This is an optimization exercise on Yosys and OpenROAD, whose aim is small area and a short achievable clock period, not a production implementation.
At most, simulation tests tie the RTL to the original design; equivalence was not proved.
The series may have gaps, and a smaller design here may also do less where the tests do not look.
Function not checked in runs 6 to 8: the RTL went through the layout flow alone.

--- run.sh ---
#!/bin/bash
# synth_recipe.tcl (not shown) runs the flow's synth.tcl, then flattens the netlist and writes it again
# the make line also repeats each setting of config.mk as NAME=value (left out here)
make -C /OpenROAD-flow-scripts/flow DESIGN_CONFIG=/design/flow/config.mk WORK_HOME=/design/flow/orfs CLKGATE_MAP_FILE= SYNTH_SCRIPT=/design/flow/synth_recipe.tcl finish
--- constraint.sdc ---
create_clock -name core_clock -period 1000.0 [get_ports {clk}]
set_input_delay 200.0000 -clock core_clock [delete_from_list [all_inputs] [get_ports {clk}]]
set_output_delay 200.0000 -clock core_clock [all_outputs]
set_load 0.01 [all_outputs]
--- config.mk ---
export PLATFORM = sky130hd
export DESIGN_NAME = puzzle3_2
export DESIGN_NICKNAME = puzzle3_2
export VERILOG_FILES = /design/flow/design.v
export SDC_FILE = /design/flow/constraint.sdc
export NUM_CORES = 4
export LEC_CHECK = 0
export ABC_AREA = 1
export CAP_MARGIN = 20
export CORE_MARGIN = 2
export CORE_UTILIZATION = 40
export SLEW_MARGIN = 20
--- design.v ---
module puzzle3_2 (
    input clk,
    input rst_n,
    input [3:0] data_in,
    input wr_en,
    input bank_end,
    output logic [63:0] sum
);
logic        w1, w2, be1;
logic [3:0]  cnt;
logic [2:0]  ph;
logic [3:0]  dl [0:10];
logic [3:0]  r  [1:9];
logic [33:0] J;
function automatic [39:0] radd40(input [39:0] a, input [39:0] b, input ci);
    logic c;
    c = ci;
    for (int i = 0; i < 40; i++) begin
        radd40[i] = a[i] ^ b[i] ^ c;
        c = (a[i] & b[i]) | (a[i] & c) | (b[i] & c);
    end
endfunction
function automatic [63:0] addsum(input [63:0] a, input [39:0] b);
    logic c;
    c = 1'b0;
    for (int i = 0; i < 64; i++) begin
        if (i < 40) begin
            addsum[i] = a[i] ^ b[i] ^ c;
            c = (a[i] & b[i]) | (a[i] & c) | (b[i] & c);
        end else begin
            addsum[i] = a[i] ^ c;
            c = a[i] & c;
        end
    end
endfunction
function automatic [39:0] mul10add(input [39:0] x, input [3:0] d);
    logic [2:0] u;
    u = d[3] ? 3'd7 : d[2:0];
    mul10add = radd40({x[36:0], u}, {x[38:0], d[3]}, d[3] & d[0]);
endfunction
function automatic [3:0] cnt9(input [9:1] t);
    cnt9 = '0;
    for (int v = 1; v <= 9; v++) cnt9 = cnt9 + {3'd0, t[v]};
endfunction
function automatic [3:0] pushval(input [3:0] x, input [3:0] f);
    logic [3:0] m;
    m = (x > f) ? x : f;
    pushval = (m == 4'd15) ? m : m + 4'd1;
endfunction
logic fresh, start, stream, drain;
assign fresh  = w1 & w2;
assign start  = fresh & be1;
assign stream = fresh & ~be1 & (cnt == 4'd10);
assign drain  = start | (ph != 3'd0);
logic [3:0] d1, d2, x1, x2, y1, y2, f1, f2, top1, top2;
logic [3:0] r1 [1:9];
logic [3:0] r2 [1:9];
logic [9:1] t1, t2;
logic [39:0] hz, h;
always_comb begin
    d1 = dl[4'd10 - {1'b0, ph}];
    d2 = dl[4'd9  - {1'b0, ph}];
    f1 = {ph, drain};
    f2 = {ph, 1'b0} + 4'd2;
    for (int v = 1; v <= 9; v++) t1[v] = r[v] > {ph, 1'b0};
    top1 = cnt9(t1);
    x1 = r[d1];
    y1 = pushval(x1, f1);
    for (int v = 1; v <= 9; v++) r1[v] = (v <= d1) ? y1 : r[v];
    for (int v = 1; v <= 9; v++) t2[v] = r1[v] > {ph, 1'b1};
    top2 = cnt9(t2);
    x2 = r1[d2];
    y2 = pushval(x2, f2);
    for (int v = 1; v <= 9; v++) r2[v] = (v <= d2) ? y2 : r1[v];
    hz = mul10add({6'd0, J}, top1);
    h  = mul10add(hz, top2);
end
always_ff @(posedge clk) begin
    dl[0] <= data_in;
    for (int k = 1; k <= 10; k++) dl[k] <= dl[k-1];
    for (int v = 1; v <= 9; v++)
        r[v] <= drain ? r2[v] : (stream ? r1[v] : 4'd0);
    J <= (drain && ph != 3'd5) ? h[33:0] : 34'd0;
end
always_ff @(posedge clk, negedge rst_n) begin
    if (!rst_n) begin
        w1  <= 1'b0;
        w2  <= 1'b0;
        be1 <= 1'b0;
        cnt <= '0;
        ph  <= '0;
        sum <= '0;
    end else begin
        w1  <= wr_en;
        w2  <= w1;
        be1 <= bank_end;
        cnt <= !fresh ? 4'd0 : (cnt == 4'd10) ? cnt : cnt + 4'd1;
        ph  <= start ? 3'd1 : (ph == 3'd0 || ph == 3'd5) ? 3'd0 : ph + 3'd1;
        sum <= addsum(sum, (ph == 3'd5) ? h : 40'd0);
    end
end
endmodule
==> flow_summary.ini, run 1 <==
[synthesis]
ys_seq_elements = 188
synth_cell_types = 51
synthFlopType = dfxtp_1
yosys_warnings = 13
synth_area_um2 = 13400
synth_edf_count = 0
synth_top_area_share_pct = 18.0
syn_inst = 1617
synth_area_per_cell_um2 = 8.31
synth_top_area_cell = fa_1
synth_nets = 1852
synth_seq_area_share_pct = 30.8
synth.area.top_cells = fa_1, dfxtp_1, dfrtp_1

[floorplan]
fp.dieArea_um2 = 35100
core_um2 = 33300
die_h_um = 187
die_w_um = 187
start_util_pct = 40.4
io_pins = 72

[timing]
tightestPinTransition_ns = 0.930
timing.final.max_slew_violations = 0
min_period_ns = 201.42
rsz0062_at_grt = no
finalHoldViolations = 0
relSlewSlack_pct = 38.0
setup_tns_ns = 0
max_freq_ghz = 0.00496
skew_ns = 0.0174
hold_slack_ns = 0.359
setup_viol_count_final = 0
fin_crit_sh_pct = 20.1

[worst_setup_path]
max_stage_delay_ns = 0.59
setup.worst_path.start = sum[15]$_DFF_PN0_
rr_worst_depth = 113
reg2reg_from = ph[1]$_DFF_PN0_
cp.depth = 1
end_kind = output port
cp_cell_sequence = clkdlybuf4s50_1
r2r_setup_slack_ns = 969.25
path_max_fanout = 2

[route]
wl_per_cell_um = 16.6
ant_nets = 0
drc = 0
drt-pass1-iter-count = 5
vias_per_cell = 5.12

[clock_network]
cts_buffers = 17
clock_path_buffers = 2
cts_setup_buffers = 0
cts_root_buffer = clkbuf_16
postCtsHoldBufs = 0
cts_resized = 0
cts_sinks = 188
clock_latency_ns = 0.45

[cells_and_area]
multi_input_area_um2 = 8100
diodes = 0
filler_cell_count = 3298
regArea_um2 = 4130
layout-drive-gt1-share_pct = 7.91

[hold_path]
worstHoldStart = dl[0][0]$_DFF_P_
min_path_type = reg2reg

[flow_run]
max_cap_violations = 0

[placed_design]
place.gp.congestion = 0.972
dpl.hpwl_mm = 26.5
port_buffers = 71

[global_routing]
track_usage_pct = 21.0
grt_pass1_wl_mm = 58.1
grt_pass1_vias = 11000
grt_overflow_total = 0
antenna_found_initial = 0

[run_status]
status = timing/DRC/antenna clean
[run 1: layout by cell type, fill, tap and decap left out, drive strengths merged, types with 2 or more instances in the layout]
cell type      instances
bufinv                 2
nand3                179
a211oi                 5
or2                   21
clkdlybuf4s50         70
xor2                   2
inv                  285
nor2                 189
nand3b                 4
nor3b                  2
o22ai                 10
nor3                   4
fa                   121
clkinvlp               2
clkbuf                19
nand4                 30
buf                    7
dfrtp                 74
xnor2                  2
clkinv                 6
a221oi                 2
a41oi                  4
dfxtp                114
a21oi                 29
a22o                   2
o21ai                 62
ha                   106
nand2                334
[run 1: Yosys cell counts, types with 2 or more instances]
library cell and count:
a21oi_1 26, dfxtp_1 114, or2_2 18, nor3_1 4, nand4_4 3, clkinv_1 3, o21ai_0 48, inv_1 265
xor2_1 2, nand3_1 169, o22ai_1 10, a22o_1 2, nor2_4 7, nor2_1 172, buf_4 3, nand4_2 2
o21ai_1 12, a21oi_2 2, ha_1 106, buf_6 3, nand2_4 8, nand2_1 309, a221oi_1 2, clkbuf_1 24
nand2_2 17, dfrtp_1 74, nand3b_1 4, nor3b_1 2, xnor2_1 2, a41oi_1 4, inv_2 14, fa_1 121
nand3_2 7, nand3_4 3, a211oi_1 5, or2_1 3, nor2_8 3, nor2_2 7, nand4_1 25
[run 1: per-stage QoR]
| step | util [%] | std cells | area [um^2] | setup slack [ns] |
|---|---|---|---|---|
| 2_1_floorplan | - | 1617 | 13400 | 799.60 |
| 3_3_place_gp | 43.9 | 2110 | 14600 | 799.07 |
| 3_5_place_dp | 43.9 | 2110 | 14600 | 799.04 |
| 4_1_cts | 45.7 | 2142 | 15200 | 798.55 |
| 5_1_grt | 45.7 | 2142 | 15200 | 798.53 |
| 6_report | 45.7 | 2142 | 15200 | 798.58 |
[run 1: final timing paths]
check	to
min in group asynchronous	sum[42]$_DFF_PN0_
hold reg to reg	dl[1][0]$_DFF_P_
setup / recovery	sum[15]
max in group asynchronous	sum[14]$_DFF_PN0_
setup reg to reg	sum[63]$_DFF_PN0_
hold / removal	dl[1][0]$_DFF_P_
[run 1: registers in the layout (all words and copies together) (netlist names)]
signal / count
J: 34
dl: 44
w1: 1
r: 36
ph: 3
be1: 1
w2: 1
cnt: 4
sum: 64
[run 1: layout make-up]
cell class | count | area share, %
clock buffers | 19 | 2.98
clock inverters | 13 | 0.995
inverters | 282 | 6.96
multi-input cells | 1115 | 53.3
flip-flops and latches | 188 | 27.2
well taps | 448 | 3.69
repair buffers | 77 | 4.95
[run 1: kinds of logic after synthesis]
family / share of synthesized area [%]
DFF: 30.8
AOI/OAI and AO/OA: 5.23
xor gates and xnor gates: 0.261
adders and majority gates: 27.9
and+or+nand+nor: 26.8
buffers and inverters: 9.03
[run 1: metal layers]
metal | vias up | part of all wire, % | GRT usage, %
li1 | 5213 | - | -
met1 | 5311 | 45 | 29.0
met2 | 380 | 46 | 33.6
met3 | 61 | 6.6 | 3.75
met4 | 0 | 2.3 | 6.47
met5 | - | 0 | 0
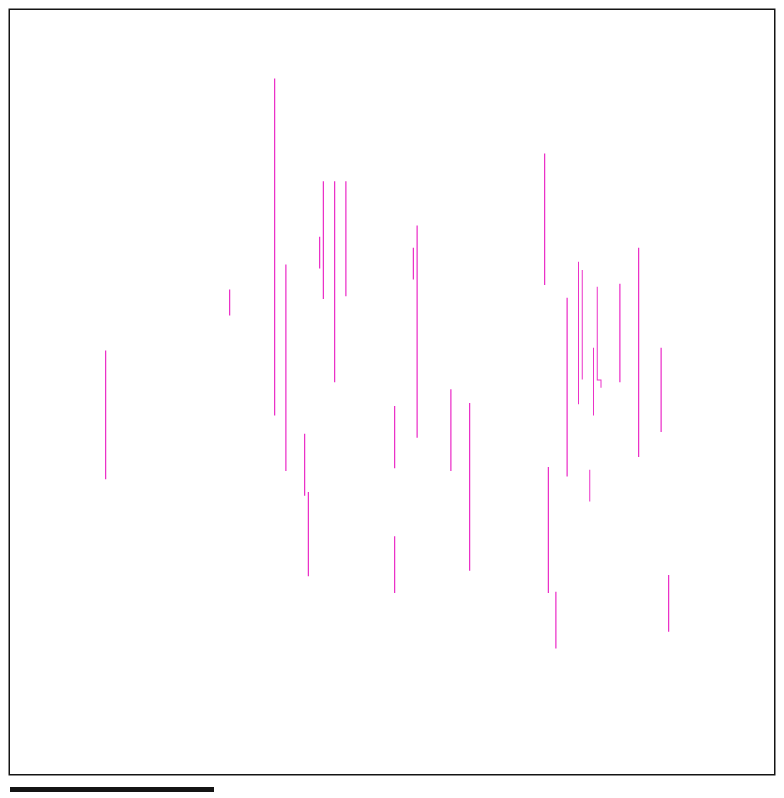
Run 1: met4 routing
Bar = 50 um.
nets with wire on the layer: 22
main direction: vertical
longest straight run: 82.3 um
wire length on this layer: 805 um
share of all routed wire: 2.3%
Routed WL: 35.6 mm
vias: 11000

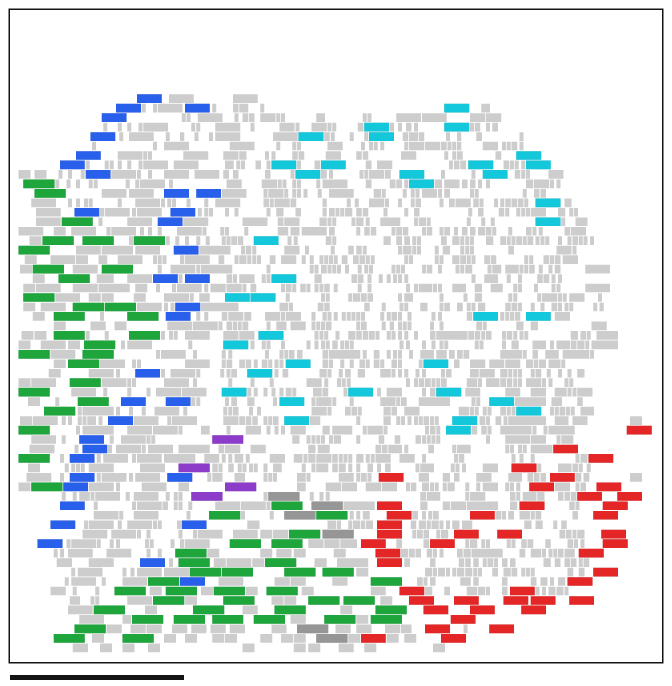
Run 1: register map, names as in the netlist
Bar = 50 um. Other sequential cells in the stronger gray, the rest of the logic in the fainter gray.
legend:
  r:
    color: cyan
    placed_flops: 36
  sum:
    color: green
    placed_flops: 64
  cnt:
    color: purple
    placed_flops: 4
  dl:
    color: red
    placed_flops: 44
    where: south-east
  J:
    color: blue
    placed_flops: 34
    where: a vertical strip on the left
not colored: 6

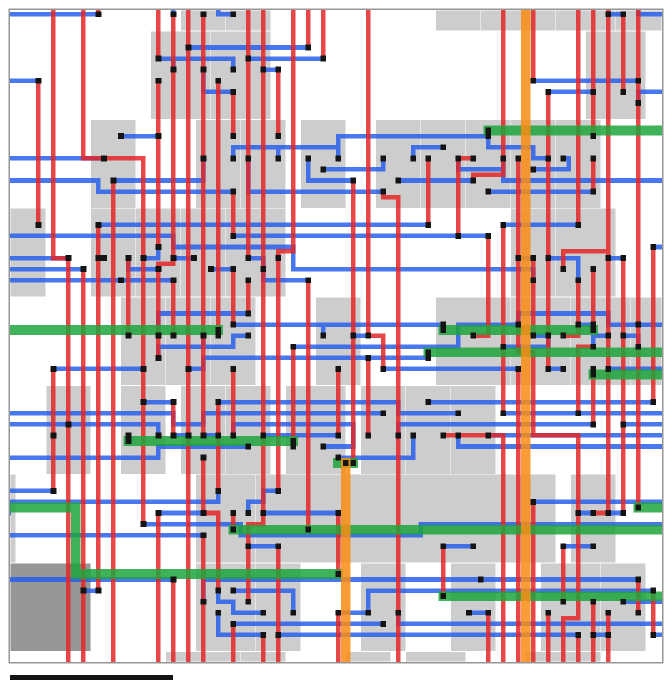
Run 1: layout detail
Bar = 5 um. Region (84, 84) to (104, 104) um. Cells in gray, sequential cells in the stronger gray; small squares are vias.
legend:
  metal 3:
    color: green
  metal 1:
    color: blue
  metal 2:
    color: red
  metal 4:
    color: orange
cells with their middle in the window: 43
most frequent: nand2_1 (21), nand3_1 (8), inv_1 (4)
sequential cells in the window: 0

Run 1, wiring by layer:
Bar = 50 um.
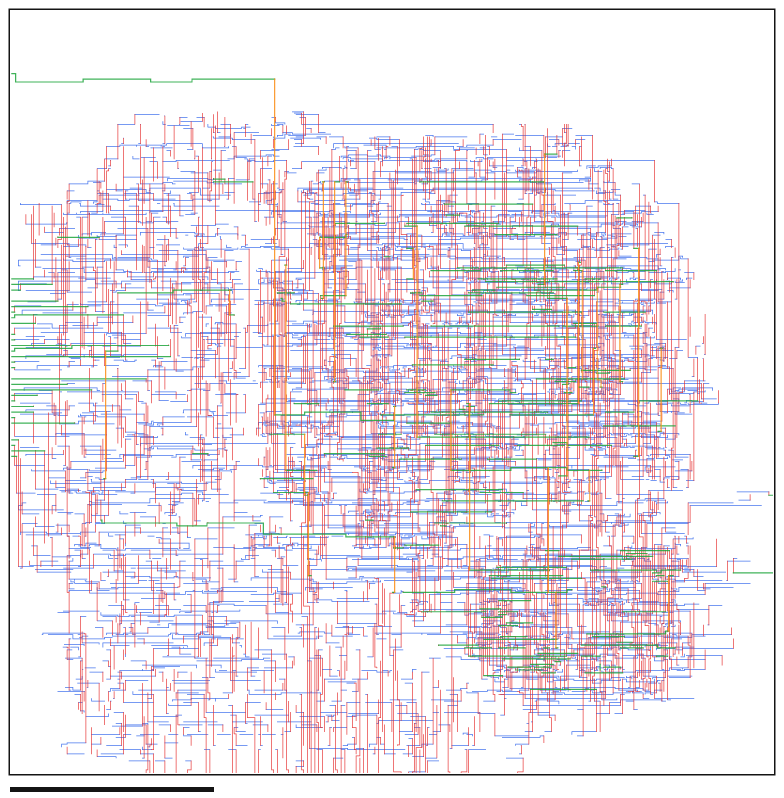

==> run 2: a larger rewrite; changed files in full <==
==> design.v <==
module puzzle3_2 (
    input clk,
    input rst_n,
    input [3:0] data_in,
    input wr_en,
    input bank_end,
    output logic [63:0] sum
);
logic        w1, w2, be1;
logic [3:0]  cnt;
logic [2:0]  ph;
logic [3:0]  dl [0:10];
logic [3:0]  r  [2:9];
logic [33:0] J;
logic fresh, start, stream, drain;
assign fresh  = w1 & w2;
assign start  = fresh & be1;
assign stream = fresh & ~be1 & (cnt == 4'd10);
assign drain  = start | (ph != 3'd0);
logic [3:0] d1, d2, x1, x2, m1, m2, y1, y2, f1, f2, top1, top2, n2;
logic [9:1] le1, le2, eq1, eq2, t1, t2;
logic act;
function automatic [3:0] therm2bin(input [9:1] t);
    therm2bin[3] = t[8];
    therm2bin[2] = t[4] & ~t[8];
    therm2bin[1] = (t[2] & ~t[4]) | (t[6] & ~t[8]);
    therm2bin[0] = (t[1] & ~t[2]) | (t[3] & ~t[4]) | (t[5] & ~t[6]) | (t[7] & ~t[8]) | t[9];
endfunction
function automatic gt4(input [3:0] a, input [3:0] b);
    gt4 = 1'b0;
    for (int i = 0; i < 4; i++) gt4 = (a[i] & ~b[i]) | ((a[i] | ~b[i]) & gt4);
endfunction
function automatic [3:0] inc4s(input [3:0] a);
    logic s;
    s = a[3] & a[2] & a[1] & a[0];
    inc4s[0] = ~a[0] | s;
    inc4s[1] = (a[1] ^ a[0]) | s;
    inc4s[2] = (a[2] ^ (a[1] & a[0])) | s;
    inc4s[3] = a[3] | (a[2] & a[1] & a[0]);
endfunction
function automatic [3:0] dec4s(input [3:0] a);   
    logic z;
    z = ~(a[3] | a[2] | a[1] | a[0]);
    dec4s[0] = ~a[0] & ~z;
    dec4s[1] = a[1] ^ ~a[0] & ~z;
    dec4s[2] = (a[2] ^ (~a[1] & ~a[0])) & ~z;
    dec4s[3] = (a[3] ^ (~a[2] & ~a[1] & ~a[0])) & ~z;
endfunction
function automatic [9:1] dec_eq(input [3:0] d);
    dec_eq[1] = ~d[3] & ~d[2] & ~d[1] &  d[0];
    dec_eq[2] = ~d[3] & ~d[2] &  d[1] & ~d[0];
    dec_eq[3] = ~d[3] & ~d[2] &  d[1] &  d[0];
    dec_eq[4] = ~d[3] &  d[2] & ~d[1] & ~d[0];
    dec_eq[5] = ~d[3] &  d[2] & ~d[1] &  d[0];
    dec_eq[6] = ~d[3] &  d[2] &  d[1] & ~d[0];
    dec_eq[7] = ~d[3] &  d[2] &  d[1] &  d[0];
    dec_eq[8] =  d[3] & ~d[0];
    dec_eq[9] =  d[3] &  d[0];
endfunction
function automatic [9:1] dec_le(input [3:0] d);
    dec_le[1] = 1'b1;
    dec_le[2] = d[3] | d[2] | d[1];
    dec_le[3] = d[3] | d[2] | (d[1] & d[0]);
    dec_le[4] = d[3] | d[2];
    dec_le[5] = d[3] | (d[2] & (d[1] | d[0]));
    dec_le[6] = d[3] | (d[2] & d[1]);
    dec_le[7] = d[3] | (d[2] & d[1] & d[0]);
    dec_le[8] = d[3];
    dec_le[9] = d[3] & d[0];
endfunction
always_comb begin
    act = drain | stream;
    d1 = '0; d2 = '0;
    for (int k = 0; k < 6; k++) begin
        d1 = d1 | ({4{ph == 3'(k)}} & dl[10-k]);
        d2 = d2 | ({4{ph == 3'(k)}} & dl[9-k]);
    end
    f1 = {ph, drain};
    f2 = {ph[2] | (ph[1] & ph[0]), ph[1] ^ ph[0], ~ph[0], 1'b0};
    eq1 = dec_eq(d1); eq2 = dec_eq(d2);
    le1 = dec_le(d1); le2 = dec_le(d2);
    t1[1] = 1'b1; t2[1] = 1'b1;
    for (int v = 2; v <= 9; v++) begin
        t2[v] = gt4({1'b0, r[v][3:1]}, {1'b0, ph});
        t1[v] = gt4(r[v], {ph, 1'b0});
    end
    top1 = therm2bin(t1);
    n2   = therm2bin(t2);
    top2 = gt4(n2, d1) ? n2 : d1;
    x1 = '0; x2 = '0;
    for (int v = 2; v <= 9; v++) begin
        x1 = x1 | ({4{eq1[v]}} & r[v]);
        x2 = x2 | ({4{eq2[v]}} & r[v]);
    end
    m1 = gt4(x1, f1) ? x1 : f1;
    y1 = inc4s(m1);
    x2 = (|(eq2 & le1)) ? y1 : x2;
    m2 = gt4(x2, f2) ? x2 : f2;
    y2 = inc4s(m2);
end
logic [39:0] hz, h;
mul10add u_h1 (.x({6'd0, J}), .d(top1), .y(hz));
mul10add u_h2 (.x(hz), .d(top2), .y(h));
logic [63:0] sum_n;
addsum u_sum (.a(sum), .b((ph == 3'd5) ? h : 40'd0), .s(sum_n));
always_ff @(posedge clk) begin
    dl[0] <= data_in;
    for (int k = 1; k <= 10; k++) dl[k] <= dl[k-1];
    for (int v = 2; v <= 9; v++)
        r[v] <= ({4{drain & le2[v]}} & y2) |
                ({4{act & le1[v] & ~(drain & le2[v])}} & y1) |
                ({4{act & ~le1[v] & ~(drain & le2[v])}} & r[v]);
    J <= (drain && ph != 3'd5) ? h[33:0] : 34'd0;
end
always_ff @(posedge clk, negedge rst_n) begin
    if (!rst_n) begin
        w1  <= 1'b0;
        w2  <= 1'b0;
        be1 <= 1'b0;
        cnt <= '0;
        ph  <= '0;
        sum <= '0;
    end else begin
        w1  <= wr_en;
        w2  <= w1;
        be1 <= bank_end;
        cnt <= !fresh ? 4'd0 : (cnt == 4'd10) ? cnt : cnt + 4'd1;
        ph  <= start ? 3'd1 : (ph == 3'd0 || ph == 3'd5) ? 3'd0 : ph + 3'd1;
        sum <= sum_n;
    end
end
endmodule
module mul10add (
    input  [39:0] x,
    input  [3:0]  d,
    output logic [39:0] y
);
    logic [39:0] a, b;
    logic c;
    always_comb begin
        a = {x[36:0], d[3] ? 3'd7 : d[2:0]};
        b = {x[38:0], d[3]};
        c = d[3] & d[0];
        for (int i = 0; i < 40; i++) begin
            y[i] = a[i] ^ b[i] ^ c;
            c = (a[i] & b[i]) | (a[i] & c) | (b[i] & c);
        end
    end
endmodule
module addsum (
    input  [63:0] a,
    input  [39:0] b,
    output logic [63:0] s
);
    logic c;
    always_comb begin
        c = 1'b0;
        for (int i = 0; i < 64; i++) begin
            if (i < 40) begin
                s[i] = a[i] ^ b[i] ^ c;
                c = (a[i] & b[i]) | (a[i] & c) | (b[i] & c);
            end else begin
                s[i] = a[i] ^ c;
                c = a[i] & c;
            end
        end
    end
endmodule
==> config.mk <==
export PLATFORM = sky130hd
export DESIGN_NAME = puzzle3_2
export DESIGN_NICKNAME = puzzle3_2
export VERILOG_FILES = /design/flow/design.v
export SDC_FILE = /design/flow/constraint.sdc
export NUM_CORES = 4
export LEC_CHECK = 0
export ABC_AREA = 1
export CAP_MARGIN = 20
export CORE_MARGIN = 2
export CORE_UTILIZATION = 40
export CTS_BUF_LIST = sky130_fd_sc_hd__clkbuf_4 sky130_fd_sc_hd__clkbuf_8
export SLEW_MARGIN = 20
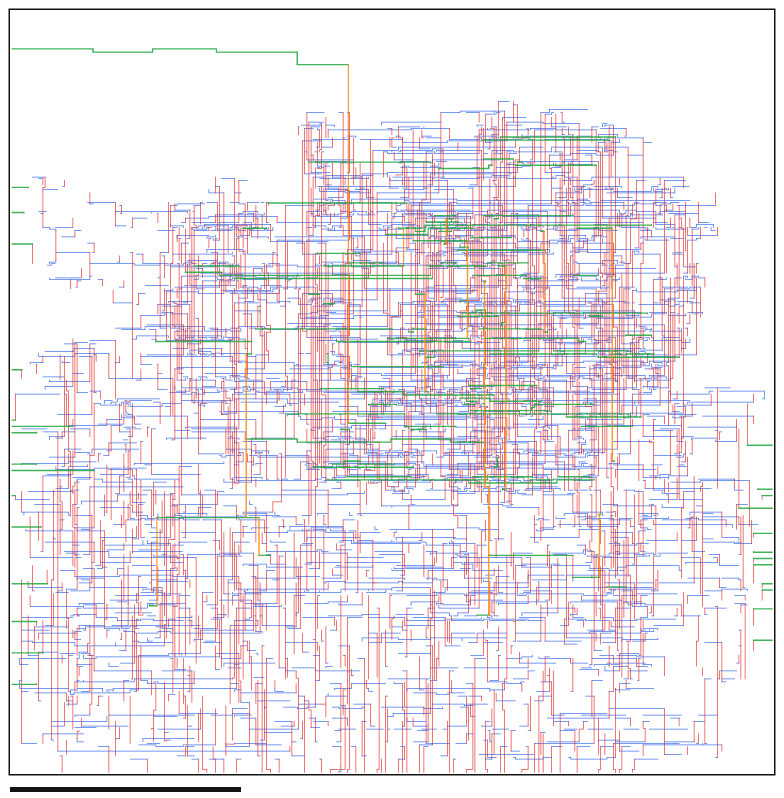
Run 2: wiring by layer
Bar = 50 um.
legend:
  metal 4:
    color: orange
    wire_length: 403 um
  metal 3:
    color: green
    wire_length: 1520 um
  metal 1:
    color: blue
    wire_length: 11600 um
  metal 2:
    color: red
    wire_length: 12100 um
WL/cell: 16.6 um
Routed WL: 25.7 mm
gr usage total: 20.2%
vias: 7898

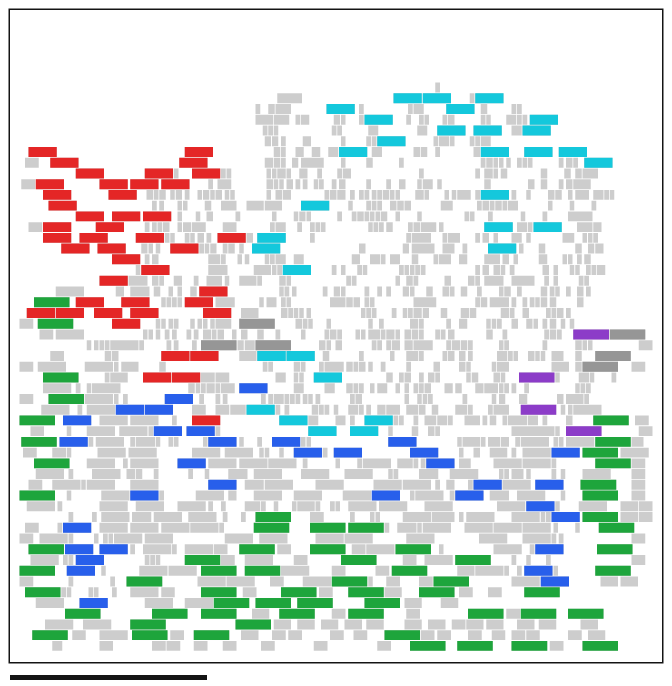
Run 2: register map, names as in the netlist
Bar = 50 um. Other sequential cells in the stronger gray, the rest of the logic in the fainter gray.
legend:
  sum:
    color: green
    placed_flops: 64
  J:
    color: blue
    placed_flops: 34
  r:
    color: cyan
    placed_flops: 32
  dl:
    color: red
    placed_flops: 44
  cnt:
    color: purple
    placed_flops: 4
    where: east
not colored: 6
sequential fraction of total cell area: 34.2%

==> run 2 against run 1 <==
Register-to-register slack better by 6.6 ns; largest cell class unchanged; clock skew is 0.0012 ns lower; final cell count is 28% lower; via count is 28% lower; fmax hardly changed; setup slack worse by 0.020 ns; first-iteration DRC count is 30% lower; utilization is 1.1 points higher; global-route usage is 0.78 points lower.
==> flow_summary.ini, run 2 <==
[run_status]
status = timing/DRC/antenna clean

[synthesis]
yosys_warnings = 5
netlist_top_cells_count = nand2_1, nor2_1, inv_1
synth_top_area_cell = dfxtp_1
synth.area.top_cells = dfxtp_1, fa_1, dfrtp_1
synthFlopType = dfxtp_1
synth_area_per_cell_um2 = 9.20
syn_inst = 1129
ys_seq_elements = 184
synth.most_common_cell = nand2_1
synth_cell_types = 45
synth_top_area_share_pct = 21.2
synth_area_um2 = 10400
synth_nets = 1284
synth_edf_count = 0
synth_seq_area_share_pct = 39.0

[worst_setup_path]
cp_cell_sequence = clkdlybuf4s50_1
end_kind = output port
crit_arrival_ns = 1.44
critPathTopFamily = buffers and inverters
reg2reg_from = ph[1]$_DFF_PN0_
max_stage_delay_ns = 0.57
setup.worst_path.start = sum[35]$_DFF_PN0_
path_max_fanout = 2
cp.required_ns = 800.00

[global_routing]
grt_pass1_vias = 8008
grt_overflow_total = 0
antenna_found_initial = 0
grt_pass1_wl_mm = 42.3

[route]
drc = 0
vias_per_cell = 5.12
ant_nets = 0
drt-pass1-iter-count = 5

[timing]
finalHoldViolations = 0
setup_slack_ns = 798.56
min_period_ns = 201.44
skew_ns = 0.0162
hold_slack_ns = 0.335
tightestPinTransition_ns = 0.935
fin_crit_sh_pct = 20.1
rsz0062_at_grt = no
setup_viol_count_final = 0
setup_tns_ns = 0
max_freq_ghz = 0.00496
timing.final.max_slew_violations = 0
relSlewSlack_pct = 37.7

[floorplan]
core_um2 = 25300
die_w_um = 165
start_util_pct = 41.0
io_pins = 72
fp.dieArea_um2 = 27300
die_h_um = 165

[cells_and_area]
largest_registers = sum x64, dl x44, J x34
final-instance-count-excl-fill = 1544
final_nets = 1356
final_common_cell = nand2_1
final_cell_mix = nand2_1, nor2_1, inv_1
diodes = 0
largest_register = sum
postLayoutCellArea_um2 = 11800
final_util_pct = 46.8
layout-drive-gt1-share_pct = 6.75
largest_reg_flops = 64

[placed_design]
port_buffers = 71
pre_cts_ws_ns = 799.06
dpl.hpwl_mm = 19.6
placed_cells = 1512
placed_area_um2 = 11400
place.gp.congestion = 0.936

[clock_network]
postCtsHoldBufs = 0
cts_resized = 0
cts_sinks = 184
tritoncts = yes
clock_path_buffers = 2
cts_setup_buffers = 0
clock_latency_ns = 0.48
clkTransAtPathRegs_ns = 0.11
cts_buffers = 17
cts_root_buffer = clkbuf_8
h-tree-depth = 4

[hold_path]
worstHoldStart = dl[0][1]$_DFF_P_
min_path_type = reg2reg

[flow_run]
max_cap_violations = 0
run 2: worst paths after layout:
check | endpoint | slack [ns] | depth (start not counted)
worst max-delay path | sum[35] | 798.56 | 1
worst min-delay path | dl[1][1]$_DFF_P_ | 0.34 | 0
worst max register to register | sum[63]$_DFF_PN0_ | 975.88 | 83
worst min register to register | dl[1][1]$_DFF_P_ | 0.34 | 0
max in group asynchronous | cnt[0]$_DFFE_PN0P_ | 799.74 | 1
min in group asynchronous | sum[23]$_DFF_PN0_ | 199.64 | 1
run 2: per-layer routing:
metal  track usage, %  share of wire, %  vias to the layer above  routed length [um]
met1             28.4                45                     3890               11600
met3             3.45               5.9                       32                1520
met2             32.4                47                      235               12100
met5                0                 0                        -                   0
met4             5.49               1.6                        0                 402
li1                 -                 -                     3741                   -
run 2: cells by family after synthesis:
logic type | count (synthesis) | share of synthesized area, %
buffers and inverters | 165 | 6.21
flip-flops | 184 | 39.0
AO/OA/AOI/OAI | 114 | 7.11
adder cells (fa/ha/maj) | 147 | 25.6
AND/OR/NAND/NOR | 515 | 21.7
XOR/XNOR | 4 | 0.337
run 2: layout make-up:
type | count | area [um^2]
Tap cell | 330 | 413
Fill cell | 2411 | 13500
Inverter | 143 | 537
Clock inverter | 15 | 181
Sequential cell | 184 | 4050
Timing Repair Buffer | 75 | 738
Multi-Input combinational cell | 780 | 5690
Clock buffer | 17 | 234
Run 2, layout detail:
Bar = 5 um. Region (73, 73) to (93, 93) um. Cells in gray, sequential cells in the stronger gray; small squares are vias.
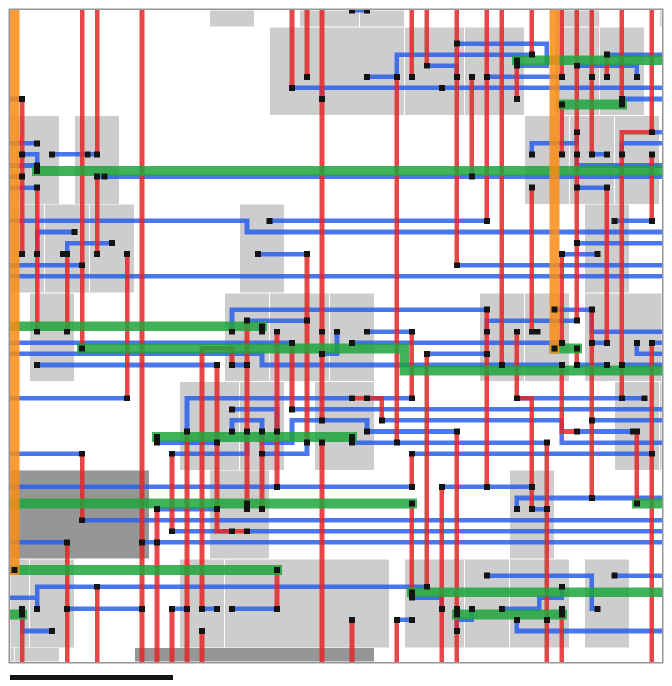

==> run 3: changes to the inputs <==
--- a/config.mk
+++ b/config.mk
@@ -10,4 +10,3 @@
 export CORE_MARGIN = 2
 export CORE_UTILIZATION = 40
-export CTS_BUF_LIST = sky130_fd_sc_hd__clkbuf_4 sky130_fd_sc_hd__clkbuf_8
 export SLEW_MARGIN = 20
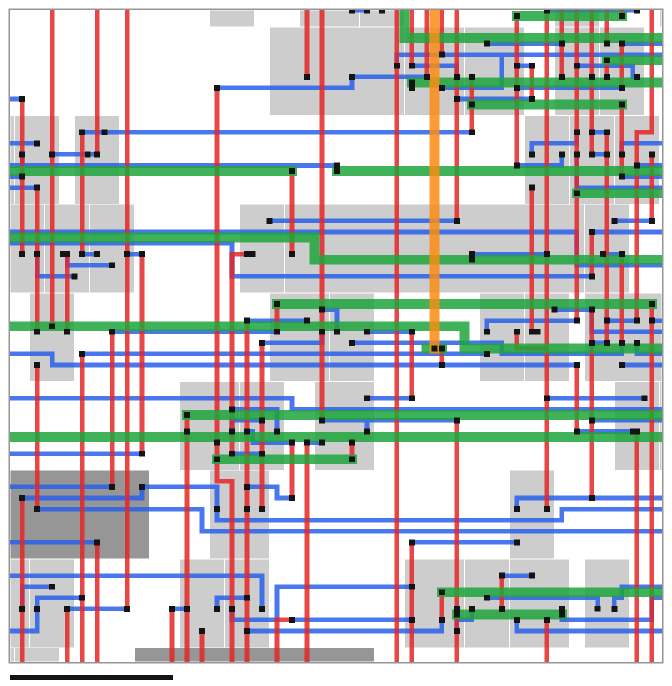
Run 3: layout detail
Bar = 5 um. Region (73, 73) to (93, 93) um. Cells in gray, sequential cells in the stronger gray; small squares are vias.
legend:
  metal 1:
    color: blue
  metal 4:
    color: orange
  metal 3:
    color: green
  metal 2:
    color: red
sequential cells in the window: 1
cells with their middle in the window: 36
most frequent: nor2_1 (9)
netlist names of flops here include: r (1)

==> run 3 against run 2 <==
Die area unchanged; synthesized cell count did not move; final cell count about the same; design area grew 1.6%; utilization up 0.76 points; wire length is 0.14% higher; critical path type unchanged; critical endpoint is now sum[7]; largest cell class unchanged.
==> flow_summary.ini, run 3 <==
[placed_design]
port_buffers = 71
placed_area_um2 = 11400
dpl.hpwl_mm = 19.6
place.gp.congestion = 0.936
placed_cells = 1512

[floorplan]
die_w_um = 165
fp.dieArea_um2 = 27300
die_h_um = 165

[worst_setup_path]
r2r_setup_slack_ns = 975.91
path_max_fanout = 2
setup.worst_path.start = sum[7]$_DFF_PN0_
endpoint = sum[7]
max_stage_delay_ns = 0.57
critPathTopFamily = buffers and inverters
reg2reg_from = ph[1]$_DFF_PN0_
cp.depth = 1
r2r-end = sum[63]$_DFF_PN0_
crit_arrival_ns = 1.39

[clock_network]
tritoncts = yes
cts_root_buffer = clkbuf_16
cts_buffers = 17
cts_setup_buffers = 0
h-tree-depth = 4
clock_latency_ns = 0.44
cts_sinks = 184

[global_routing]
use_met2_pct = 32.7
grt_overflow_total = 0
grt_util_met3_pct = 4.00
track_usage_pct = 20.2
grt.busiest_layer = met2
antenna_found_initial = 0
grt_pass1_wl_mm = 42.3

[synthesis]
synth_cell_types = 45
syn_inst = 1129
synthFlopType = dfxtp_1
synth_nets = 1284
synth_area_um2 = 10400
synth.most_common_cell = nand2_1
synth.area.top_cells = dfxtp_1, fa_1, dfrtp_1
synth_area_per_cell_um2 = 9.20
synth_edf_count = 0
yosys_warnings = 5

[route]
drt-pass1-iter-count = 7
wl_per_cell_um = 16.6
vias_per_cell = 5.09
drc = 0
drt_wl_total_mm = 25.7

[run_status]
status = timing/DRC/antenna clean

[cells_and_area]
postLayoutCellArea_um2 = 12000
filler_cell_count = 2384
largest_registers = sum x64, dl x44, J x34
layout-drive-gt1-share_pct = 6.75
final_cell_mix = nand2_1, nor2_1, inv_1
diodes = 0

[timing]
min_period_ns = 201.39
relSlewSlack_pct = 37.5
fin_crit_sh_pct = 20.1
rsz0062_at_grt = no
tightestPinTransition_ns = 0.938
hold_slack_ns = 0.328

[hold_path]
min_path_type = reg2reg
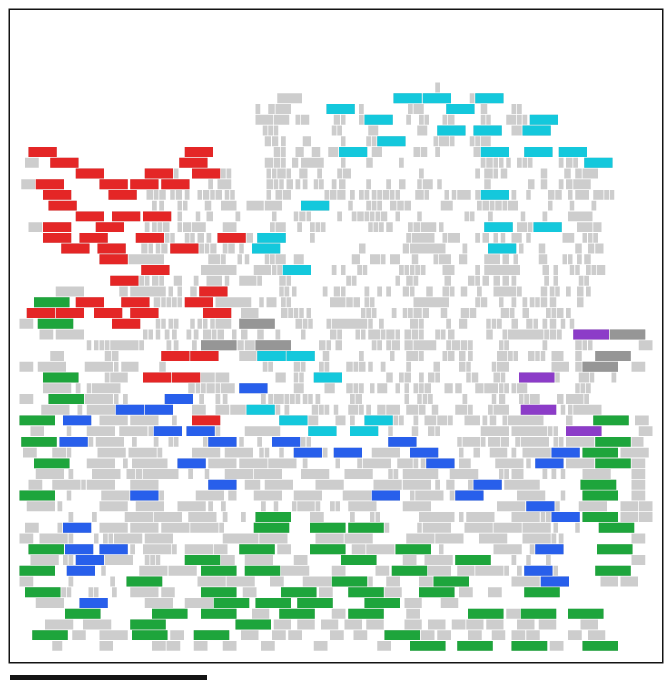
Run 3: register map, names as in the netlist
Bar = 50 um. Other sequential cells in the stronger gray, the rest of the logic in the fainter gray.
legend:
  J:
    color: blue
    placed_flops: 34
  sum:
    color: green
    placed_flops: 64
  dl:
    color: red
    placed_flops: 44
  r:
    color: cyan
    placed_flops: 32
  cnt:
    color: purple
    placed_flops: 4
    where: east
not colored: 6
register area: 4050 um^2
Final Util: 47.5%
sequential fraction of total cell area: 33.7%

==> run 3: cell type report <==
class,instances,area (um^2),area share (%)
well taps,330,413,3.43
clock buffers,18,450,3.74
flip-flops and latches,184,4050,33.7
repair buffers,76,746,6.19
multi-input cells,780,5690,47.3
clock inverters,14,151,1.26
inverters,143,537,4.46
==> run 3: metal layers <==
layer  share of wire (%)  up-vias
met1                  45     3847
met2                  47      236
met5                   0        -
li1                    -     3749
met3                 6.2       32
met4                 1.4        0
==> run 3: worst min-delay path by stage <==
stage	from	slack, ns	cells past startpoint	endpoint
after floorplan	dl[0][0]$_DFF_P_	0.31	0	dl[1][0]$_DFF_P_
after global routing	dl[2][1]$_DFF_P_	0.33	0	dl[3][1]$_DFF_P_
after detailed placement	dl[0][0]$_DFF_P_	0.31	0	dl[1][0]$_DFF_P_
final	dl[0][1]$_DFF_P_	0.33	0	dl[1][1]$_DFF_P_
after CTS	dl[0][0]$_DFF_P_	0.33	0	dl[1][0]$_DFF_P_
after global placement	dl[0][1]$_DFF_P_	0.31	0	dl[1][1]$_DFF_P_
==> run 3: cells by family after synthesis <==
logic type | synth area share [%]
compound gates | 7.11
xor+xnor | 0.337
fa+ha+maj | 25.6
buf+inv | 6.21
flops | 39.0
simple gates | 21.7
==> run 3: per-stage QoR <==
step                util (%)  setup slack (ns)
CTS                     47.5            798.58
finish                  47.5            798.61
detailed placement      45.1            799.06
global placement        45.1            799.08
floorplan                  -            799.60
global route            47.5            798.54
Run 3, path with the least slack:
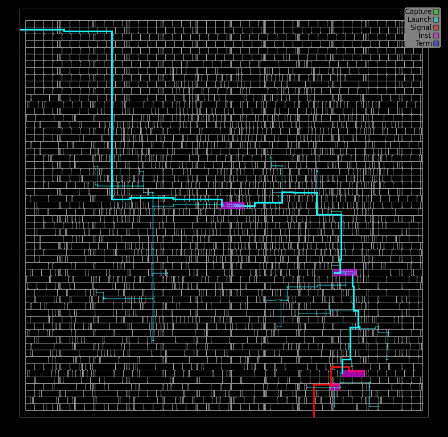

==> run 4: changes to the inputs <==
==> flow/run.sh (new file) <==
#!/bin/bash
# Layout flow: the standard synthesis, then its combinational logic
# re-mapped by ABC with a stronger area script (registers and adder cells
# untouched), then the standard layout with small port buffers and
# clock tree synthesis without dummy loads.
set -eo pipefail
R=$PWD/orfs/results/sky130hd/puzzle3_2/base
bash standard.sh $R/1_2_yosys.v > 1_standard_synth.log 2>&1
cp $R/1_2_yosys.v synth_standard.v
bash flow/reopt.sh synth_standard.v $R/1_2_yosys.v > reopt.ys
yosys -s reopt.ys > 2_reopt.log 2>&1
export BUFFER_PORTS_ARGS="-buffer_cell sky130_fd_sc_hd__buf_1"
export CTS_ARGS="-sink_clustering_enable -repair_clock_nets -dont_use_dummy_load"
bash standard.sh finish > 3_standard_layout.log 2>&1
==> flow/dontuse.txt (new file) <==
-dont_use sky130_fd_sc_hd__lpflow_bleeder_1 -dont_use sky130_fd_sc_hd__lpflow_clkbufkapwr_1 -dont_use sky130_fd_sc_hd__lpflow_clkbufkapwr_16 -dont_use sky130_fd_sc_hd__lpflow_clkbufkapwr_2 -dont_use sky130_fd_sc_hd__lpflow_clkbufkapwr_4 -dont_use sky130_fd_sc_hd__lpflow_clkbufkapwr_8 -dont_use sky130_fd_sc_hd__lpflow_clkinvkapwr_1 -dont_use sky130_fd_sc_hd__lpflow_clkinvkapwr_16 -dont_use sky130_fd_sc_hd__lpflow_clkinvkapwr_2 -dont_use sky130_fd_sc_hd__lpflow_clkinvkapwr_4 -dont_use sky130_fd_sc_hd__lpflow_clkinvkapwr_8 -dont_use sky130_fd_sc_hd__lpflow_decapkapwr_12 -dont_use sky130_fd_sc_hd__lpflow_decapkapwr_3 -dont_use sky130_fd_sc_hd__lpflow_decapkapwr_4 -dont_use sky130_fd_sc_hd__lpflow_decapkapwr_6 -dont_use sky130_fd_sc_hd__lpflow_decapkapwr_8 -dont_use sky130_fd_sc_hd__lpflow_inputiso0n_1 -dont_use sky130_fd_sc_hd__lpflow_inputiso0p_1 -dont_use sky130_fd_sc_hd__lpflow_inputiso1n_1 -dont_use sky130_fd_sc_hd__lpflow_inputiso1p_1 -dont_use sky130_fd_sc_hd__lpflow_inputisolatch_1 -dont_use sky130_fd_sc_hd__lpflow_isobufsrc_1 -dont_use sky130_fd_sc_hd__lpflow_isobufsrc_16 -dont_use sky130_fd_sc_hd__lpflow_isobufsrc_2 -dont_use sky130_fd_sc_hd__lpflow_isobufsrc_4 -dont_use sky130_fd_sc_hd__lpflow_isobufsrc_8 -dont_use sky130_fd_sc_hd__lpflow_isobufsrckapwr_16 -dont_use sky130_fd_sc_hd__lpflow_lsbuf_lh_hl_isowell_tap_1 -dont_use sky130_fd_sc_hd__lpflow_lsbuf_lh_hl_isowell_tap_2 -dont_use sky130_fd_sc_hd__lpflow_lsbuf_lh_hl_isowell_tap_4 -dont_use sky130_fd_sc_hd__lpflow_lsbuf_lh_isowell_4 -dont_use sky130_fd_sc_hd__lpflow_lsbuf_lh_isowell_tap_1 -dont_use sky130_fd_sc_hd__lpflow_lsbuf_lh_isowell_tap_2 -dont_use sky130_fd_sc_hd__lpflow_lsbuf_lh_isowell_tap_4 -dont_use sky130_fd_sc_hd__probe_p_8 -dont_use sky130_fd_sc_hd__probec_p_8 
==> flow/reopt.sh (new file) <==
#!/bin/bash
# Writes a Yosys script that re-maps the combinational logic of a mapped
# netlist ($1) with a stronger ABC script and writes the result to $2.
# Flip-flops, latches, adder cells and tie cells are kept as they are, so
# every register keeps its name and cell type.
LIB=$FLOW_HOME/platforms/sky130hd/lib/sky130_fd_sc_hd__tt_025C_1v80.lib
DU=$(cat $(dirname $0)/dontuse.txt)
cat <<EOT
read_liberty -ignore_miss_func $LIB
read_verilog $1
hierarchy -top $FLOW_TOP
setattr -mod -set blackbox 1 sky130_fd_sc_hd__df* sky130_fd_sc_hd__edf* sky130_fd_sc_hd__sdf* sky130_fd_sc_hd__sedf* sky130_fd_sc_hd__dl* sky130_fd_sc_hd__fa_* sky130_fd_sc_hd__ha_* sky130_fd_sc_hd__conb_*
flatten
opt_clean
stat -liberty $LIB
abc -liberty $LIB $DU -script +strash;&get,-n;&deepsyn,-T,60;&dch,-f;&nf,-R,1000;&put
opt_clean -purge
stat -liberty $LIB
write_verilog -noattr -nohex -nodec $2
EOT
==> standard.sh (new file) <==
#!/bin/bash
# synth_recipe.tcl (not shown) runs the flow's synth.tcl, then flattens the netlist and writes it again
# the make line also repeats each setting of config.mk as NAME=value (left out here)
make -C /OpenROAD-flow-scripts/flow DESIGN_CONFIG=/design/flow/config.mk WORK_HOME=/design/flow/orfs CLKGATE_MAP_FILE= SYNTH_SCRIPT=/design/flow/synth_recipe.tcl "${@:-finish}"
removed: run.sh
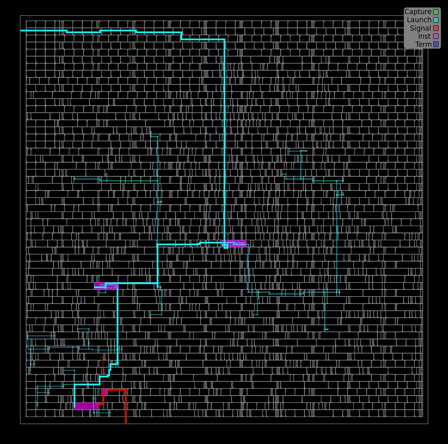
Run 4: path with the least slack
setup slack after layout: 798.99 ns
min Tclk post-route: 201.01 ns

==> run 4 against run 3 <==
Non-clock buffer count down 1; first-iteration DRC count is 16% higher; worst hold slack worse by 0.0023 ns; critical endpoint is now sum[24].
==> flow_summary.ini, run 4 <==
[cells_and_area]
final_cell_mix = nor2_1, dfxtp_1, fa_1
postLayoutCellArea_um2 = 10500
multi_input_area_um2 = 5080
final_common_cell = nor2_1
syn2layout_area_growth_pct = 12.0
filler_cell_count = 2256
final-instance-count-excl-fill = 1236
largest_registers = sum x64, dl x44, J x34
diodes = 0
layout-drive-gt1-share_pct = 2.40
final_nets = 1074
largest_reg_flops = 64
final_util_pct = 45.1
regArea_um2 = 4050

[worst_setup_path]
crit_arrival_ns = 1.01
critPathTopFamily = flip-flops
max_stage_delay_ns = 0.39
worst-path-buf-inv = 1
start_kind = flop
cp.required_ns = 800.00
path_max_fanout = 2
cp_cell_sequence = buf_1

[timing]
setup_viol_count_final = 0
relSlewSlack_pct = 24.7
rsz0062_at_grt = no
tightestPinTransition_ns = 1.13
fin_crit_sh_pct = 20.1

[hold_path]
min_path_type = reg2reg

[route]
drc = 0
ant_nets = 0
drt-pass1-iter-count = 7
vias_per_cell = 5.37
wl_per_cell_um = 17.5

[run_status]
status = timing/DRC/antenna clean

[clock_network]
cts_root_buffer = clkbuf_16
clock_path_buffers = 2
cts_setup_buffers = 0
cts_resized = 0
clock_latency_ns = 0.44
cts_buffers = 17
tritoncts = yes
cts_sinks = 184
h-tree-depth = 4

[placed_design]
placed_area_um2 = 10100
place.gp.congestion = 0.921
dpl.hpwl_mm = 16.4
placed_cells = 1219
port_buffers = 71

[global_routing]
grt_pass1_wl_mm = 36.0
grt_overflow_total = 0
antenna_found_initial = 0
track_usage_pct = 19.0
grt_max_degree = 75

[floorplan]
fp.dieArea_um2 = 24700
core_um2 = 23300
die_w_um = 157
start_util_pct = 40.3
io_pins = 72
die_h_um = 157

[synthesis]
synth_area_per_cell_um2 = 11.4
synth_nets = 980
syn_inst = 825
yosys_warnings = 5
synth_area_um2 = 9370

[flow_run]
max_cap_violations = 0
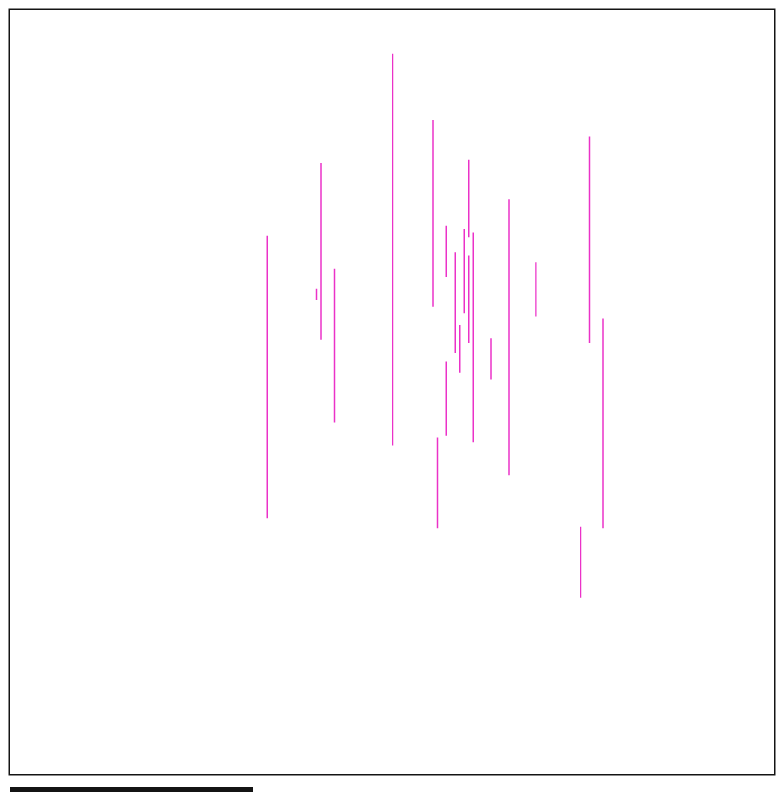
Run 4: met4 routing
Bar = 50 um.
longest straight run: 80.2 um
share of all routed wire: 2.7%
wire length on this layer: 587 um
Routed WL: 21.6 mm
vias: 6632

[run 4: layout make-up]
class	count	share of cell area [%]
clock buffers	17	4.05
inverters	64	2.29
multi-input cells	577	48.4
flip-flops and latches	184	38.6
well taps	319	3.80
repair buffers	75	2.86
[run 4: final timing paths]
check	endpoint	from	slack, ns	cells past startpoint
max in group asynchronous	be1$_DFF_PN0_	rst_n	799.67	1
min reg2reg	dl[3][0]$_DFF_P_	dl[2][0]$_DFF_P_	0.33	0
max reg2reg	sum[63]$_DFF_PN0_	ph[0]$_DFF_PN0_	975.85	77
min in group asynchronous	sum[24]$_DFF_PN0_	rst_n	199.70	1
max	sum[24]	sum[24]$_DFF_PN0_	798.99	1
min	dl[3][0]$_DFF_P_	dl[2][0]$_DFF_P_	0.33	0
[run 4: per-stage QoR]
stage | setup slack (ns) | hold WS (ns)
floorplan | 799.60 | 0.310
global placement | 799.08 | 0.310
detailed placement | 799.05 | 0.312
CTS | 798.96 | 0.328
global route | 798.92 | 0.332
finish | 798.99 | 0.326
[run 4: routing by layer]
metal | track usage [%] | share of wire, % | wire length [um] | vias to the layer above
met2 | 29.1 | 45 | 9800 | 250
met1 | 27.0 | 46 | 9970 | 3273
met3 | 3.14 | 6.0 | 1290 | 52
met4 | 7.40 | 2.7 | 586 | 0
li1 | - | - | - | 3057
met5 | 0 | 0 | 0 | -
==> run 5: changes to the inputs <==
--- a/config.mk
+++ b/config.mk
@@ -10,3 +10,4 @@
 export CORE_MARGIN = 2
 export CORE_UTILIZATION = 40
+export CTS_BUF_LIST = sky130_fd_sc_hd__clkbuf_4 sky130_fd_sc_hd__clkbuf_8
 export SLEW_MARGIN = 20
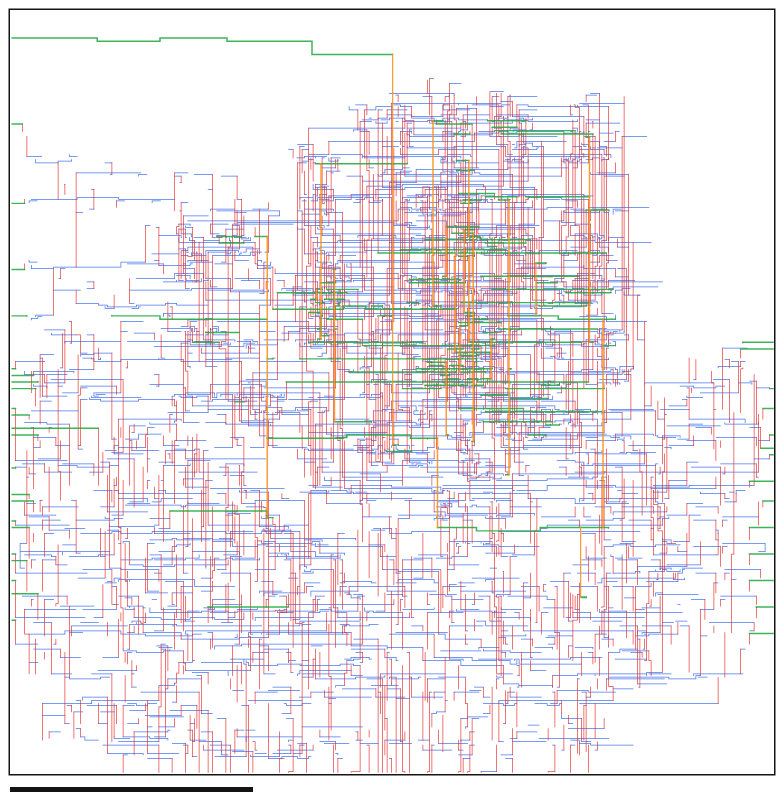
Run 5: wiring by layer
Bar = 50 um.
WL/cell: 17.5 um
gr usage total: 19.0%

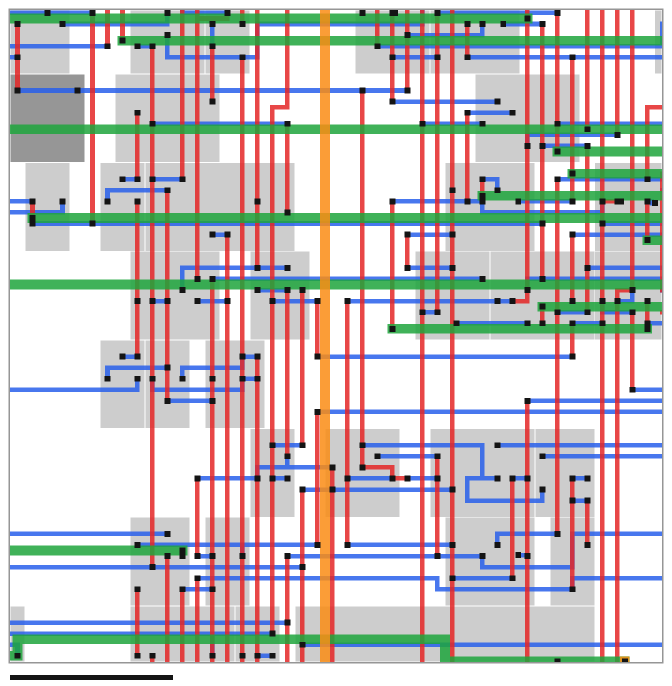
Run 5: layout detail
Bar = 5 um. Region (69, 69) to (89, 89) um. Cells in gray, sequential cells in the stronger gray; small squares are vias.
legend:
  metal 2:
    color: red
  metal 3:
    color: green
  metal 4:
    color: orange
  metal 1:
    color: blue
cells with their middle in the window: 31
most frequent: nor2_1 (6), a21oi_1 (4), a22oi_1 (3)
sequential cells in the window: 0

==> run 5 against run 4 <==
Design area unchanged; clock skew stayed put; final cell count is the same; setup slack is the same; sequential share of layout area did not move; worst hold slack did not move; area after synthesis did not move; critical path depth is the same; count of clock-buffer cells in the layout is the same; critical path type unchanged.
==> flow_summary.ini, run 5 <==
[run_status]
status = timing/DRC/antenna clean

[worst_setup_path]
slowest_stage = dfrtp_1
crit_arrival_ns = 1.01
max_stage_delay_ns = 0.39
cp.required_ns = 800.00
path_max_fanout = 2
crit_type = reg2out
end_kind = output port
cp_cell_sequence = buf_1
worst-path-buf-inv = 1
critPathTopFamily = flip-flops
start_kind = flop

[route]
first_iter_violations = 686
ant_nets = 0
drc = 0
drt_wl_total_mm = 21.6
vias_per_cell = 5.37
vias = 6632
drt-pass1-iter-count = 7

[timing]
setup_tns_ns = 0
rsz0062_at_grt = no
fin_crit_sh_pct = 20.1
skew_ns = 0.0284
max_freq_ghz = 0.00497
setup_viol_count_final = 0
min_period_ns = 201.01
hold_slack_ns = 0.326
tightestPinTransition_ns = 1.13
relSlewSlack_pct = 24.7

[cells_and_area]
largest_register = sum
diodes = 0
multi_input_area_um2 = 5080
final_cell_mix = nor2_1, dfxtp_1, fa_1
final_util_pct = 45.1
filler_cell_count = 2256
final_nets = 1074
postLayoutCellArea_um2 = 10500
syn2layout_area_growth_pct = 12.0
regArea_um2 = 4050
layout-drive-gt1-share_pct = 2.40
largest_reg_flops = 64
final_common_cell = nor2_1
largest_registers = sum x64, dl x44, J x34

[clock_network]
cts_setup_buffers = 0
cts_root_buffer = clkbuf_16
cts_resized = 0
clock_path_buffers = 2
postCtsHoldBufs = 0
clkTransAtPathRegs_ns = 0.08
clock_latency_ns = 0.44
tritoncts = yes
cts_buffers = 17
h-tree-depth = 4
cts_sinks = 184

[synthesis]
synth_area_per_cell_um2 = 11.4
synth_nets = 980
syn_inst = 825
yosys_warnings = 5
synth_area_um2 = 9370

[floorplan]
die_w_um = 157
io_pins = 72
core_um2 = 23300
rows = 56
die_h_um = 157
start_util_pct = 40.3
fp.dieArea_um2 = 24700

[global_routing]
antenna_found_initial = 0
grt_overflow_total = 0
grt.busiest_layer = met2
use_met2_pct = 29.1
grt_util_met3_pct = 3.14
grt_max_degree = 75
grt_pass1_vias = 6739
use_met1_pct = 27.0
grt_pass1_wl_mm = 36.0

[hold_path]
min_path_type = reg2reg

[flow_run]
max_cap_violations = 0

[placed_design]
dpl.hpwl_mm = 16.4
port_buffers = 71
placed_area_um2 = 10100
place.gp.congestion = 0.921
[run 5: cell type report]
type | instances | area share, %
clock buffers | 17 | 4.05
well taps | 319 | 3.80
multi-input cells | 577 | 48.4
inverters | 64 | 2.29
repair buffers | 75 | 2.86
flip-flops and latches | 184 | 38.6
[run 5: final timing paths]
kind / start / endpoint / slack (ns) / depth (start not counted)
max: sum[24]$_DFF_PN0_ / sum[24] / 798.99 / 1
min reg2reg: dl[2][0]$_DFF_P_ / dl[3][0]$_DFF_P_ / 0.33 / 0
max reg2reg: ph[0]$_DFF_PN0_ / sum[63]$_DFF_PN0_ / 975.85 / 77
min: dl[2][0]$_DFF_P_ / dl[3][0]$_DFF_P_ / 0.33 / 0
min in group asynchronous: rst_n / sum[24]$_DFF_PN0_ / 199.70 / 1
max in group asynchronous: rst_n / be1$_DFF_PN0_ / 799.67 / 1
[run 5: metal layers]
layer  vias up  routed length [um]
met5         -                   0
li1       3057                   -
met4         0                 586
met3        52                1290
met2       250                9800
met1      3273                9970
[run 5: stage by stage]
step | worst slack (ns) | cells
4_1_cts | 798.96 | 1236
3_5_place_dp | 799.05 | 1219
5_1_grt | 798.92 | 1236
6_report | 798.99 | 1236
2_1_floorplan | 799.60 | 825
3_3_place_gp | 799.08 | 1219
Run 5, register map, names as in the netlist:
Bar = 50 um. Other sequential cells in the stronger gray, the rest of the logic in the fainter gray.
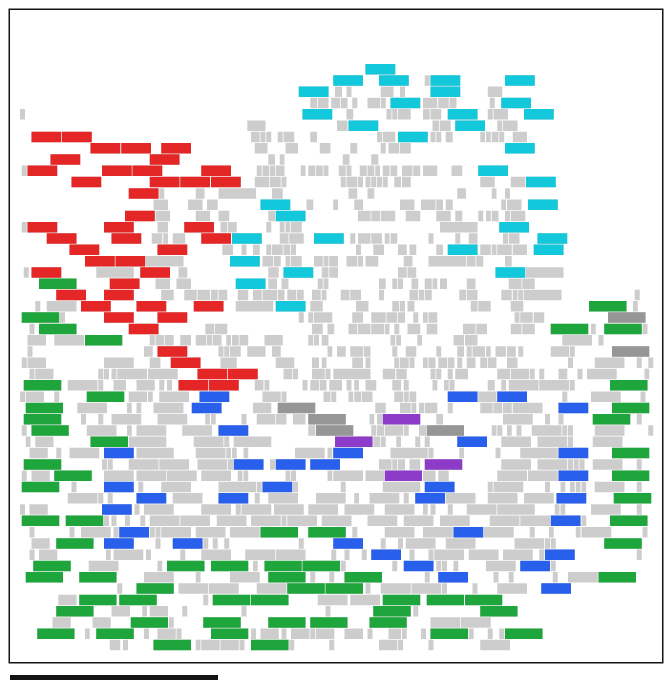

==> run 6: changes to the inputs <==
--- a/design.v
+++ b/design.v
@@ -12,5 +12,7 @@
 logic [3:0]  dl [0:10];
 logic [3:0]  r  [2:9];
+logic [33:0] Jn;   
 logic [33:0] J;
+assign J = ~Jn;
 logic fresh, start, stream, drain;
 assign fresh  = w1 & w2;
@@ -111,5 +113,5 @@
                 ({4{act & le1[v] & ~(drain & le2[v])}} & y1) |
                 ({4{act & ~le1[v] & ~(drain & le2[v])}} & r[v]);
-    J <= (drain && ph != 3'd5) ? h[33:0] : 34'd0;
+    Jn <= ~((drain && ph != 3'd5) ? h[33:0] : 34'd0);
 end
 always_ff @(posedge clk, negedge rst_n) begin
--- a/flow/run.sh
+++ b/flow/run.sh
@@ -8,7 +8,8 @@
 bash standard.sh $R/1_2_yosys.v > 1_standard_synth.log 2>&1
 cp $R/1_2_yosys.v synth_standard.v
-bash flow/reopt.sh synth_standard.v $R/1_2_yosys.v > reopt.ys
-yosys -s reopt.ys > 2_reopt.log 2>&1
+python3 flow/prep.py synth_standard.v synth_prep.v > 2_prep.log 2>&1
+bash flow/reopt.sh synth_prep.v $R/1_2_yosys.v > reopt.ys
+yosys -s reopt.ys > 3_reopt.log 2>&1
 export BUFFER_PORTS_ARGS="-buffer_cell sky130_fd_sc_hd__buf_1"
 export CTS_ARGS="-sink_clustering_enable -repair_clock_nets -dont_use_dummy_load"
-bash standard.sh finish > 3_standard_layout.log 2>&1
+bash standard.sh finish > 4_standard_layout.log 2>&1
==> flow/prep.py (new file) <==
#!/usr/bin/env python3
# Half adders with an unused output are replaced by the plain gate for the
# output that is used (COUT = A & B, SUM = A ^ B), so that the re-mapping
# step can merge them into the surrounding logic.
import re, sys
src = open(sys.argv[1]).read()
cell_re = re.compile(r'(sky130_fd_sc_hd__\w+)(\s+)(\S+)(\s*)\((.*?)\);', re.S)
pin_re = re.compile(r'\.(\w+)\(([^()]*)\)')
OUT = ('Y', 'X', 'COUT', 'SUM', 'Q', 'Q_N', 'HI', 'LO')
used = {}
cells = list(cell_re.finditer(src))
for m in cells:
    for p, n in pin_re.findall(m.group(5)):
        if p not in OUT:
            used[n.strip()] = True
# nets that leave the module are used too
for m in re.finditer(r'^\s*output\s+(?:\[[^\]]*\]\s*)?([^;]+);', src, re.M):
    for n in m.group(1).split(','):
        used[n.strip()] = True
def port_used(n):
    n = n.strip()
    if n in used:
        return True
    base = re.sub(r'\s*\[\d+\]\s*$', '', n)
    return base in used
out = []
last = 0
nrep = 0
for m in cells:
    if m.group(1).startswith('sky130_fd_sc_hd__ha_'):
        pins = {p: n for p, n in pin_re.findall(m.group(5))}
        cu, su = port_used(pins['COUT']), port_used(pins['SUM'])
        rep = None
        if cu and not su:
            rep = 'sky130_fd_sc_hd__and2_1 %s (.A(%s), .B(%s), .X(%s));' % (m.group(3), pins['A'], pins['B'], pins['COUT'])
        elif su and not cu:
            rep = 'sky130_fd_sc_hd__xor2_1 %s (.A(%s), .B(%s), .X(%s));' % (m.group(3), pins['A'], pins['B'], pins['SUM'])
        if rep:
            nrep += 1
            out.append(src[last:m.start()])
            out.append(rep)
            last = m.end()
out.append(src[last:])
open(sys.argv[2], 'w').write(''.join(out))
print('replaced', nrep, 'half adders')
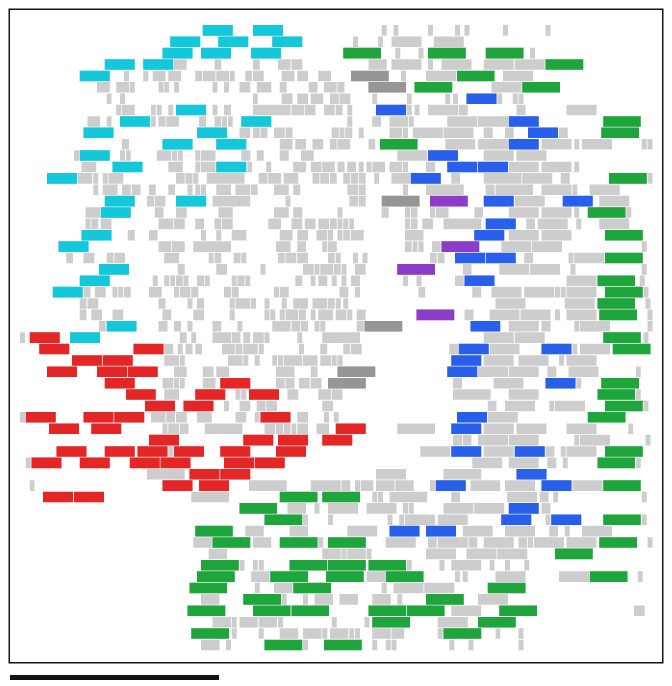
Run 6: register map, names as in the netlist
Bar = 50 um. Other sequential cells in the stronger gray, the rest of the logic in the fainter gray.
legend:
  cnt:
    color: purple
    placed_flops: 4
  sum:
    color: green
    placed_flops: 64
  Jn:
    color: blue
    placed_flops: 34
  dl:
    color: red
    placed_flops: 44
  r:
    color: cyan
    placed_flops: 32
    where: north-west
Final Util: 45.6%
sequential fraction of total cell area: 39.2%

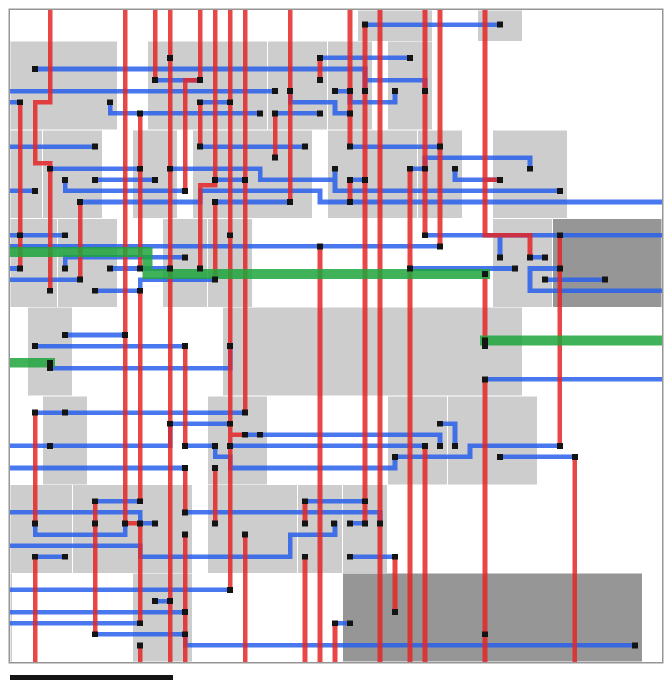
Run 6: layout detail
Bar = 5 um. Region (68, 68) to (88, 88) um. Cells in gray, sequential cells in the stronger gray; small squares are vias.
legend:
  metal 3:
    color: green
  metal 2:
    color: red
  metal 1:
    color: blue
netlist names of flops here include: ph (1)
sequential cells in the window: 1
cells with their middle in the window: 28
most frequent: nor2_1 (4)

==> run 6 against run 5 <==
Fmax about the same; sequential cell count unchanged; area after synthesis down 1.6%; final cell count down 6.1%; wire length down 2.7%; clock skew up 0.0023 ns; critical path depth unchanged; register-to-register slack worse by 0.11 ns; critical endpoint is now sum[23]; largest cell class unchanged.
==> flow_summary.ini, run 6 <==
[worst_setup_path]
cp_cell_sequence = buf_1
setup.worst_path.start = sum[23]$_DFF_PN0_
crit_arrival_ns = 1.03
reg2reg_from = ph[0]$_DFF_PN0_
path_max_fanout = 2
crit_type = reg2out

[timing]
setup_slack_ns = 798.97
setup_tns_ns = 0
fin_crit_sh_pct = 20.1
tightestPinTransition_ns = 0.972
rsz0062_at_grt = no
setup_viol_count_final = 0

[global_routing]
grt_overflow_total = 0
track_usage_pct = 18.7
antenna_found_initial = 0

[clock_network]
clock_latency_ns = 0.43
cts_setup_buffers = 0
tritoncts = yes
h-tree-depth = 4

[cells_and_area]
final_common_cell = dfxtp_1
syn2layout_area_growth_pct = 12.0
postLayoutCellArea_um2 = 10300

[route]
vias = 6435
drc = 0
drt_wl_total_mm = 21.0
wl_per_cell_um = 18.1

[placed_design]
port_buffers = 71
place.gp.congestion = 0.991
dpl.hpwl_mm = 15.5

[run_status]
status = timing/DRC/antenna clean

[flow_run]
max_cap_violations = 0

[synthesis]
yosys_warnings = 5
synth_area_um2 = 9220
synth_area_per_cell_um2 = 11.8
synth_nets = 931

[floorplan]
fp.dieArea_um2 = 24300
die_w_um = 156

[hold_path]
min_path_type = reg2reg
-- run 6: worst paths after layout --
check / to / slack, ns / cells past startpoint
setup / recovery: sum[23] / 798.97 / 1
setup reg to reg: sum[63]$_DFF_PN0_ / 975.74 / 76
max in group asynchronous: be1$_DFF_PN0_ / 799.67 / 1
hold reg to reg: dl[4][3]$_DFF_P_ / 0.32 / 0
min in group asynchronous: sum[30]$_DFF_PN0_ / 199.70 / 1
hold / removal: dl[4][3]$_DFF_P_ / 0.32 / 0
-- run 6: metal layers --
metal  global-route usage [%]  vias up  wire, um
li1                         -     3000         -
met1                     25.1     3184      9490
met2                     30.6      204      9930
met3                     3.39       47      1070
met4                     6.60        0       556
met5                        0        -         0
-- run 6: layout make-up --
class	instances	area [um^2]
well taps	285	357
repair buffers	78	323
multi-input cells	569	5070
inverters	28	105
flip-flops and latches	184	4050
fillers	2130	12300
clock buffers	17	425
-- run 6: through the flow --
stage	util, %	std cells
CTS	45.6	1161
global placement	43.8	1144
global route	45.6	1161
finish	45.6	1161
detailed placement	43.8	1144
floorplan	-	781
Run 6, path with the least slack:
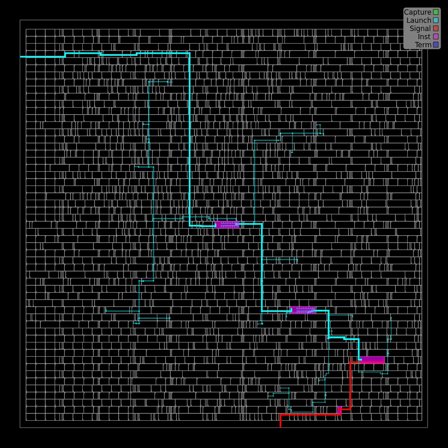

==> run 7: changes to the inputs <==
--- a/flow/run.sh
+++ b/flow/run.sh
@@ -12,4 +12,4 @@
 yosys -s reopt.ys > 3_reopt.log 2>&1
 export BUFFER_PORTS_ARGS="-buffer_cell sky130_fd_sc_hd__buf_1"
-export CTS_ARGS="-sink_clustering_enable -repair_clock_nets -dont_use_dummy_load"
+export CTS_ARGS="-sink_clustering_enable -repair_clock_nets -dont_use_dummy_load -buf_list sky130_fd_sc_hd__clkbuf_8"
 bash standard.sh finish > 4_standard_layout.log 2>&1
--- a/config.mk
+++ b/config.mk
@@ -10,4 +10,3 @@
 export CORE_MARGIN = 2
 export CORE_UTILIZATION = 40
-export CTS_BUF_LIST = sky130_fd_sc_hd__clkbuf_4 sky130_fd_sc_hd__clkbuf_8
 export SLEW_MARGIN = 20
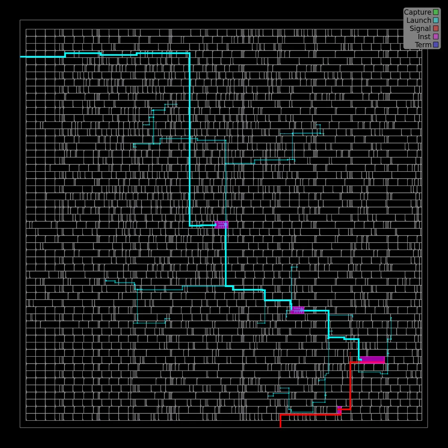
Run 7: path with the least slack
Final Util: 44.8%
min Tclk post-route: 201.07 ns
Setup Total Neg Slack: 0 ns
setup slack after layout: 798.93 ns

==> run 7 against run 6 <==
Count of clock-buffer cells in the layout unchanged; worst hold slack worse by 0.0028 ns; die area unchanged; still clean; via count up 0.16%; highest routed layer unchanged; largest cell class unchanged; critical path type unchanged.
==> flow_summary.ini, run 7 <==
[placed_design]
port_buffers = 71
pre_cts_ws_ns = 799.06
place.gp.congestion = 0.991
dpl.hpwl_mm = 15.5

[hold_path]
min_path_type = reg2reg

[worst_setup_path]
worst-path-buf-inv = 1
crit_type = reg2out
r2r_setup_slack_ns = 975.76
rr_worst_depth = 76
slowest_stage = dfrtp_1
endpoint = sum[23]
end_kind = output port
max_stage_delay_ns = 0.41
setup.worst_path.start = sum[23]$_DFF_PN0_
path_max_fanout = 2
start_kind = flop
cp.required_ns = 800.00
cp.depth = 1
cp_cell_sequence = buf_1
r2r-end = sum[63]$_DFF_PN0_
crit_arrival_ns = 1.07
critPathTopFamily = flip-flops
reg2reg_from = ph[0]$_DFF_PN0_

[cells_and_area]
final_common_cell = dfxtp_1
largest_reg_flops = 64
diodes = 0
largest_register = sum
final_nets = 1028
final_cell_mix = dfxtp_1, fa_1, nor2_1
largest_registers = sum x64, dl x44, Jn x34
regArea_um2 = 4050
multi_input_area_um2 = 5070
filler_cell_count = 2148
layout-drive-gt1-share_pct = 2.97
syn2layout_area_growth_pct = 9.96

[clock_network]
tritoncts = yes
cts_root_buffer = clkbuf_8
clock_latency_ns = 0.47
cts_buffers = 17
cts_sinks = 184
clock_path_buffers = 2
h-tree-depth = 4
postCtsHoldBufs = 0
cts_resized = 0
clkTransAtPathRegs_ns = 0.11
cts_setup_buffers = 0

[route]
drc = 0
vias_per_cell = 5.55
ant_nets = 0
first_iter_violations = 532
wl_per_cell_um = 18.1
drt-pass1-iter-count = 7

[floorplan]
core_um2 = 22600
die_h_um = 156
die_w_um = 156
io_pins = 72
start_util_pct = 40.7
rows = 55
fp.dieArea_um2 = 24300

[synthesis]
synth_area_per_cell_um2 = 11.8
synth_area_um2 = 9220
syn_inst = 781
yosys_warnings = 5
synth_nets = 931

[timing]
timing.final.max_slew_violations = 0
fin_crit_sh_pct = 20.1
rsz0062_at_grt = no
tightestPinTransition_ns = 0.968
finalHoldViolations = 0
relSlewSlack_pct = 34.8
max_freq_ghz = 0.00497
hold_slack_ns = 0.313
skew_ns = 0.0504
setup_viol_count_final = 0

[flow_run]
max_cap_violations = 0

[global_routing]
antenna_found_initial = 0
grt_pass1_vias = 6640
grt_overflow_total = 0
grt_max_degree = 75
grt_pass1_wl_mm = 34.9

[run_status]
status = timing/DRC/antenna clean
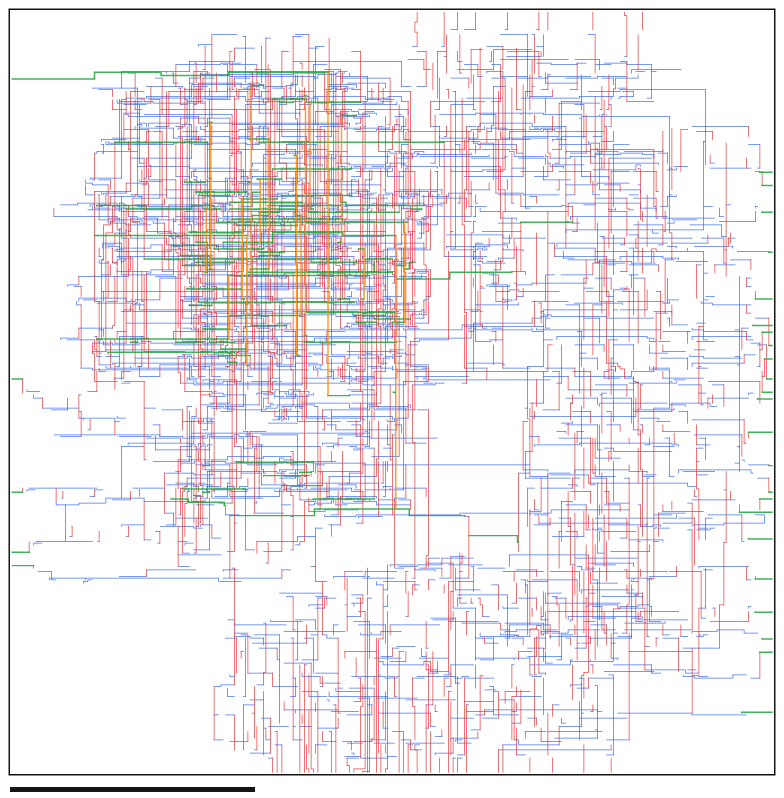
Run 7: wiring by layer
Bar = 50 um.
gr usage total: 18.6%
vias: 6445
Routed WL: 21.0 mm

[run 7: cell type report]
type	count	area share, %
clock buffers	17	2.31
multi-input cells	569	50.0
inverters	28	1.04
flip-flops and latches	184	40.0
repair buffers	78	3.18
well taps	285	3.52
[run 7: metrics by stage]
step / cells / area [um^2]
final: 1161 / 10100
after global routing: 1161 / 10100
after CTS: 1161 / 10100
after detailed placement: 1144 / 9910
after global placement: 1144 / 9910
after floorplan: 781 / 9220
[run 7: worst min path at each step]
stage                      from                to  slack [ns]  cells past startpoint
2_1_floorplan  dl[0][0]$_DFF_P_  dl[1][0]$_DFF_P_        0.31                      0
3_3_place_gp   dl[1][2]$_DFF_P_  dl[2][2]$_DFF_P_        0.31                      0
3_5_place_dp   dl[0][3]$_DFF_P_  dl[1][3]$_DFF_P_        0.31                      0
4_1_cts        dl[3][3]$_DFF_P_  dl[4][3]$_DFF_P_        0.32                      0
5_1_grt        dl[3][3]$_DFF_P_  dl[4][3]$_DFF_P_        0.33                      0
6_report       dl[3][3]$_DFF_P_  dl[4][3]$_DFF_P_        0.31                      0
[run 7: metal layers]
metal  vias to the layer above  track usage (%)  routed length, um
met5                         -                0                  0
met4                         0             5.81                501
met3                        39             3.67               1140
met2                       213             30.5               9870
met1                      3192             25.1               9530
li1                       3001                -                  -
Run 7, register map, names as in the netlist:
Bar = 50 um. Other sequential cells in the stronger gray, the rest of the logic in the fainter gray.
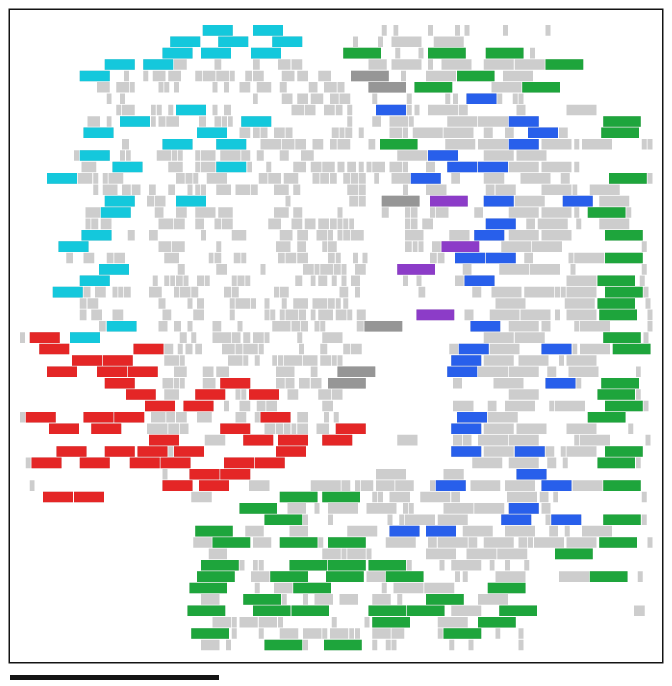

==> run 8: changes to the inputs <==
--- a/config.mk
+++ b/config.mk
@@ -9,4 +9,5 @@
 export CAP_MARGIN = 20
 export CORE_MARGIN = 2
-export CORE_UTILIZATION = 40
+export CORE_UTILIZATION = 65
+export GPL_TIMING_DRIVEN = 0
 export SLEW_MARGIN = 20
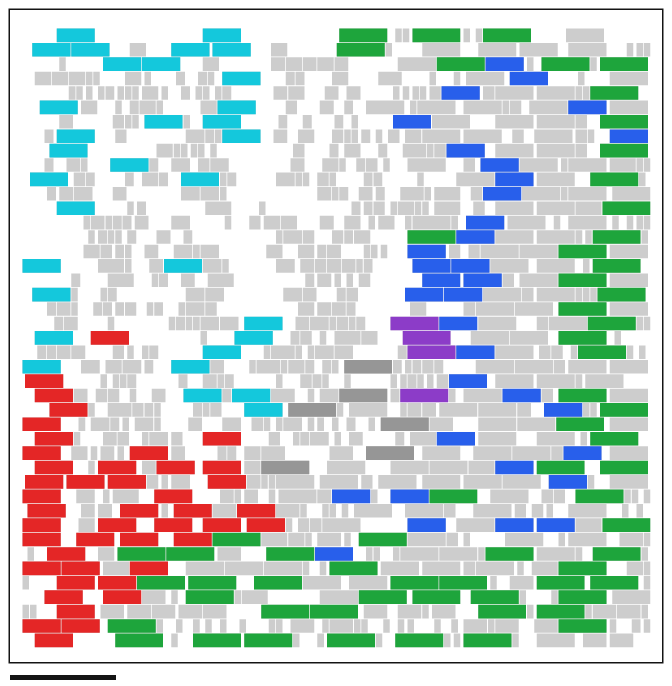
Run 8: register map, names as in the netlist
Bar = 20 um. Other sequential cells in the stronger gray, the rest of the logic in the fainter gray.
legend:
  dl:
    color: red
    placed_flops: 44
    where: south-west
  sum:
    color: green
    placed_flops: 64
    where: spread over the die
  r:
    color: cyan
    placed_flops: 32
  Jn:
    color: blue
    placed_flops: 34
  cnt:
    color: purple
    placed_flops: 4
Final Util: 72.3%
sequential fraction of total cell area: 40.4%

==> run 8 against run 7 <==
Final cell count down 9.2%; setup slack better by 0.026 ns; still clean on timing, DRC and antenna; non-clock buffer count down 2; sequential cell count unchanged; first-iteration DRC count up 32%; critical path depth unchanged; area after synthesis unchanged; global-route usage up 13 points; largest cell class unchanged.
==> flow_summary.ini, run 8 <==
[run_status]
status = timing/DRC/antenna clean

[flow_run]
max_cap_violations = 0

[timing]
timing.final.max_slew_violations = 0
setup_viol_count_final = 0
finalHoldViolations = 0
setup_tns_ns = 0
hold_slack_ns = 0.333
tightestPinTransition_ns = 1.10
relSlewSlack_pct = 25.8
skew_ns = 0.0402
fin_crit_sh_pct = 20.1
max_freq_ghz = 0.00497
rsz0062_at_grt = no

[worst_setup_path]
r2r-end = sum[63]$_DFF_PN0_
cp_cell_sequence = buf_1
cp.required_ns = 800.00
crit_type = reg2out
setup.worst_path.start = sum[29]$_DFF_PN0_
slowest_stage = dfrtp_1
worst-path-buf-inv = 1
endpoint = sum[29]
crit_arrival_ns = 1.05
start_kind = flop
critPathTopFamily = flip-flops
r2r_setup_slack_ns = 975.52
path_max_fanout = 2
end_kind = output port
max_stage_delay_ns = 0.40
cp.depth = 1
rr_worst_depth = 76
reg2reg_from = ph[0]$_DFF_PN0_

[route]
vias = 6776
drc = 0
vias_per_cell = 6.43
ant_nets = 0
wl_per_cell_um = 21.1
drt-pass1-iter-count = 5
drt_wl_total_mm = 22.2
first_iter_violations = 703

[cells_and_area]
syn2layout_area_growth_pct = 8.79
filler_cell_count = 974
postLayoutCellArea_um2 = 10000
largest_reg_flops = 64
largest_register = sum
final_cell_mix = dfxtp_1, fa_1, nor2_1
final_common_cell = dfxtp_1
final_nets = 1026
largest_registers = sum x64, dl x44, Jn x34
layout-drive-gt1-share_pct = 3.20
diodes = 0

[floorplan]
fp.dieArea_um2 = 15200
start_util_pct = 66.4
rows = 43
die_h_um = 123
die_w_um = 123
core_um2 = 13900
io_pins = 72

[placed_design]
dpl.hpwl_mm = 16.7
port_buffers = 71
placed_area_um2 = 9790
pre_cts_ws_ns = 799.44
placed_cells = 1037
place.gp.congestion = 0.968

[global_routing]
grt_overflow_total = 0
grt_pass1_wl_mm = 35.6
antenna_found_initial = 0
grt_pass1_vias = 6858
track_usage_pct = 31.2
grt_max_degree = 40

[clock_network]
cts_root_buffer = clkbuf_8
clock_path_buffers = 2
h-tree-depth = 4
cts_sinks = 184
clkTransAtPathRegs_ns = 0.10
cts_setup_buffers = 0
cts_buffers = 17
cts_resized = 0
postCtsHoldBufs = 0
tritoncts = yes
clock_latency_ns = 0.48

[hold_path]
min_path_type = reg2reg
worstHoldStart = dl[0][3]$_DFF_P_

[synthesis]
synth_nets = 931
synth_area_per_cell_um2 = 11.8
syn_inst = 781
yosys_warnings = 5
synth_area_um2 = 9220

[pwr]
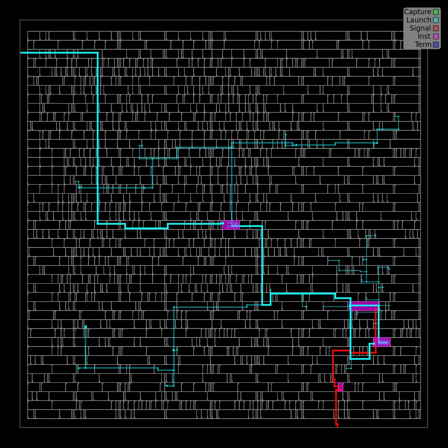
Run 8: path with the least slack
setup slack after layout: 798.96 ns
Non-Filler Instances: 1054
min Tclk post-route: 201.04 ns

## run 8: stage by stage
stage	util, %
detailed placement	70.6
CTS	72.2
floorplan	-
global route	72.3
finish	72.3
global placement	70.0
## run 8: per-layer routing
metal  share of wire, %  global-route usage [%]  up-vias
li1                   -                       -     2983
met1                 41                    42.3     3407
met2                 49                    50.1      328
met3                6.9                    6.50       58
met4                2.8                    11.4        0
met5                  0                       0        -
## run 8: area by class of cell
| cell class | instances | area, um^2 | share of cell area (%) |
|---|---|---|---|
| inverter | 28 | 105 | 1.05 |
| multi-input combinational | 569 | 5080 | 50.7 |
| sequential | 184 | 4050 | 40.4 |
| clock buffer | 17 | 234 | 2.33 |
| timing repair buffer | 76 | 330 | 3.29 |
| tap | 180 | 225 | 2.24 |
## run 8: worst min-delay path by stage
stage / endpoint / slack [ns] / cells after the start
after global placement: dl[1][3]$_DFF_P_ / 0.31 / 0
after global routing: dl[1][3]$_DFF_P_ / 0.33 / 0
after CTS: dl[1][3]$_DFF_P_ / 0.34 / 0
final: dl[1][3]$_DFF_P_ / 0.33 / 0
after detailed placement: dl[2][3]$_DFF_P_ / 0.31 / 0
after floorplan: dl[1][0]$_DFF_P_ / 0.31 / 0
Run 8, layout detail:
Bar = 5 um. Region (52, 52) to (72, 72) um. Cells in gray, sequential cells in the stronger gray; small squares are vias.
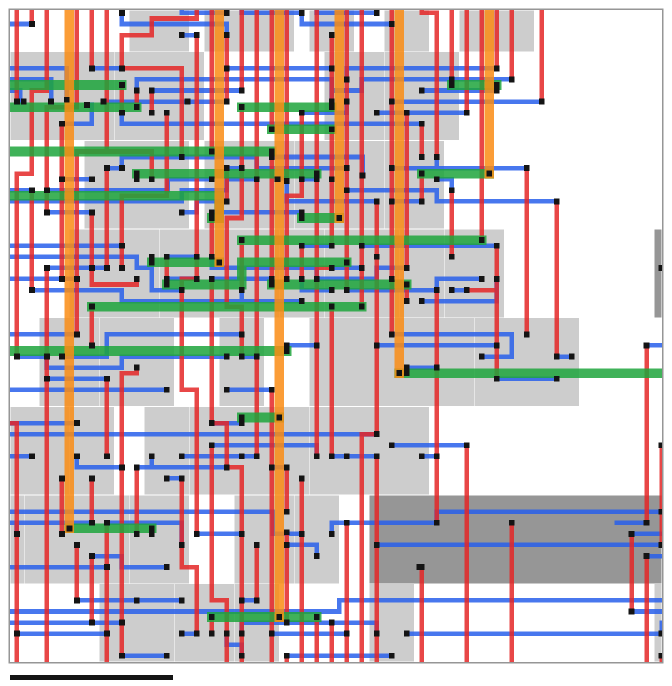

==> run 9: changes to the inputs <==
--- a/design.v
+++ b/design.v
@@ -20,5 +20,5 @@
 assign stream = fresh & ~be1 & (cnt == 4'd10);
 assign drain  = start | (ph != 3'd0);
-logic [3:0] d1, d2, x1, x2, m1, m2, y1, y2, f1, f2, top1, top2, n2;
+logic [3:0] d1, d2, x1, x2, s2, m1, m2, y1, y2, f1, f2, top1, top2, n2;
 logic [9:1] le1, le2, eq1, eq2, t1, t2;
 logic act;
@@ -40,12 +40,4 @@
     inc4s[2] = (a[2] ^ (a[1] & a[0])) | s;
     inc4s[3] = a[3] | (a[2] & a[1] & a[0]);
-endfunction
-function automatic [3:0] dec4s(input [3:0] a);   
-    logic z;
-    z = ~(a[3] | a[2] | a[1] | a[0]);
-    dec4s[0] = ~a[0] & ~z;
-    dec4s[1] = a[1] ^ ~a[0] & ~z;
-    dec4s[2] = (a[2] ^ (~a[1] & ~a[0])) & ~z;
-    dec4s[3] = (a[3] ^ (~a[2] & ~a[1] & ~a[0])) & ~z;
 endfunction
 function automatic [9:1] dec_eq(input [3:0] d);
@@ -90,12 +82,12 @@
     n2   = therm2bin(t2);
     top2 = gt4(n2, d1) ? n2 : d1;
-    x1 = '0; x2 = '0;
+    x1 = '0; s2 = '0;
     for (int v = 2; v <= 9; v++) begin
         x1 = x1 | ({4{eq1[v]}} & r[v]);
-        x2 = x2 | ({4{eq2[v]}} & r[v]);
+        s2 = s2 | ({4{eq2[v]}} & r[v]);
     end
     m1 = gt4(x1, f1) ? x1 : f1;
     y1 = inc4s(m1);
-    x2 = (|(eq2 & le1)) ? y1 : x2;
+    x2 = (|(eq2 & le1)) ? y1 : s2;
     m2 = gt4(x2, f2) ? x2 : f2;
     y2 = inc4s(m2);
--- a/config.mk
+++ b/config.mk
@@ -7,7 +7,6 @@
 export LEC_CHECK = 0
 export ABC_AREA = 1
-export CAP_MARGIN = 20
+export CAP_MARGIN = 0
 export CORE_MARGIN = 2
-export CORE_UTILIZATION = 65
-export GPL_TIMING_DRIVEN = 0
-export SLEW_MARGIN = 20
+export CORE_UTILIZATION = 40
+export SLEW_MARGIN = 0
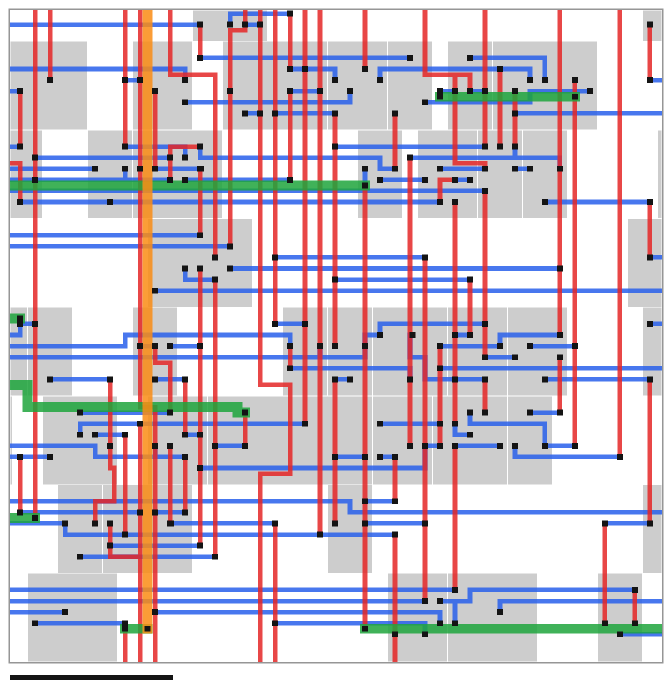
Run 9: layout detail
Bar = 5 um. Region (68, 68) to (88, 88) um. Cells in gray, sequential cells in the stronger gray; small squares are vias.
legend:
  metal 3:
    color: green
  metal 1:
    color: blue
  metal 4:
    color: orange
  metal 2:
    color: red
most frequent: nand2_1 (9), o21ai_0 (5)
sequential cells in the window: 0
cells with their middle in the window: 35

==> run 9 against run 8 <==
Area after synthesis about the same; still clean; critical path depth unchanged; non-clock buffer count increased by 6; critical endpoint is now sum[32]; die area is 60% higher.
==> flow_summary.ini, run 9 <==
[run_status]
status = timing/DRC/antenna clean

[timing]
setup_tns_ns = 0
min_period_ns = 201.08
max_freq_ghz = 0.00497
rsz0062_at_grt = no
setup_viol_count_final = 0
timing.final.max_slew_violations = 0
finalHoldViolations = 0
skew_ns = 0.0566
relSlewSlack_pct = 32.8
fin_crit_sh_pct = 20.1
setup_slack_ns = 798.93
tightestPinTransition_ns = 1.01

[global_routing]
grt_pass1_vias = 6577
grt_max_degree = 75
grt_pass1_wl_mm = 34.9
grt_overflow_total = 0
antenna_found_initial = 0
track_usage_pct = 18.5

[route]
drt-pass1-iter-count = 6
drc = 0
ant_nets = 0
vias_per_cell = 5.56
wl_per_cell_um = 18.1
first_iter_violations = 743

[worst_setup_path]
rr_worst_depth = 79
start_kind = flop
r2r_setup_slack_ns = 975.71
slowest_stage = dfrtp_1
end_kind = output port
cp_cell_sequence = buf_1
cp.required_ns = 800.00
r2r-end = sum[63]$_DFF_PN0_
max_stage_delay_ns = 0.41
crit_arrival_ns = 1.08
critPathTopFamily = flip-flops
worst-path-buf-inv = 1
cp.depth = 1
crit_type = reg2out
setup.worst_path.start = sum[32]$_DFF_PN0_
path_max_fanout = 2
reg2reg_from = ph[0]$_DFF_PN0_

[cells_and_area]
largest_register = sum
syn2layout_area_growth_pct = 10.2
final_util_pct = 44.9
final_nets = 1041
largest_reg_flops = 64
final_common_cell = dfxtp_1
diodes = 0
largest_registers = sum x64, dl x44, Jn x34
layout-drive-gt1-share_pct = 3.37
postLayoutCellArea_um2 = 10200
final_cell_mix = dfxtp_1, fa_1, nor2_1
final-instance-count-excl-fill = 1174

[placed_design]
dpl.hpwl_mm = 15.7
pre_cts_ws_ns = 799.09
placed_cells = 1157
placed_area_um2 = 9940
port_buffers = 71
place.gp.congestion = 0.973

[synthesis]
yosys_warnings = 5
synth_area_um2 = 9230
synth_nets = 940
syn_inst = 790
synth_area_per_cell_um2 = 11.7

[floorplan]
fp.dieArea_um2 = 24300
start_util_pct = 40.8
core_um2 = 22600
rows = 55
io_pins = 72
die_h_um = 156
die_w_um = 156

[flow_run]
max_cap_violations = 0

[clock_network]
cts_setup_buffers = 0
clock_path_buffers = 2
cts_sinks = 184
postCtsHoldBufs = 0
h-tree-depth = 4
clkTransAtPathRegs_ns = 0.12
clock_latency_ns = 0.49
tritoncts = yes
cts_root_buffer = clkbuf_8
cts_buffers = 17
cts_resized = 0

[hold_path]
min_path_type = reg2reg
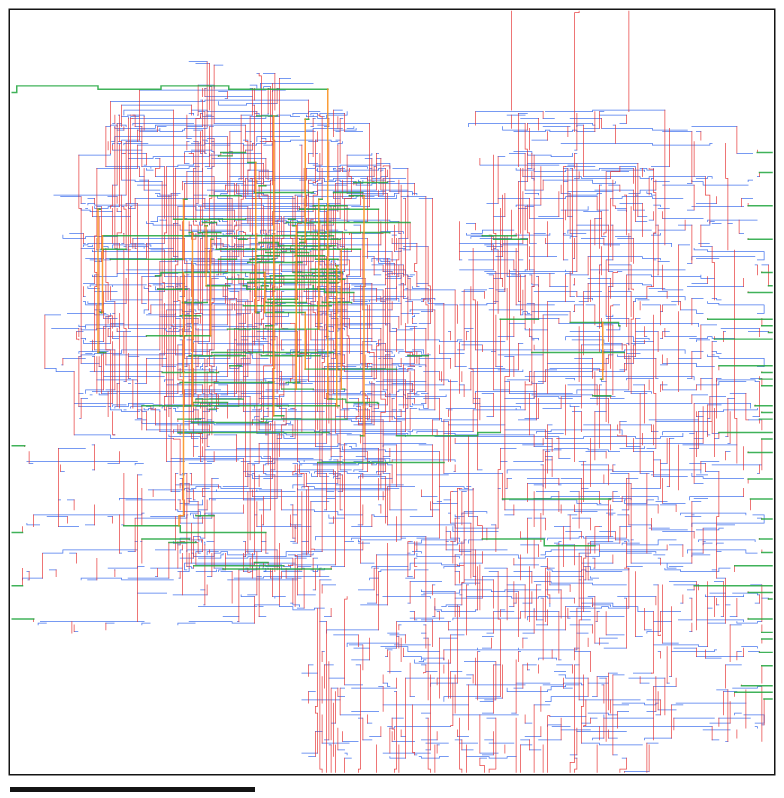
Run 9: wiring by layer
Bar = 50 um.
legend:
  metal 3:
    color: green
    wire_length: 1280 um
  metal 1:
    color: blue
    wire_length: 9760 um
  metal 2:
    color: red
    wire_length: 9650 um
  metal 4:
    color: orange
    wire_length: 554 um
vias: 6526
Routed WL: 21.2 mm

run 9: area by class of cell:
type	count	area, um^2
flip-flops and latches	184	4050
repair buffers	82	353
clock buffers	17	234
fillers	2120	12500
well taps	285	357
multi-input cells	573	5050
inverters	33	124
run 9: how the worst min path moves through the flow:
stage | end | startpoint | depth (start not counted)
2_1_floorplan | dl[1][0]$_DFF_P_ | dl[0][0]$_DFF_P_ | 0
3_5_place_dp | dl[3][3]$_DFF_P_ | dl[2][3]$_DFF_P_ | 0
3_3_place_gp | dl[1][0]$_DFF_P_ | dl[0][0]$_DFF_P_ | 0
5_1_grt | dl[1][2]$_DFF_P_ | dl[0][2]$_DFF_P_ | 0
4_1_cts | dl[4][0]$_DFF_P_ | dl[3][0]$_DFF_P_ | 0
6_report | dl[4][0]$_DFF_P_ | dl[3][0]$_DFF_P_ | 0
run 9: routing by layer:
layer | up-vias | share of wire (%) | track usage, %
li1 | 3028 | - | -
met1 | 3216 | 46 | 25.9
met2 | 242 | 45 | 29.0
met3 | 40 | 6.0 | 3.72
met4 | 0 | 2.6 | 5.81
met5 | - | 0 | 0
run 9: per-stage QoR:
stage / hold slack (ns)
2_1_floorplan: 0.310
3_3_place_gp: 0.310
3_5_place_dp: 0.312
4_1_cts: 0.332
5_1_grt: 0.341
6_report: 0.331
Run 9, met4 routing:
Bar = 50 um.
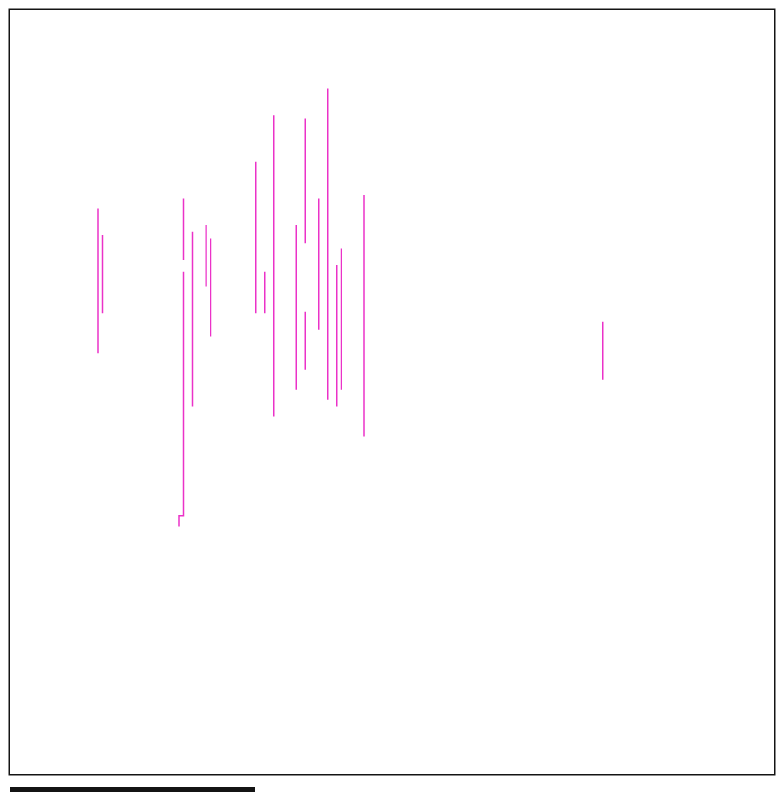

==> run 10: changes to the inputs <==
--- a/config.mk
+++ b/config.mk
@@ -7,6 +7,6 @@
 export LEC_CHECK = 0
 export ABC_AREA = 1
-export CAP_MARGIN = 0
+export CAP_MARGIN = 20
 export CORE_MARGIN = 2
 export CORE_UTILIZATION = 40
-export SLEW_MARGIN = 0
+export SLEW_MARGIN = 20
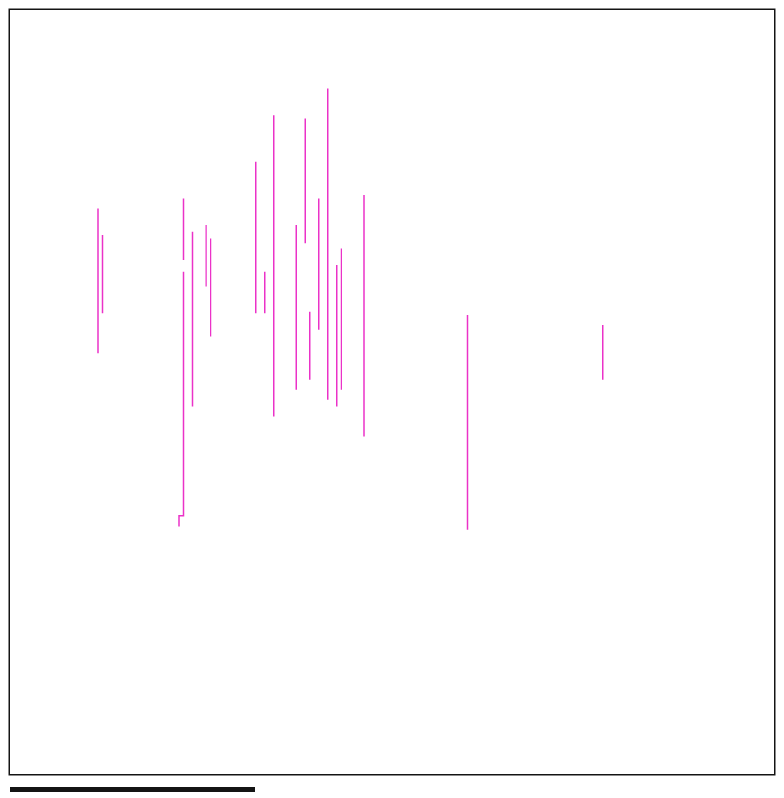
Run 10: met4 routing
Bar = 50 um.
longest straight run: 63.2 um
main direction: vertical
Routed WL: 21.3 mm
vias: 6528

==> run 10 against run 9 <==
Still clean; first-iteration DRC count stayed put; design area stayed put; critical path type unchanged; largest cell class unchanged.
==> flow_summary.ini, run 10 <==
[run_status]
status = timing/DRC/antenna clean

[worst_setup_path]
start_kind = flop
worst-path-buf-inv = 1
max_stage_delay_ns = 0.41
cp_cell_sequence = buf_1
cp.required_ns = 800.00
path_max_fanout = 2
critPathTopFamily = flip-flops
r2r_setup_slack_ns = 975.72
crit_type = reg2out
end_kind = output port
crit_arrival_ns = 1.08
slowest_stage = dfrtp_1

[clock_network]
clock_latency_ns = 0.49
clock_path_buffers = 2
cts_sinks = 184
postCtsHoldBufs = 0
cts_resized = 0
cts_setup_buffers = 0
clkTransAtPathRegs_ns = 0.12
cts_root_buffer = clkbuf_8
cts_buffers = 17
h-tree-depth = 4
tritoncts = yes

[timing]
tightestPinTransition_ns = 1.01
rsz0062_at_grt = no
setup_slack_ns = 798.92
max_freq_ghz = 0.00497
setup_tns_ns = 0
fin_crit_sh_pct = 20.1
setup_viol_count_final = 0
min_period_ns = 201.08
skew_ns = 0.0560
timing.final.max_slew_violations = 0
relSlewSlack_pct = 32.8
finalHoldViolations = 0

[floorplan]
die_w_um = 156
fp.dieArea_um2 = 24300
start_util_pct = 40.8
rows = 55
io_pins = 72
core_um2 = 22600
die_h_um = 156

[synthesis]
synth_area_um2 = 9230
synth_nets = 940
synth_area_per_cell_um2 = 11.7
syn_inst = 790
yosys_warnings = 5

[cells_and_area]
layout-drive-gt1-share_pct = 3.37
largest_reg_flops = 64
final_nets = 1041
postLayoutCellArea_um2 = 10200
syn2layout_area_growth_pct = 10.2
largest_register = sum
final_common_cell = dfxtp_1
final_cell_mix = dfxtp_1, fa_1, nor2_1
largest_registers = sum x64, dl x44, Jn x34
diodes = 0
final-instance-count-excl-fill = 1174

[placed_design]
dpl.hpwl_mm = 15.7
placed_cells = 1157
pre_cts_ws_ns = 799.09
place.gp.congestion = 0.973
placed_area_um2 = 9940
port_buffers = 71

[global_routing]
grt_pass1_wl_mm = 34.9
grt_pass1_vias = 6577
grt_overflow_total = 0
antenna_found_initial = 0
grt_max_degree = 75

[route]
vias_per_cell = 5.56
ant_nets = 0
first_iter_violations = 743
drt-pass1-iter-count = 6
drc = 0

[hold_path]
min_path_type = reg2reg

[flow_run]
max_cap_violations = 0
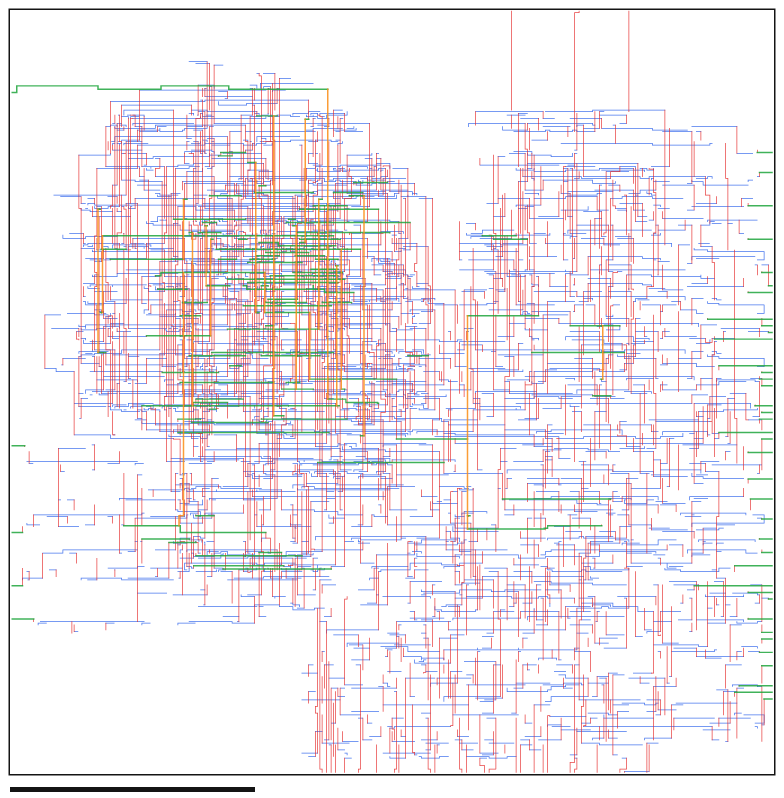
Run 10: wiring by layer
Bar = 50 um.
legend:
  metal 4:
    color: orange
    wire_length: 599 um
  metal 3:
    color: green
    wire_length: 1300 um
  metal 1:
    color: blue
    wire_length: 9740 um
  metal 2:
    color: red
    wire_length: 9610 um
gr usage total: 18.5%
WL/cell: 18.1 um

## run 10: final timing paths
path | startpoint | endpoint | cells past startpoint
worst max-delay path | sum[32]$_DFF_PN0_ | sum[32] | 1
worst min-delay path | dl[3][0]$_DFF_P_ | dl[4][0]$_DFF_P_ | 0
max in group asynchronous | rst_n | sum[8]$_DFF_PN0_ | 1
worst max register to register | ph[0]$_DFF_PN0_ | sum[63]$_DFF_PN0_ | 79
min in group asynchronous | rst_n | sum[61]$_DFF_PN0_ | 1
worst min register to register | dl[3][0]$_DFF_P_ | dl[4][0]$_DFF_P_ | 0
## run 10: cell type report
| class | count | area [um^2] |
|---|---|---|
| multi-input cells | 573 | 5050 |
| fillers | 2120 | 12500 |
| clock buffers | 17 | 234 |
| repair buffers | 82 | 353 |
| inverters | 33 | 124 |
| well taps | 285 | 357 |
| flip-flops and latches | 184 | 4050 |
## run 10: through the flow
| step | utilization [%] | hold WS, ns |
|---|---|---|
| floorplan | - | 0.310 |
| global placement | 43.9 | 0.310 |
| detailed placement | 43.9 | 0.312 |
| CTS | 44.9 | 0.332 |
| global route | 44.9 | 0.341 |
| finish | 44.9 | 0.331 |
## run 10: routing by layer
metal  vias to the layer above  global-route usage, %  part of all wire [%]
li1                       3028                      -                     -
met1                      3211                   25.9                    46
met2                       245                   29.0                    45
met3                        44                   3.72                   6.1
met4                         0                   5.81                   2.8
met5                         -                      0                     0
Run 10, path with the least slack:
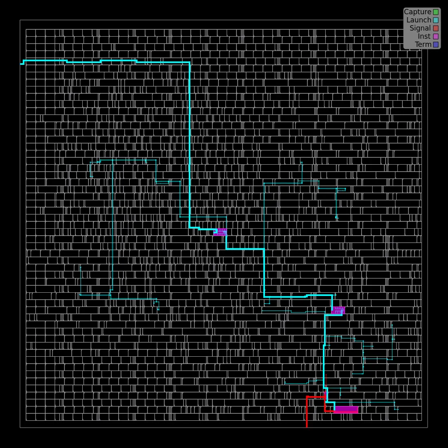

==> run 11: changes to the inputs <==
--- a/design.v
+++ b/design.v
@@ -20,6 +20,7 @@
 assign stream = fresh & ~be1 & (cnt == 4'd10);
 assign drain  = start | (ph != 3'd0);
-logic [3:0] d1, d2, x1, x2, s2, m1, m2, y1, y2, f1, f2, top1, top2, n2;
-logic [9:1] le1, le2, eq1, eq2, t1, t2;
+logic [3:0] d1, d2, x, m, b, b1, fd, top1, top2, n2;
+logic [9:1] le1, le2, led, eqd, t1, t2;
+logic two;
 logic act;
 function automatic [3:0] therm2bin(input [9:1] t);
@@ -70,8 +71,9 @@
         d2 = d2 | ({4{ph == 3'(k)}} & dl[9-k]);
     end
-    f1 = {ph, drain};
-    f2 = {ph[2] | (ph[1] & ph[0]), ph[1] ^ ph[0], ~ph[0], 1'b0};
-    eq1 = dec_eq(d1); eq2 = dec_eq(d2);
-    le1 = dec_le(d1); le2 = dec_le(d2);
+    le1 = dec_le(d1);
+    le2 = drain ? dec_le(d2) : 9'd0;
+    two = |(dec_eq(d2) & le1) & drain;
+    led = le1 | le2;
+    eqd = led & ~{1'b0, led[9:2]};
     t1[1] = 1'b1; t2[1] = 1'b1;
     for (int v = 2; v <= 9; v++) begin
@@ -82,14 +84,10 @@
     n2   = therm2bin(t2);
     top2 = gt4(n2, d1) ? n2 : d1;
-    x1 = '0; s2 = '0;
-    for (int v = 2; v <= 9; v++) begin
-        x1 = x1 | ({4{eq1[v]}} & r[v]);
-        s2 = s2 | ({4{eq2[v]}} & r[v]);
-    end
-    m1 = gt4(x1, f1) ? x1 : f1;
-    y1 = inc4s(m1);
-    x2 = (|(eq2 & le1)) ? y1 : s2;
-    m2 = gt4(x2, f2) ? x2 : f2;
-    y2 = inc4s(m2);
+    x = '0;
+    for (int v = 2; v <= 9; v++) x = x | ({4{eqd[v]}} & r[v]);
+    fd = !drain ? 4'd0 : two ? {ph, 1'b1} : {ph + 3'd1, 1'b0};
+    m  = gt4(x, fd) ? x : fd;
+    b  = inc4s(m);
+    b1 = inc4s(b);
 end
 logic [39:0] hz, h;
@@ -102,7 +100,7 @@
     for (int k = 1; k <= 10; k++) dl[k] <= dl[k-1];
     for (int v = 2; v <= 9; v++)
-        r[v] <= ({4{drain & le2[v]}} & y2) |
-                ({4{act & le1[v] & ~(drain & le2[v])}} & y1) |
-                ({4{act & ~le1[v] & ~(drain & le2[v])}} & r[v]);
+        r[v] <= ({4{two & le2[v]}} & b1) |
+                ({4{act & led[v] & ~(two & le2[v])}} & b) |
+                ({4{act & ~led[v]}} & r[v]);
     Jn <= ~((drain && ph != 3'd5) ? h[33:0] : 34'd0);
 end
--- a/config.mk
+++ b/config.mk
@@ -9,4 +9,4 @@
 export CAP_MARGIN = 20
 export CORE_MARGIN = 2
-export CORE_UTILIZATION = 40
+export CORE_UTILIZATION = 65
 export SLEW_MARGIN = 20
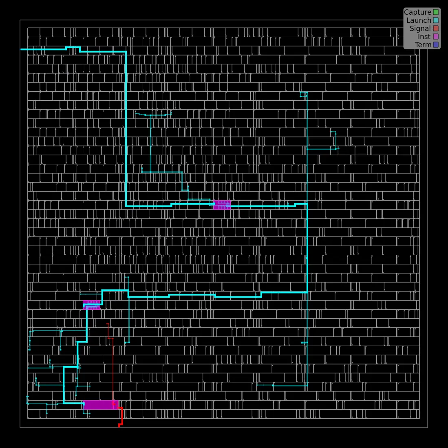
Run 11: path with the least slack
Final Util: 71.8%
Non-Filler Instances: 1041
min Tclk post-route: 201.03 ns
setup slack after layout: 798.97 ns

==> run 11 against run 10 <==
Die area fell by 39%; worst hold slack better by 0.0052 ns; sequential cell count did not move; critical path depth is the same; design area decreased by 3.2%.
==> flow_summary.ini, run 11 <==
[clock_network]
cts_setup_buffers = 0
cts_sinks = 184
h-tree-depth = 4
tritoncts = yes
cts_resized = 0
cts_buffers = 17

[floorplan]
start_util_pct = 66.0
io_pins = 72

[worst_setup_path]
crit_type = reg2out
reg2reg_from = ph[1]$_DFF_PN0_
start_kind = flop
r2r_setup_slack_ns = 976.45
cp.required_ns = 800.00
end_kind = output port
path_max_fanout = 2

[synthesis]
synth_area_per_cell_um2 = 11.8
syn_inst = 766

[cells_and_area]
postLayoutCellArea_um2 = 9850
syn2layout_area_growth_pct = 8.83
filler_cell_count = 937
diodes = 0
largest_reg_flops = 64
final_common_cell = dfxtp_1
largest_registers = sum x64, dl x44, Jn x34
final_cell_mix = dfxtp_1, fa_1, nor2_1
final_nets = 1013
largest_register = sum

[route]
vias_per_cell = 6.20
drt-pass1-iter-count = 7
ant_nets = 0
drc = 0
wl_per_cell_um = 20.3

[timing]
setup_tns_ns = 0
tightestPinTransition_ns = 1.11
fin_crit_sh_pct = 20.1
skew_ns = 0.0454
finalHoldViolations = 0
rsz0062_at_grt = no

[run_status]
status = timing/DRC/antenna clean

[flow_run]
max_cap_violations = 0

[hold_path]
min_to = dl[4][3]$_DFF_P_
worstHoldStart = dl[3][3]$_DFF_P_

[placed_design]
placed_cells = 1023
dpl.hpwl_mm = 15.9
place.gp.congestion = 0.947
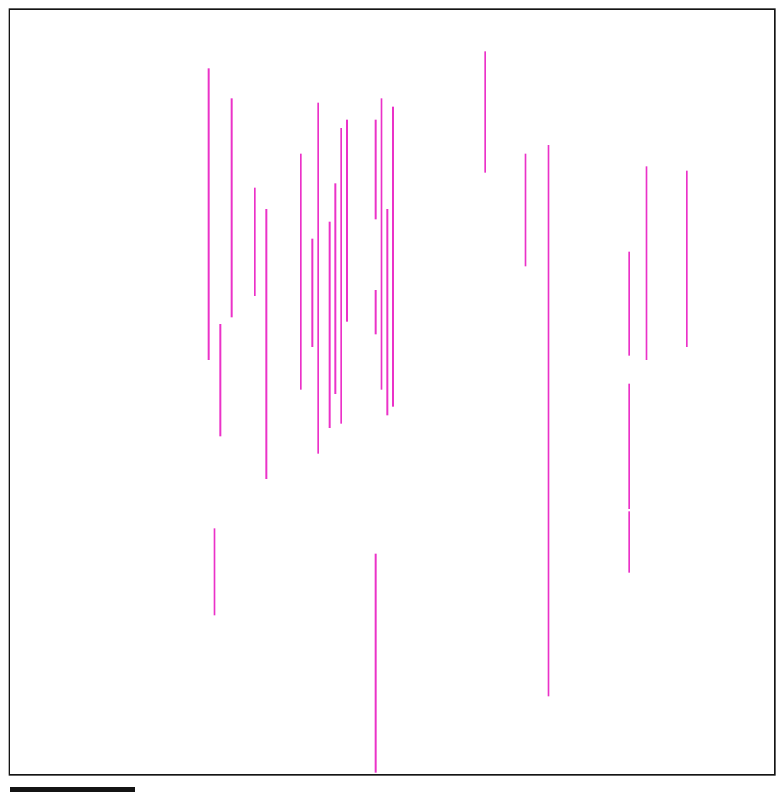
Run 11: met4 routing
Bar = 20 um.
nets with wire on the layer: 24
wire length on this layer: 839 um
main direction: vertical
Routed WL: 21.2 mm
vias: 6459

run 11: worst max-delay path by stage:
stage	start	end	slack (ns)	depth (start not counted)
finish	sum[42]$_DFF_PN0_	sum[42]	798.97	1
global route	sum[27]$_DFF_PN0_	sum[27]	798.89	1
CTS	sum[42]$_DFF_PN0_	sum[42]	798.95	1
detailed placement	rst_n	be1$_DFF_PN0_	799.09	1
global placement	rst_n	be1$_DFF_PN0_	799.16	1
floorplan	sum[10]$_DFF_PN0_	sum[10]	799.60	0
run 11: final cells by class:
type	instances	area [um^2]	share of cell area, %
well taps	180	225	2.29
repair buffers	78	335	3.40
inverters	38	143	1.45
clock buffers	17	234	2.37
flip-flops and latches	184	4050	41.1
multi-input cells	544	4860	49.4
run 11: metal layers:
metal | global-route usage (%) | wire, um | up-vias
li1 | - | - | 2887
met1 | 40.2 | 8440 | 3223
met2 | 49.6 | 10500 | 285
met3 | 6.23 | 1400 | 64
met4 | 13.2 | 839 | 0
met5 | 0 | 0 | -
run 11: per-stage QoR:
stage	setup WS, ns	hold WS, ns
3_3_place_gp	799.16	0.312
2_1_floorplan	799.60	0.310
3_5_place_dp	799.09	0.312
6_report	798.97	0.336
4_1_cts	798.95	0.341
5_1_grt	798.89	0.348
Run 11, wiring by layer:
Bar = 20 um.
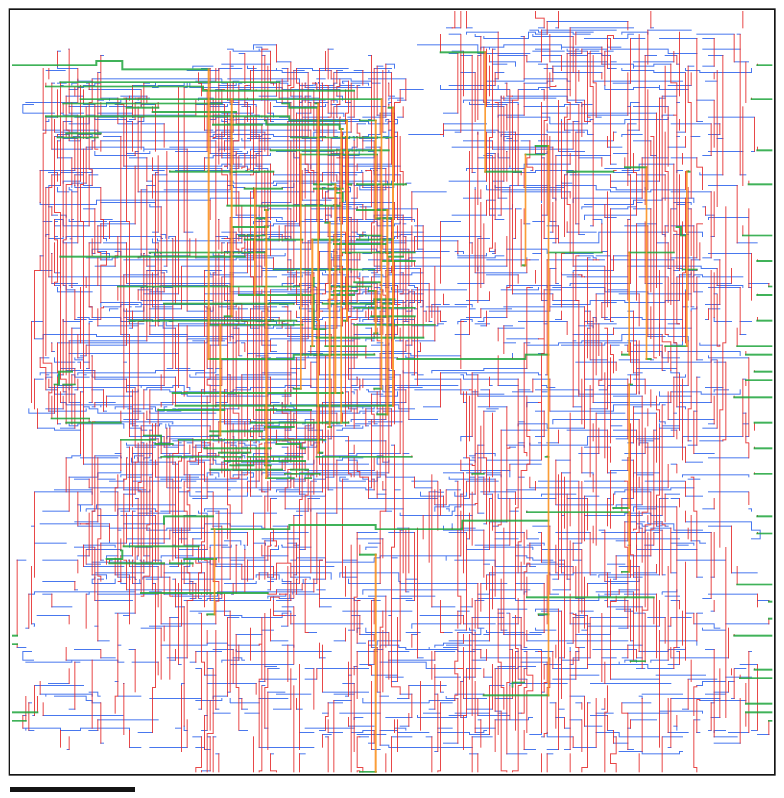

==> run 12: changes to the inputs <==
--- a/config.mk
+++ b/config.mk
@@ -9,4 +9,4 @@
 export CAP_MARGIN = 20
 export CORE_MARGIN = 2
-export CORE_UTILIZATION = 65
+export CORE_UTILIZATION = 50
 export SLEW_MARGIN = 20
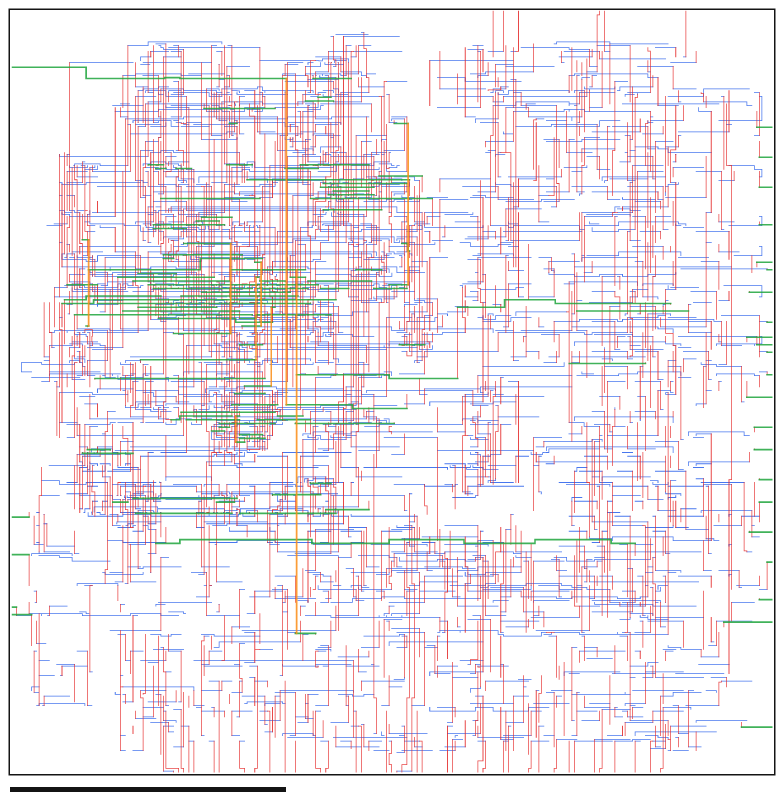
Run 12: wiring by layer
Bar = 50 um.
legend:
  metal 4:
    color: orange
    wire_length: 232 um
  metal 2:
    color: red
    wire_length: 9560 um
  metal 1:
    color: blue
    wire_length: 8810 um
  metal 3:
    color: green
    wire_length: 1320 um

==> run 12 against run 11 <==
Synthesized cell count unchanged; first-iteration DRC count decreased by 14%; critical path depth unchanged; global-route usage decreased by 8.2 points; count of clock-buffer cells in the layout unchanged; area after synthesis unchanged; still clean; worst hold slack got worse by 0.022 ns; sequential share of layout area decreased by 0.20 points; non-clock buffer count unchanged; die area increased by 29%.
==> flow_summary.ini, run 12 <==
[cells_and_area]
syn2layout_area_growth_pct = 9.37
filler_cell_count = 1519
largest_register = sum
regArea_um2 = 4050
largest_registers = sum x64, dl x44, Jn x34
multi_input_area_um2 = 4860
final_common_cell = dfxtp_1
diodes = 0
largest_reg_flops = 64
final_nets = 1013
final_cell_mix = dfxtp_1, fa_1, nor2_1

[timing]
finalHoldViolations = 0
min_period_ns = 201.02
tightestPinTransition_ns = 1.05
relSlewSlack_pct = 29.2
setup_viol_count_final = 0
fin_crit_sh_pct = 20.1
setup_slack_ns = 798.98
setup_tns_ns = 0
max_freq_ghz = 0.00497
rsz0062_at_grt = no
skew_ns = 0.0418

[route]
drt_wl_total_mm = 19.9
vias_per_cell = 5.76
wl_per_cell_um = 18.3
drt-pass1-iter-count = 8
drc = 0
ant_nets = 0
vias = 6273

[clock_network]
postCtsHoldBufs = 0
cts_sinks = 184
cts_resized = 0
cts_buffers = 17
clkTransAtPathRegs_ns = 0.11
tritoncts = yes
h-tree-depth = 4
cts_setup_buffers = 0

[floorplan]
core_um2 = 17800
io_pins = 72
die_h_um = 139
die_w_um = 139
start_util_pct = 50.8

[placed_design]
dpl.hpwl_mm = 15.1
place.gp.congestion = 1.01
pre_cts_ws_ns = 799.07

[synthesis]
syn_inst = 766
synth_area_per_cell_um2 = 11.8
synth_nets = 916

[global_routing]
track_usage_pct = 22.3

[run_status]
status = timing/DRC/antenna clean

[worst_setup_path]
end_kind = output port
start_kind = flop
r2r_setup_slack_ns = 976.65
crit_type = reg2out
path_max_fanout = 2
max_stage_delay_ns = 0.40
cp.required_ns = 800.00
crit_arrival_ns = 1.02

[flow_run]
max_cap_violations = 0
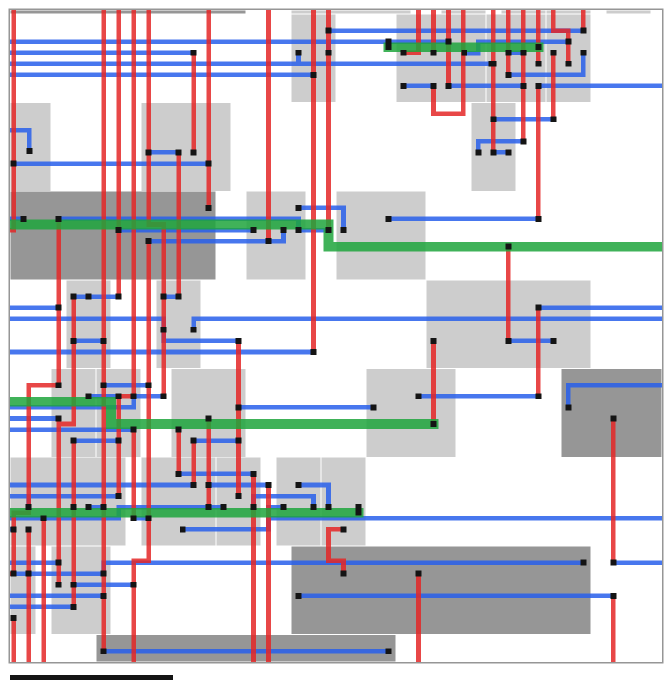
Run 12: layout detail
Bar = 5 um. Region (59, 59) to (79, 79) um. Cells in gray, sequential cells in the stronger gray; small squares are vias.
legend:
  metal 3:
    color: green
  metal 1:
    color: blue
  metal 2:
    color: red
cells with their middle in the window: 23
sequential cells in the window: 2
most frequent: nand2_1 (5), clkinv_1 (3), buf_4 (3)
netlist names of flops here include: ph (1), r (1)

## run 12: final cells by class
| class | instances | share of cell area (%) |
|---|---|---|
| Multi-Input combinational cell | 544 | 49.1 |
| Sequential cell | 184 | 40.9 |
| Timing Repair Buffer | 78 | 3.26 |
| Tap cell | 229 | 2.89 |
| Clock buffer | 17 | 2.36 |
| Inverter | 38 | 1.44 |
## run 12: final timing paths
check                                   from                 end  cells past startpoint
max reg2reg                  ph[0]$_DFF_PN0_   sum[63]$_DFF_PN0_                     75
max                        sum[31]$_DFF_PN0_             sum[31]                      1
min                         dl[3][0]$_DFF_P_    dl[4][0]$_DFF_P_                      0
min in group asynchronous              rst_n   sum[46]$_DFF_PN0_                      1
max in group asynchronous              rst_n  cnt[0]$_DFFE_PN0P_                      1
min reg2reg                 dl[3][0]$_DFF_P_    dl[4][0]$_DFF_P_                      0
## run 12: metrics by stage
step	std cells	hold slack (ns)	area, um^2	utilization (%)
after floorplan	766	0.310	9050	-
after CTS	1090	0.309	9900	55.5
after detailed placement	1073	0.312	9670	54.2
after global placement	1073	0.310	9670	54.2
after global routing	1090	0.319	9900	55.5
final	1090	0.314	9900	55.5
## run 12: routing by layer
| layer | wire [um] | global-route usage [%] | vias up |
|---|---|---|---|
| met5 | 0 | 0 | - |
| met2 | 9560 | 35.8 | 228 |
| met1 | 8810 | 31.3 | 3141 |
| met4 | 231 | 5.26 | 0 |
| li1 | - | - | 2882 |
| met3 | 1320 | 5.15 | 22 |

-- what the ideal ports hide --
How much do the figures lean on ideal ports? The routed layouts below were timed once more, with nothing changed but the port constraints. Step 1 sets driving cells, clkbuf_16 on the clock port and buf_2 on the other inputs (assumed; they add their load-dependent delay and slew). Step 2 adds t to the input delays and takes it off the output delays; t is the mean of the earliest and latest rising clock arrival at the registers after step 1. Input paths then give back, and output paths get back, about the clock's delay inside the block. Three values: no drivers, after step 1, after step 2; two values: the first two.
run	t, ns	setup slack, ns	hold WS [ns]	slew at the worst register clock pin (ns)	worst data-port slew with drivers (ns)
run 1	0.497	798.577 / 798.524 / 799.021	0.359 / 0.359 / 0.359	0.08 / 0.08	0.03
run 2	0.519	798.557 / 798.512 / 799.031	0.335 / 0.335 / 0.335	0.12 / 0.12	0.04
run 3	0.478	798.610 / 798.562 / 799.041	0.328 / 0.328 / 0.328	0.08 / 0.08	0.04
run 4	0.472	798.992 / 798.943 / 799.226	0.326 / 0.326 / 0.326	0.08 / 0.08	0.03
run 5	0.472	798.992 / 798.943 / 799.226	0.326 / 0.326 / 0.326	0.08 / 0.08	0.03
run 6	0.468	798.974 / 798.925 / 799.227	0.316 / 0.316 / 0.316	0.08 / 0.08	0.03
run 7	0.487	798.929 / 798.885 / 799.223	0.313 / 0.313 / 0.313	0.11 / 0.11	0.03
run 8	0.500	798.955 / 798.914 / 799.415	0.333 / 0.333 / 0.333	0.10 / 0.10	0.04
run 9	0.502	798.925 / 798.881 / 799.149	0.331 / 0.331 / 0.331	0.12 / 0.12	0.05
run 10	0.503	798.924 / 798.881 / 799.241	0.331 / 0.331 / 0.331	0.12 / 0.12	0.05
run 11	0.493	798.974 / 798.937 / 799.388	0.336 / 0.336 / 0.336	0.12 / 0.12	0.06
run 12	0.490	798.977 / 798.935 / 799.225	0.314 / 0.314 / 0.314	0.11 / 0.11	0.05
After both steps every run listed still meets setup and hold. The worst setup slack also covers recovery checks on asynchronous resets.
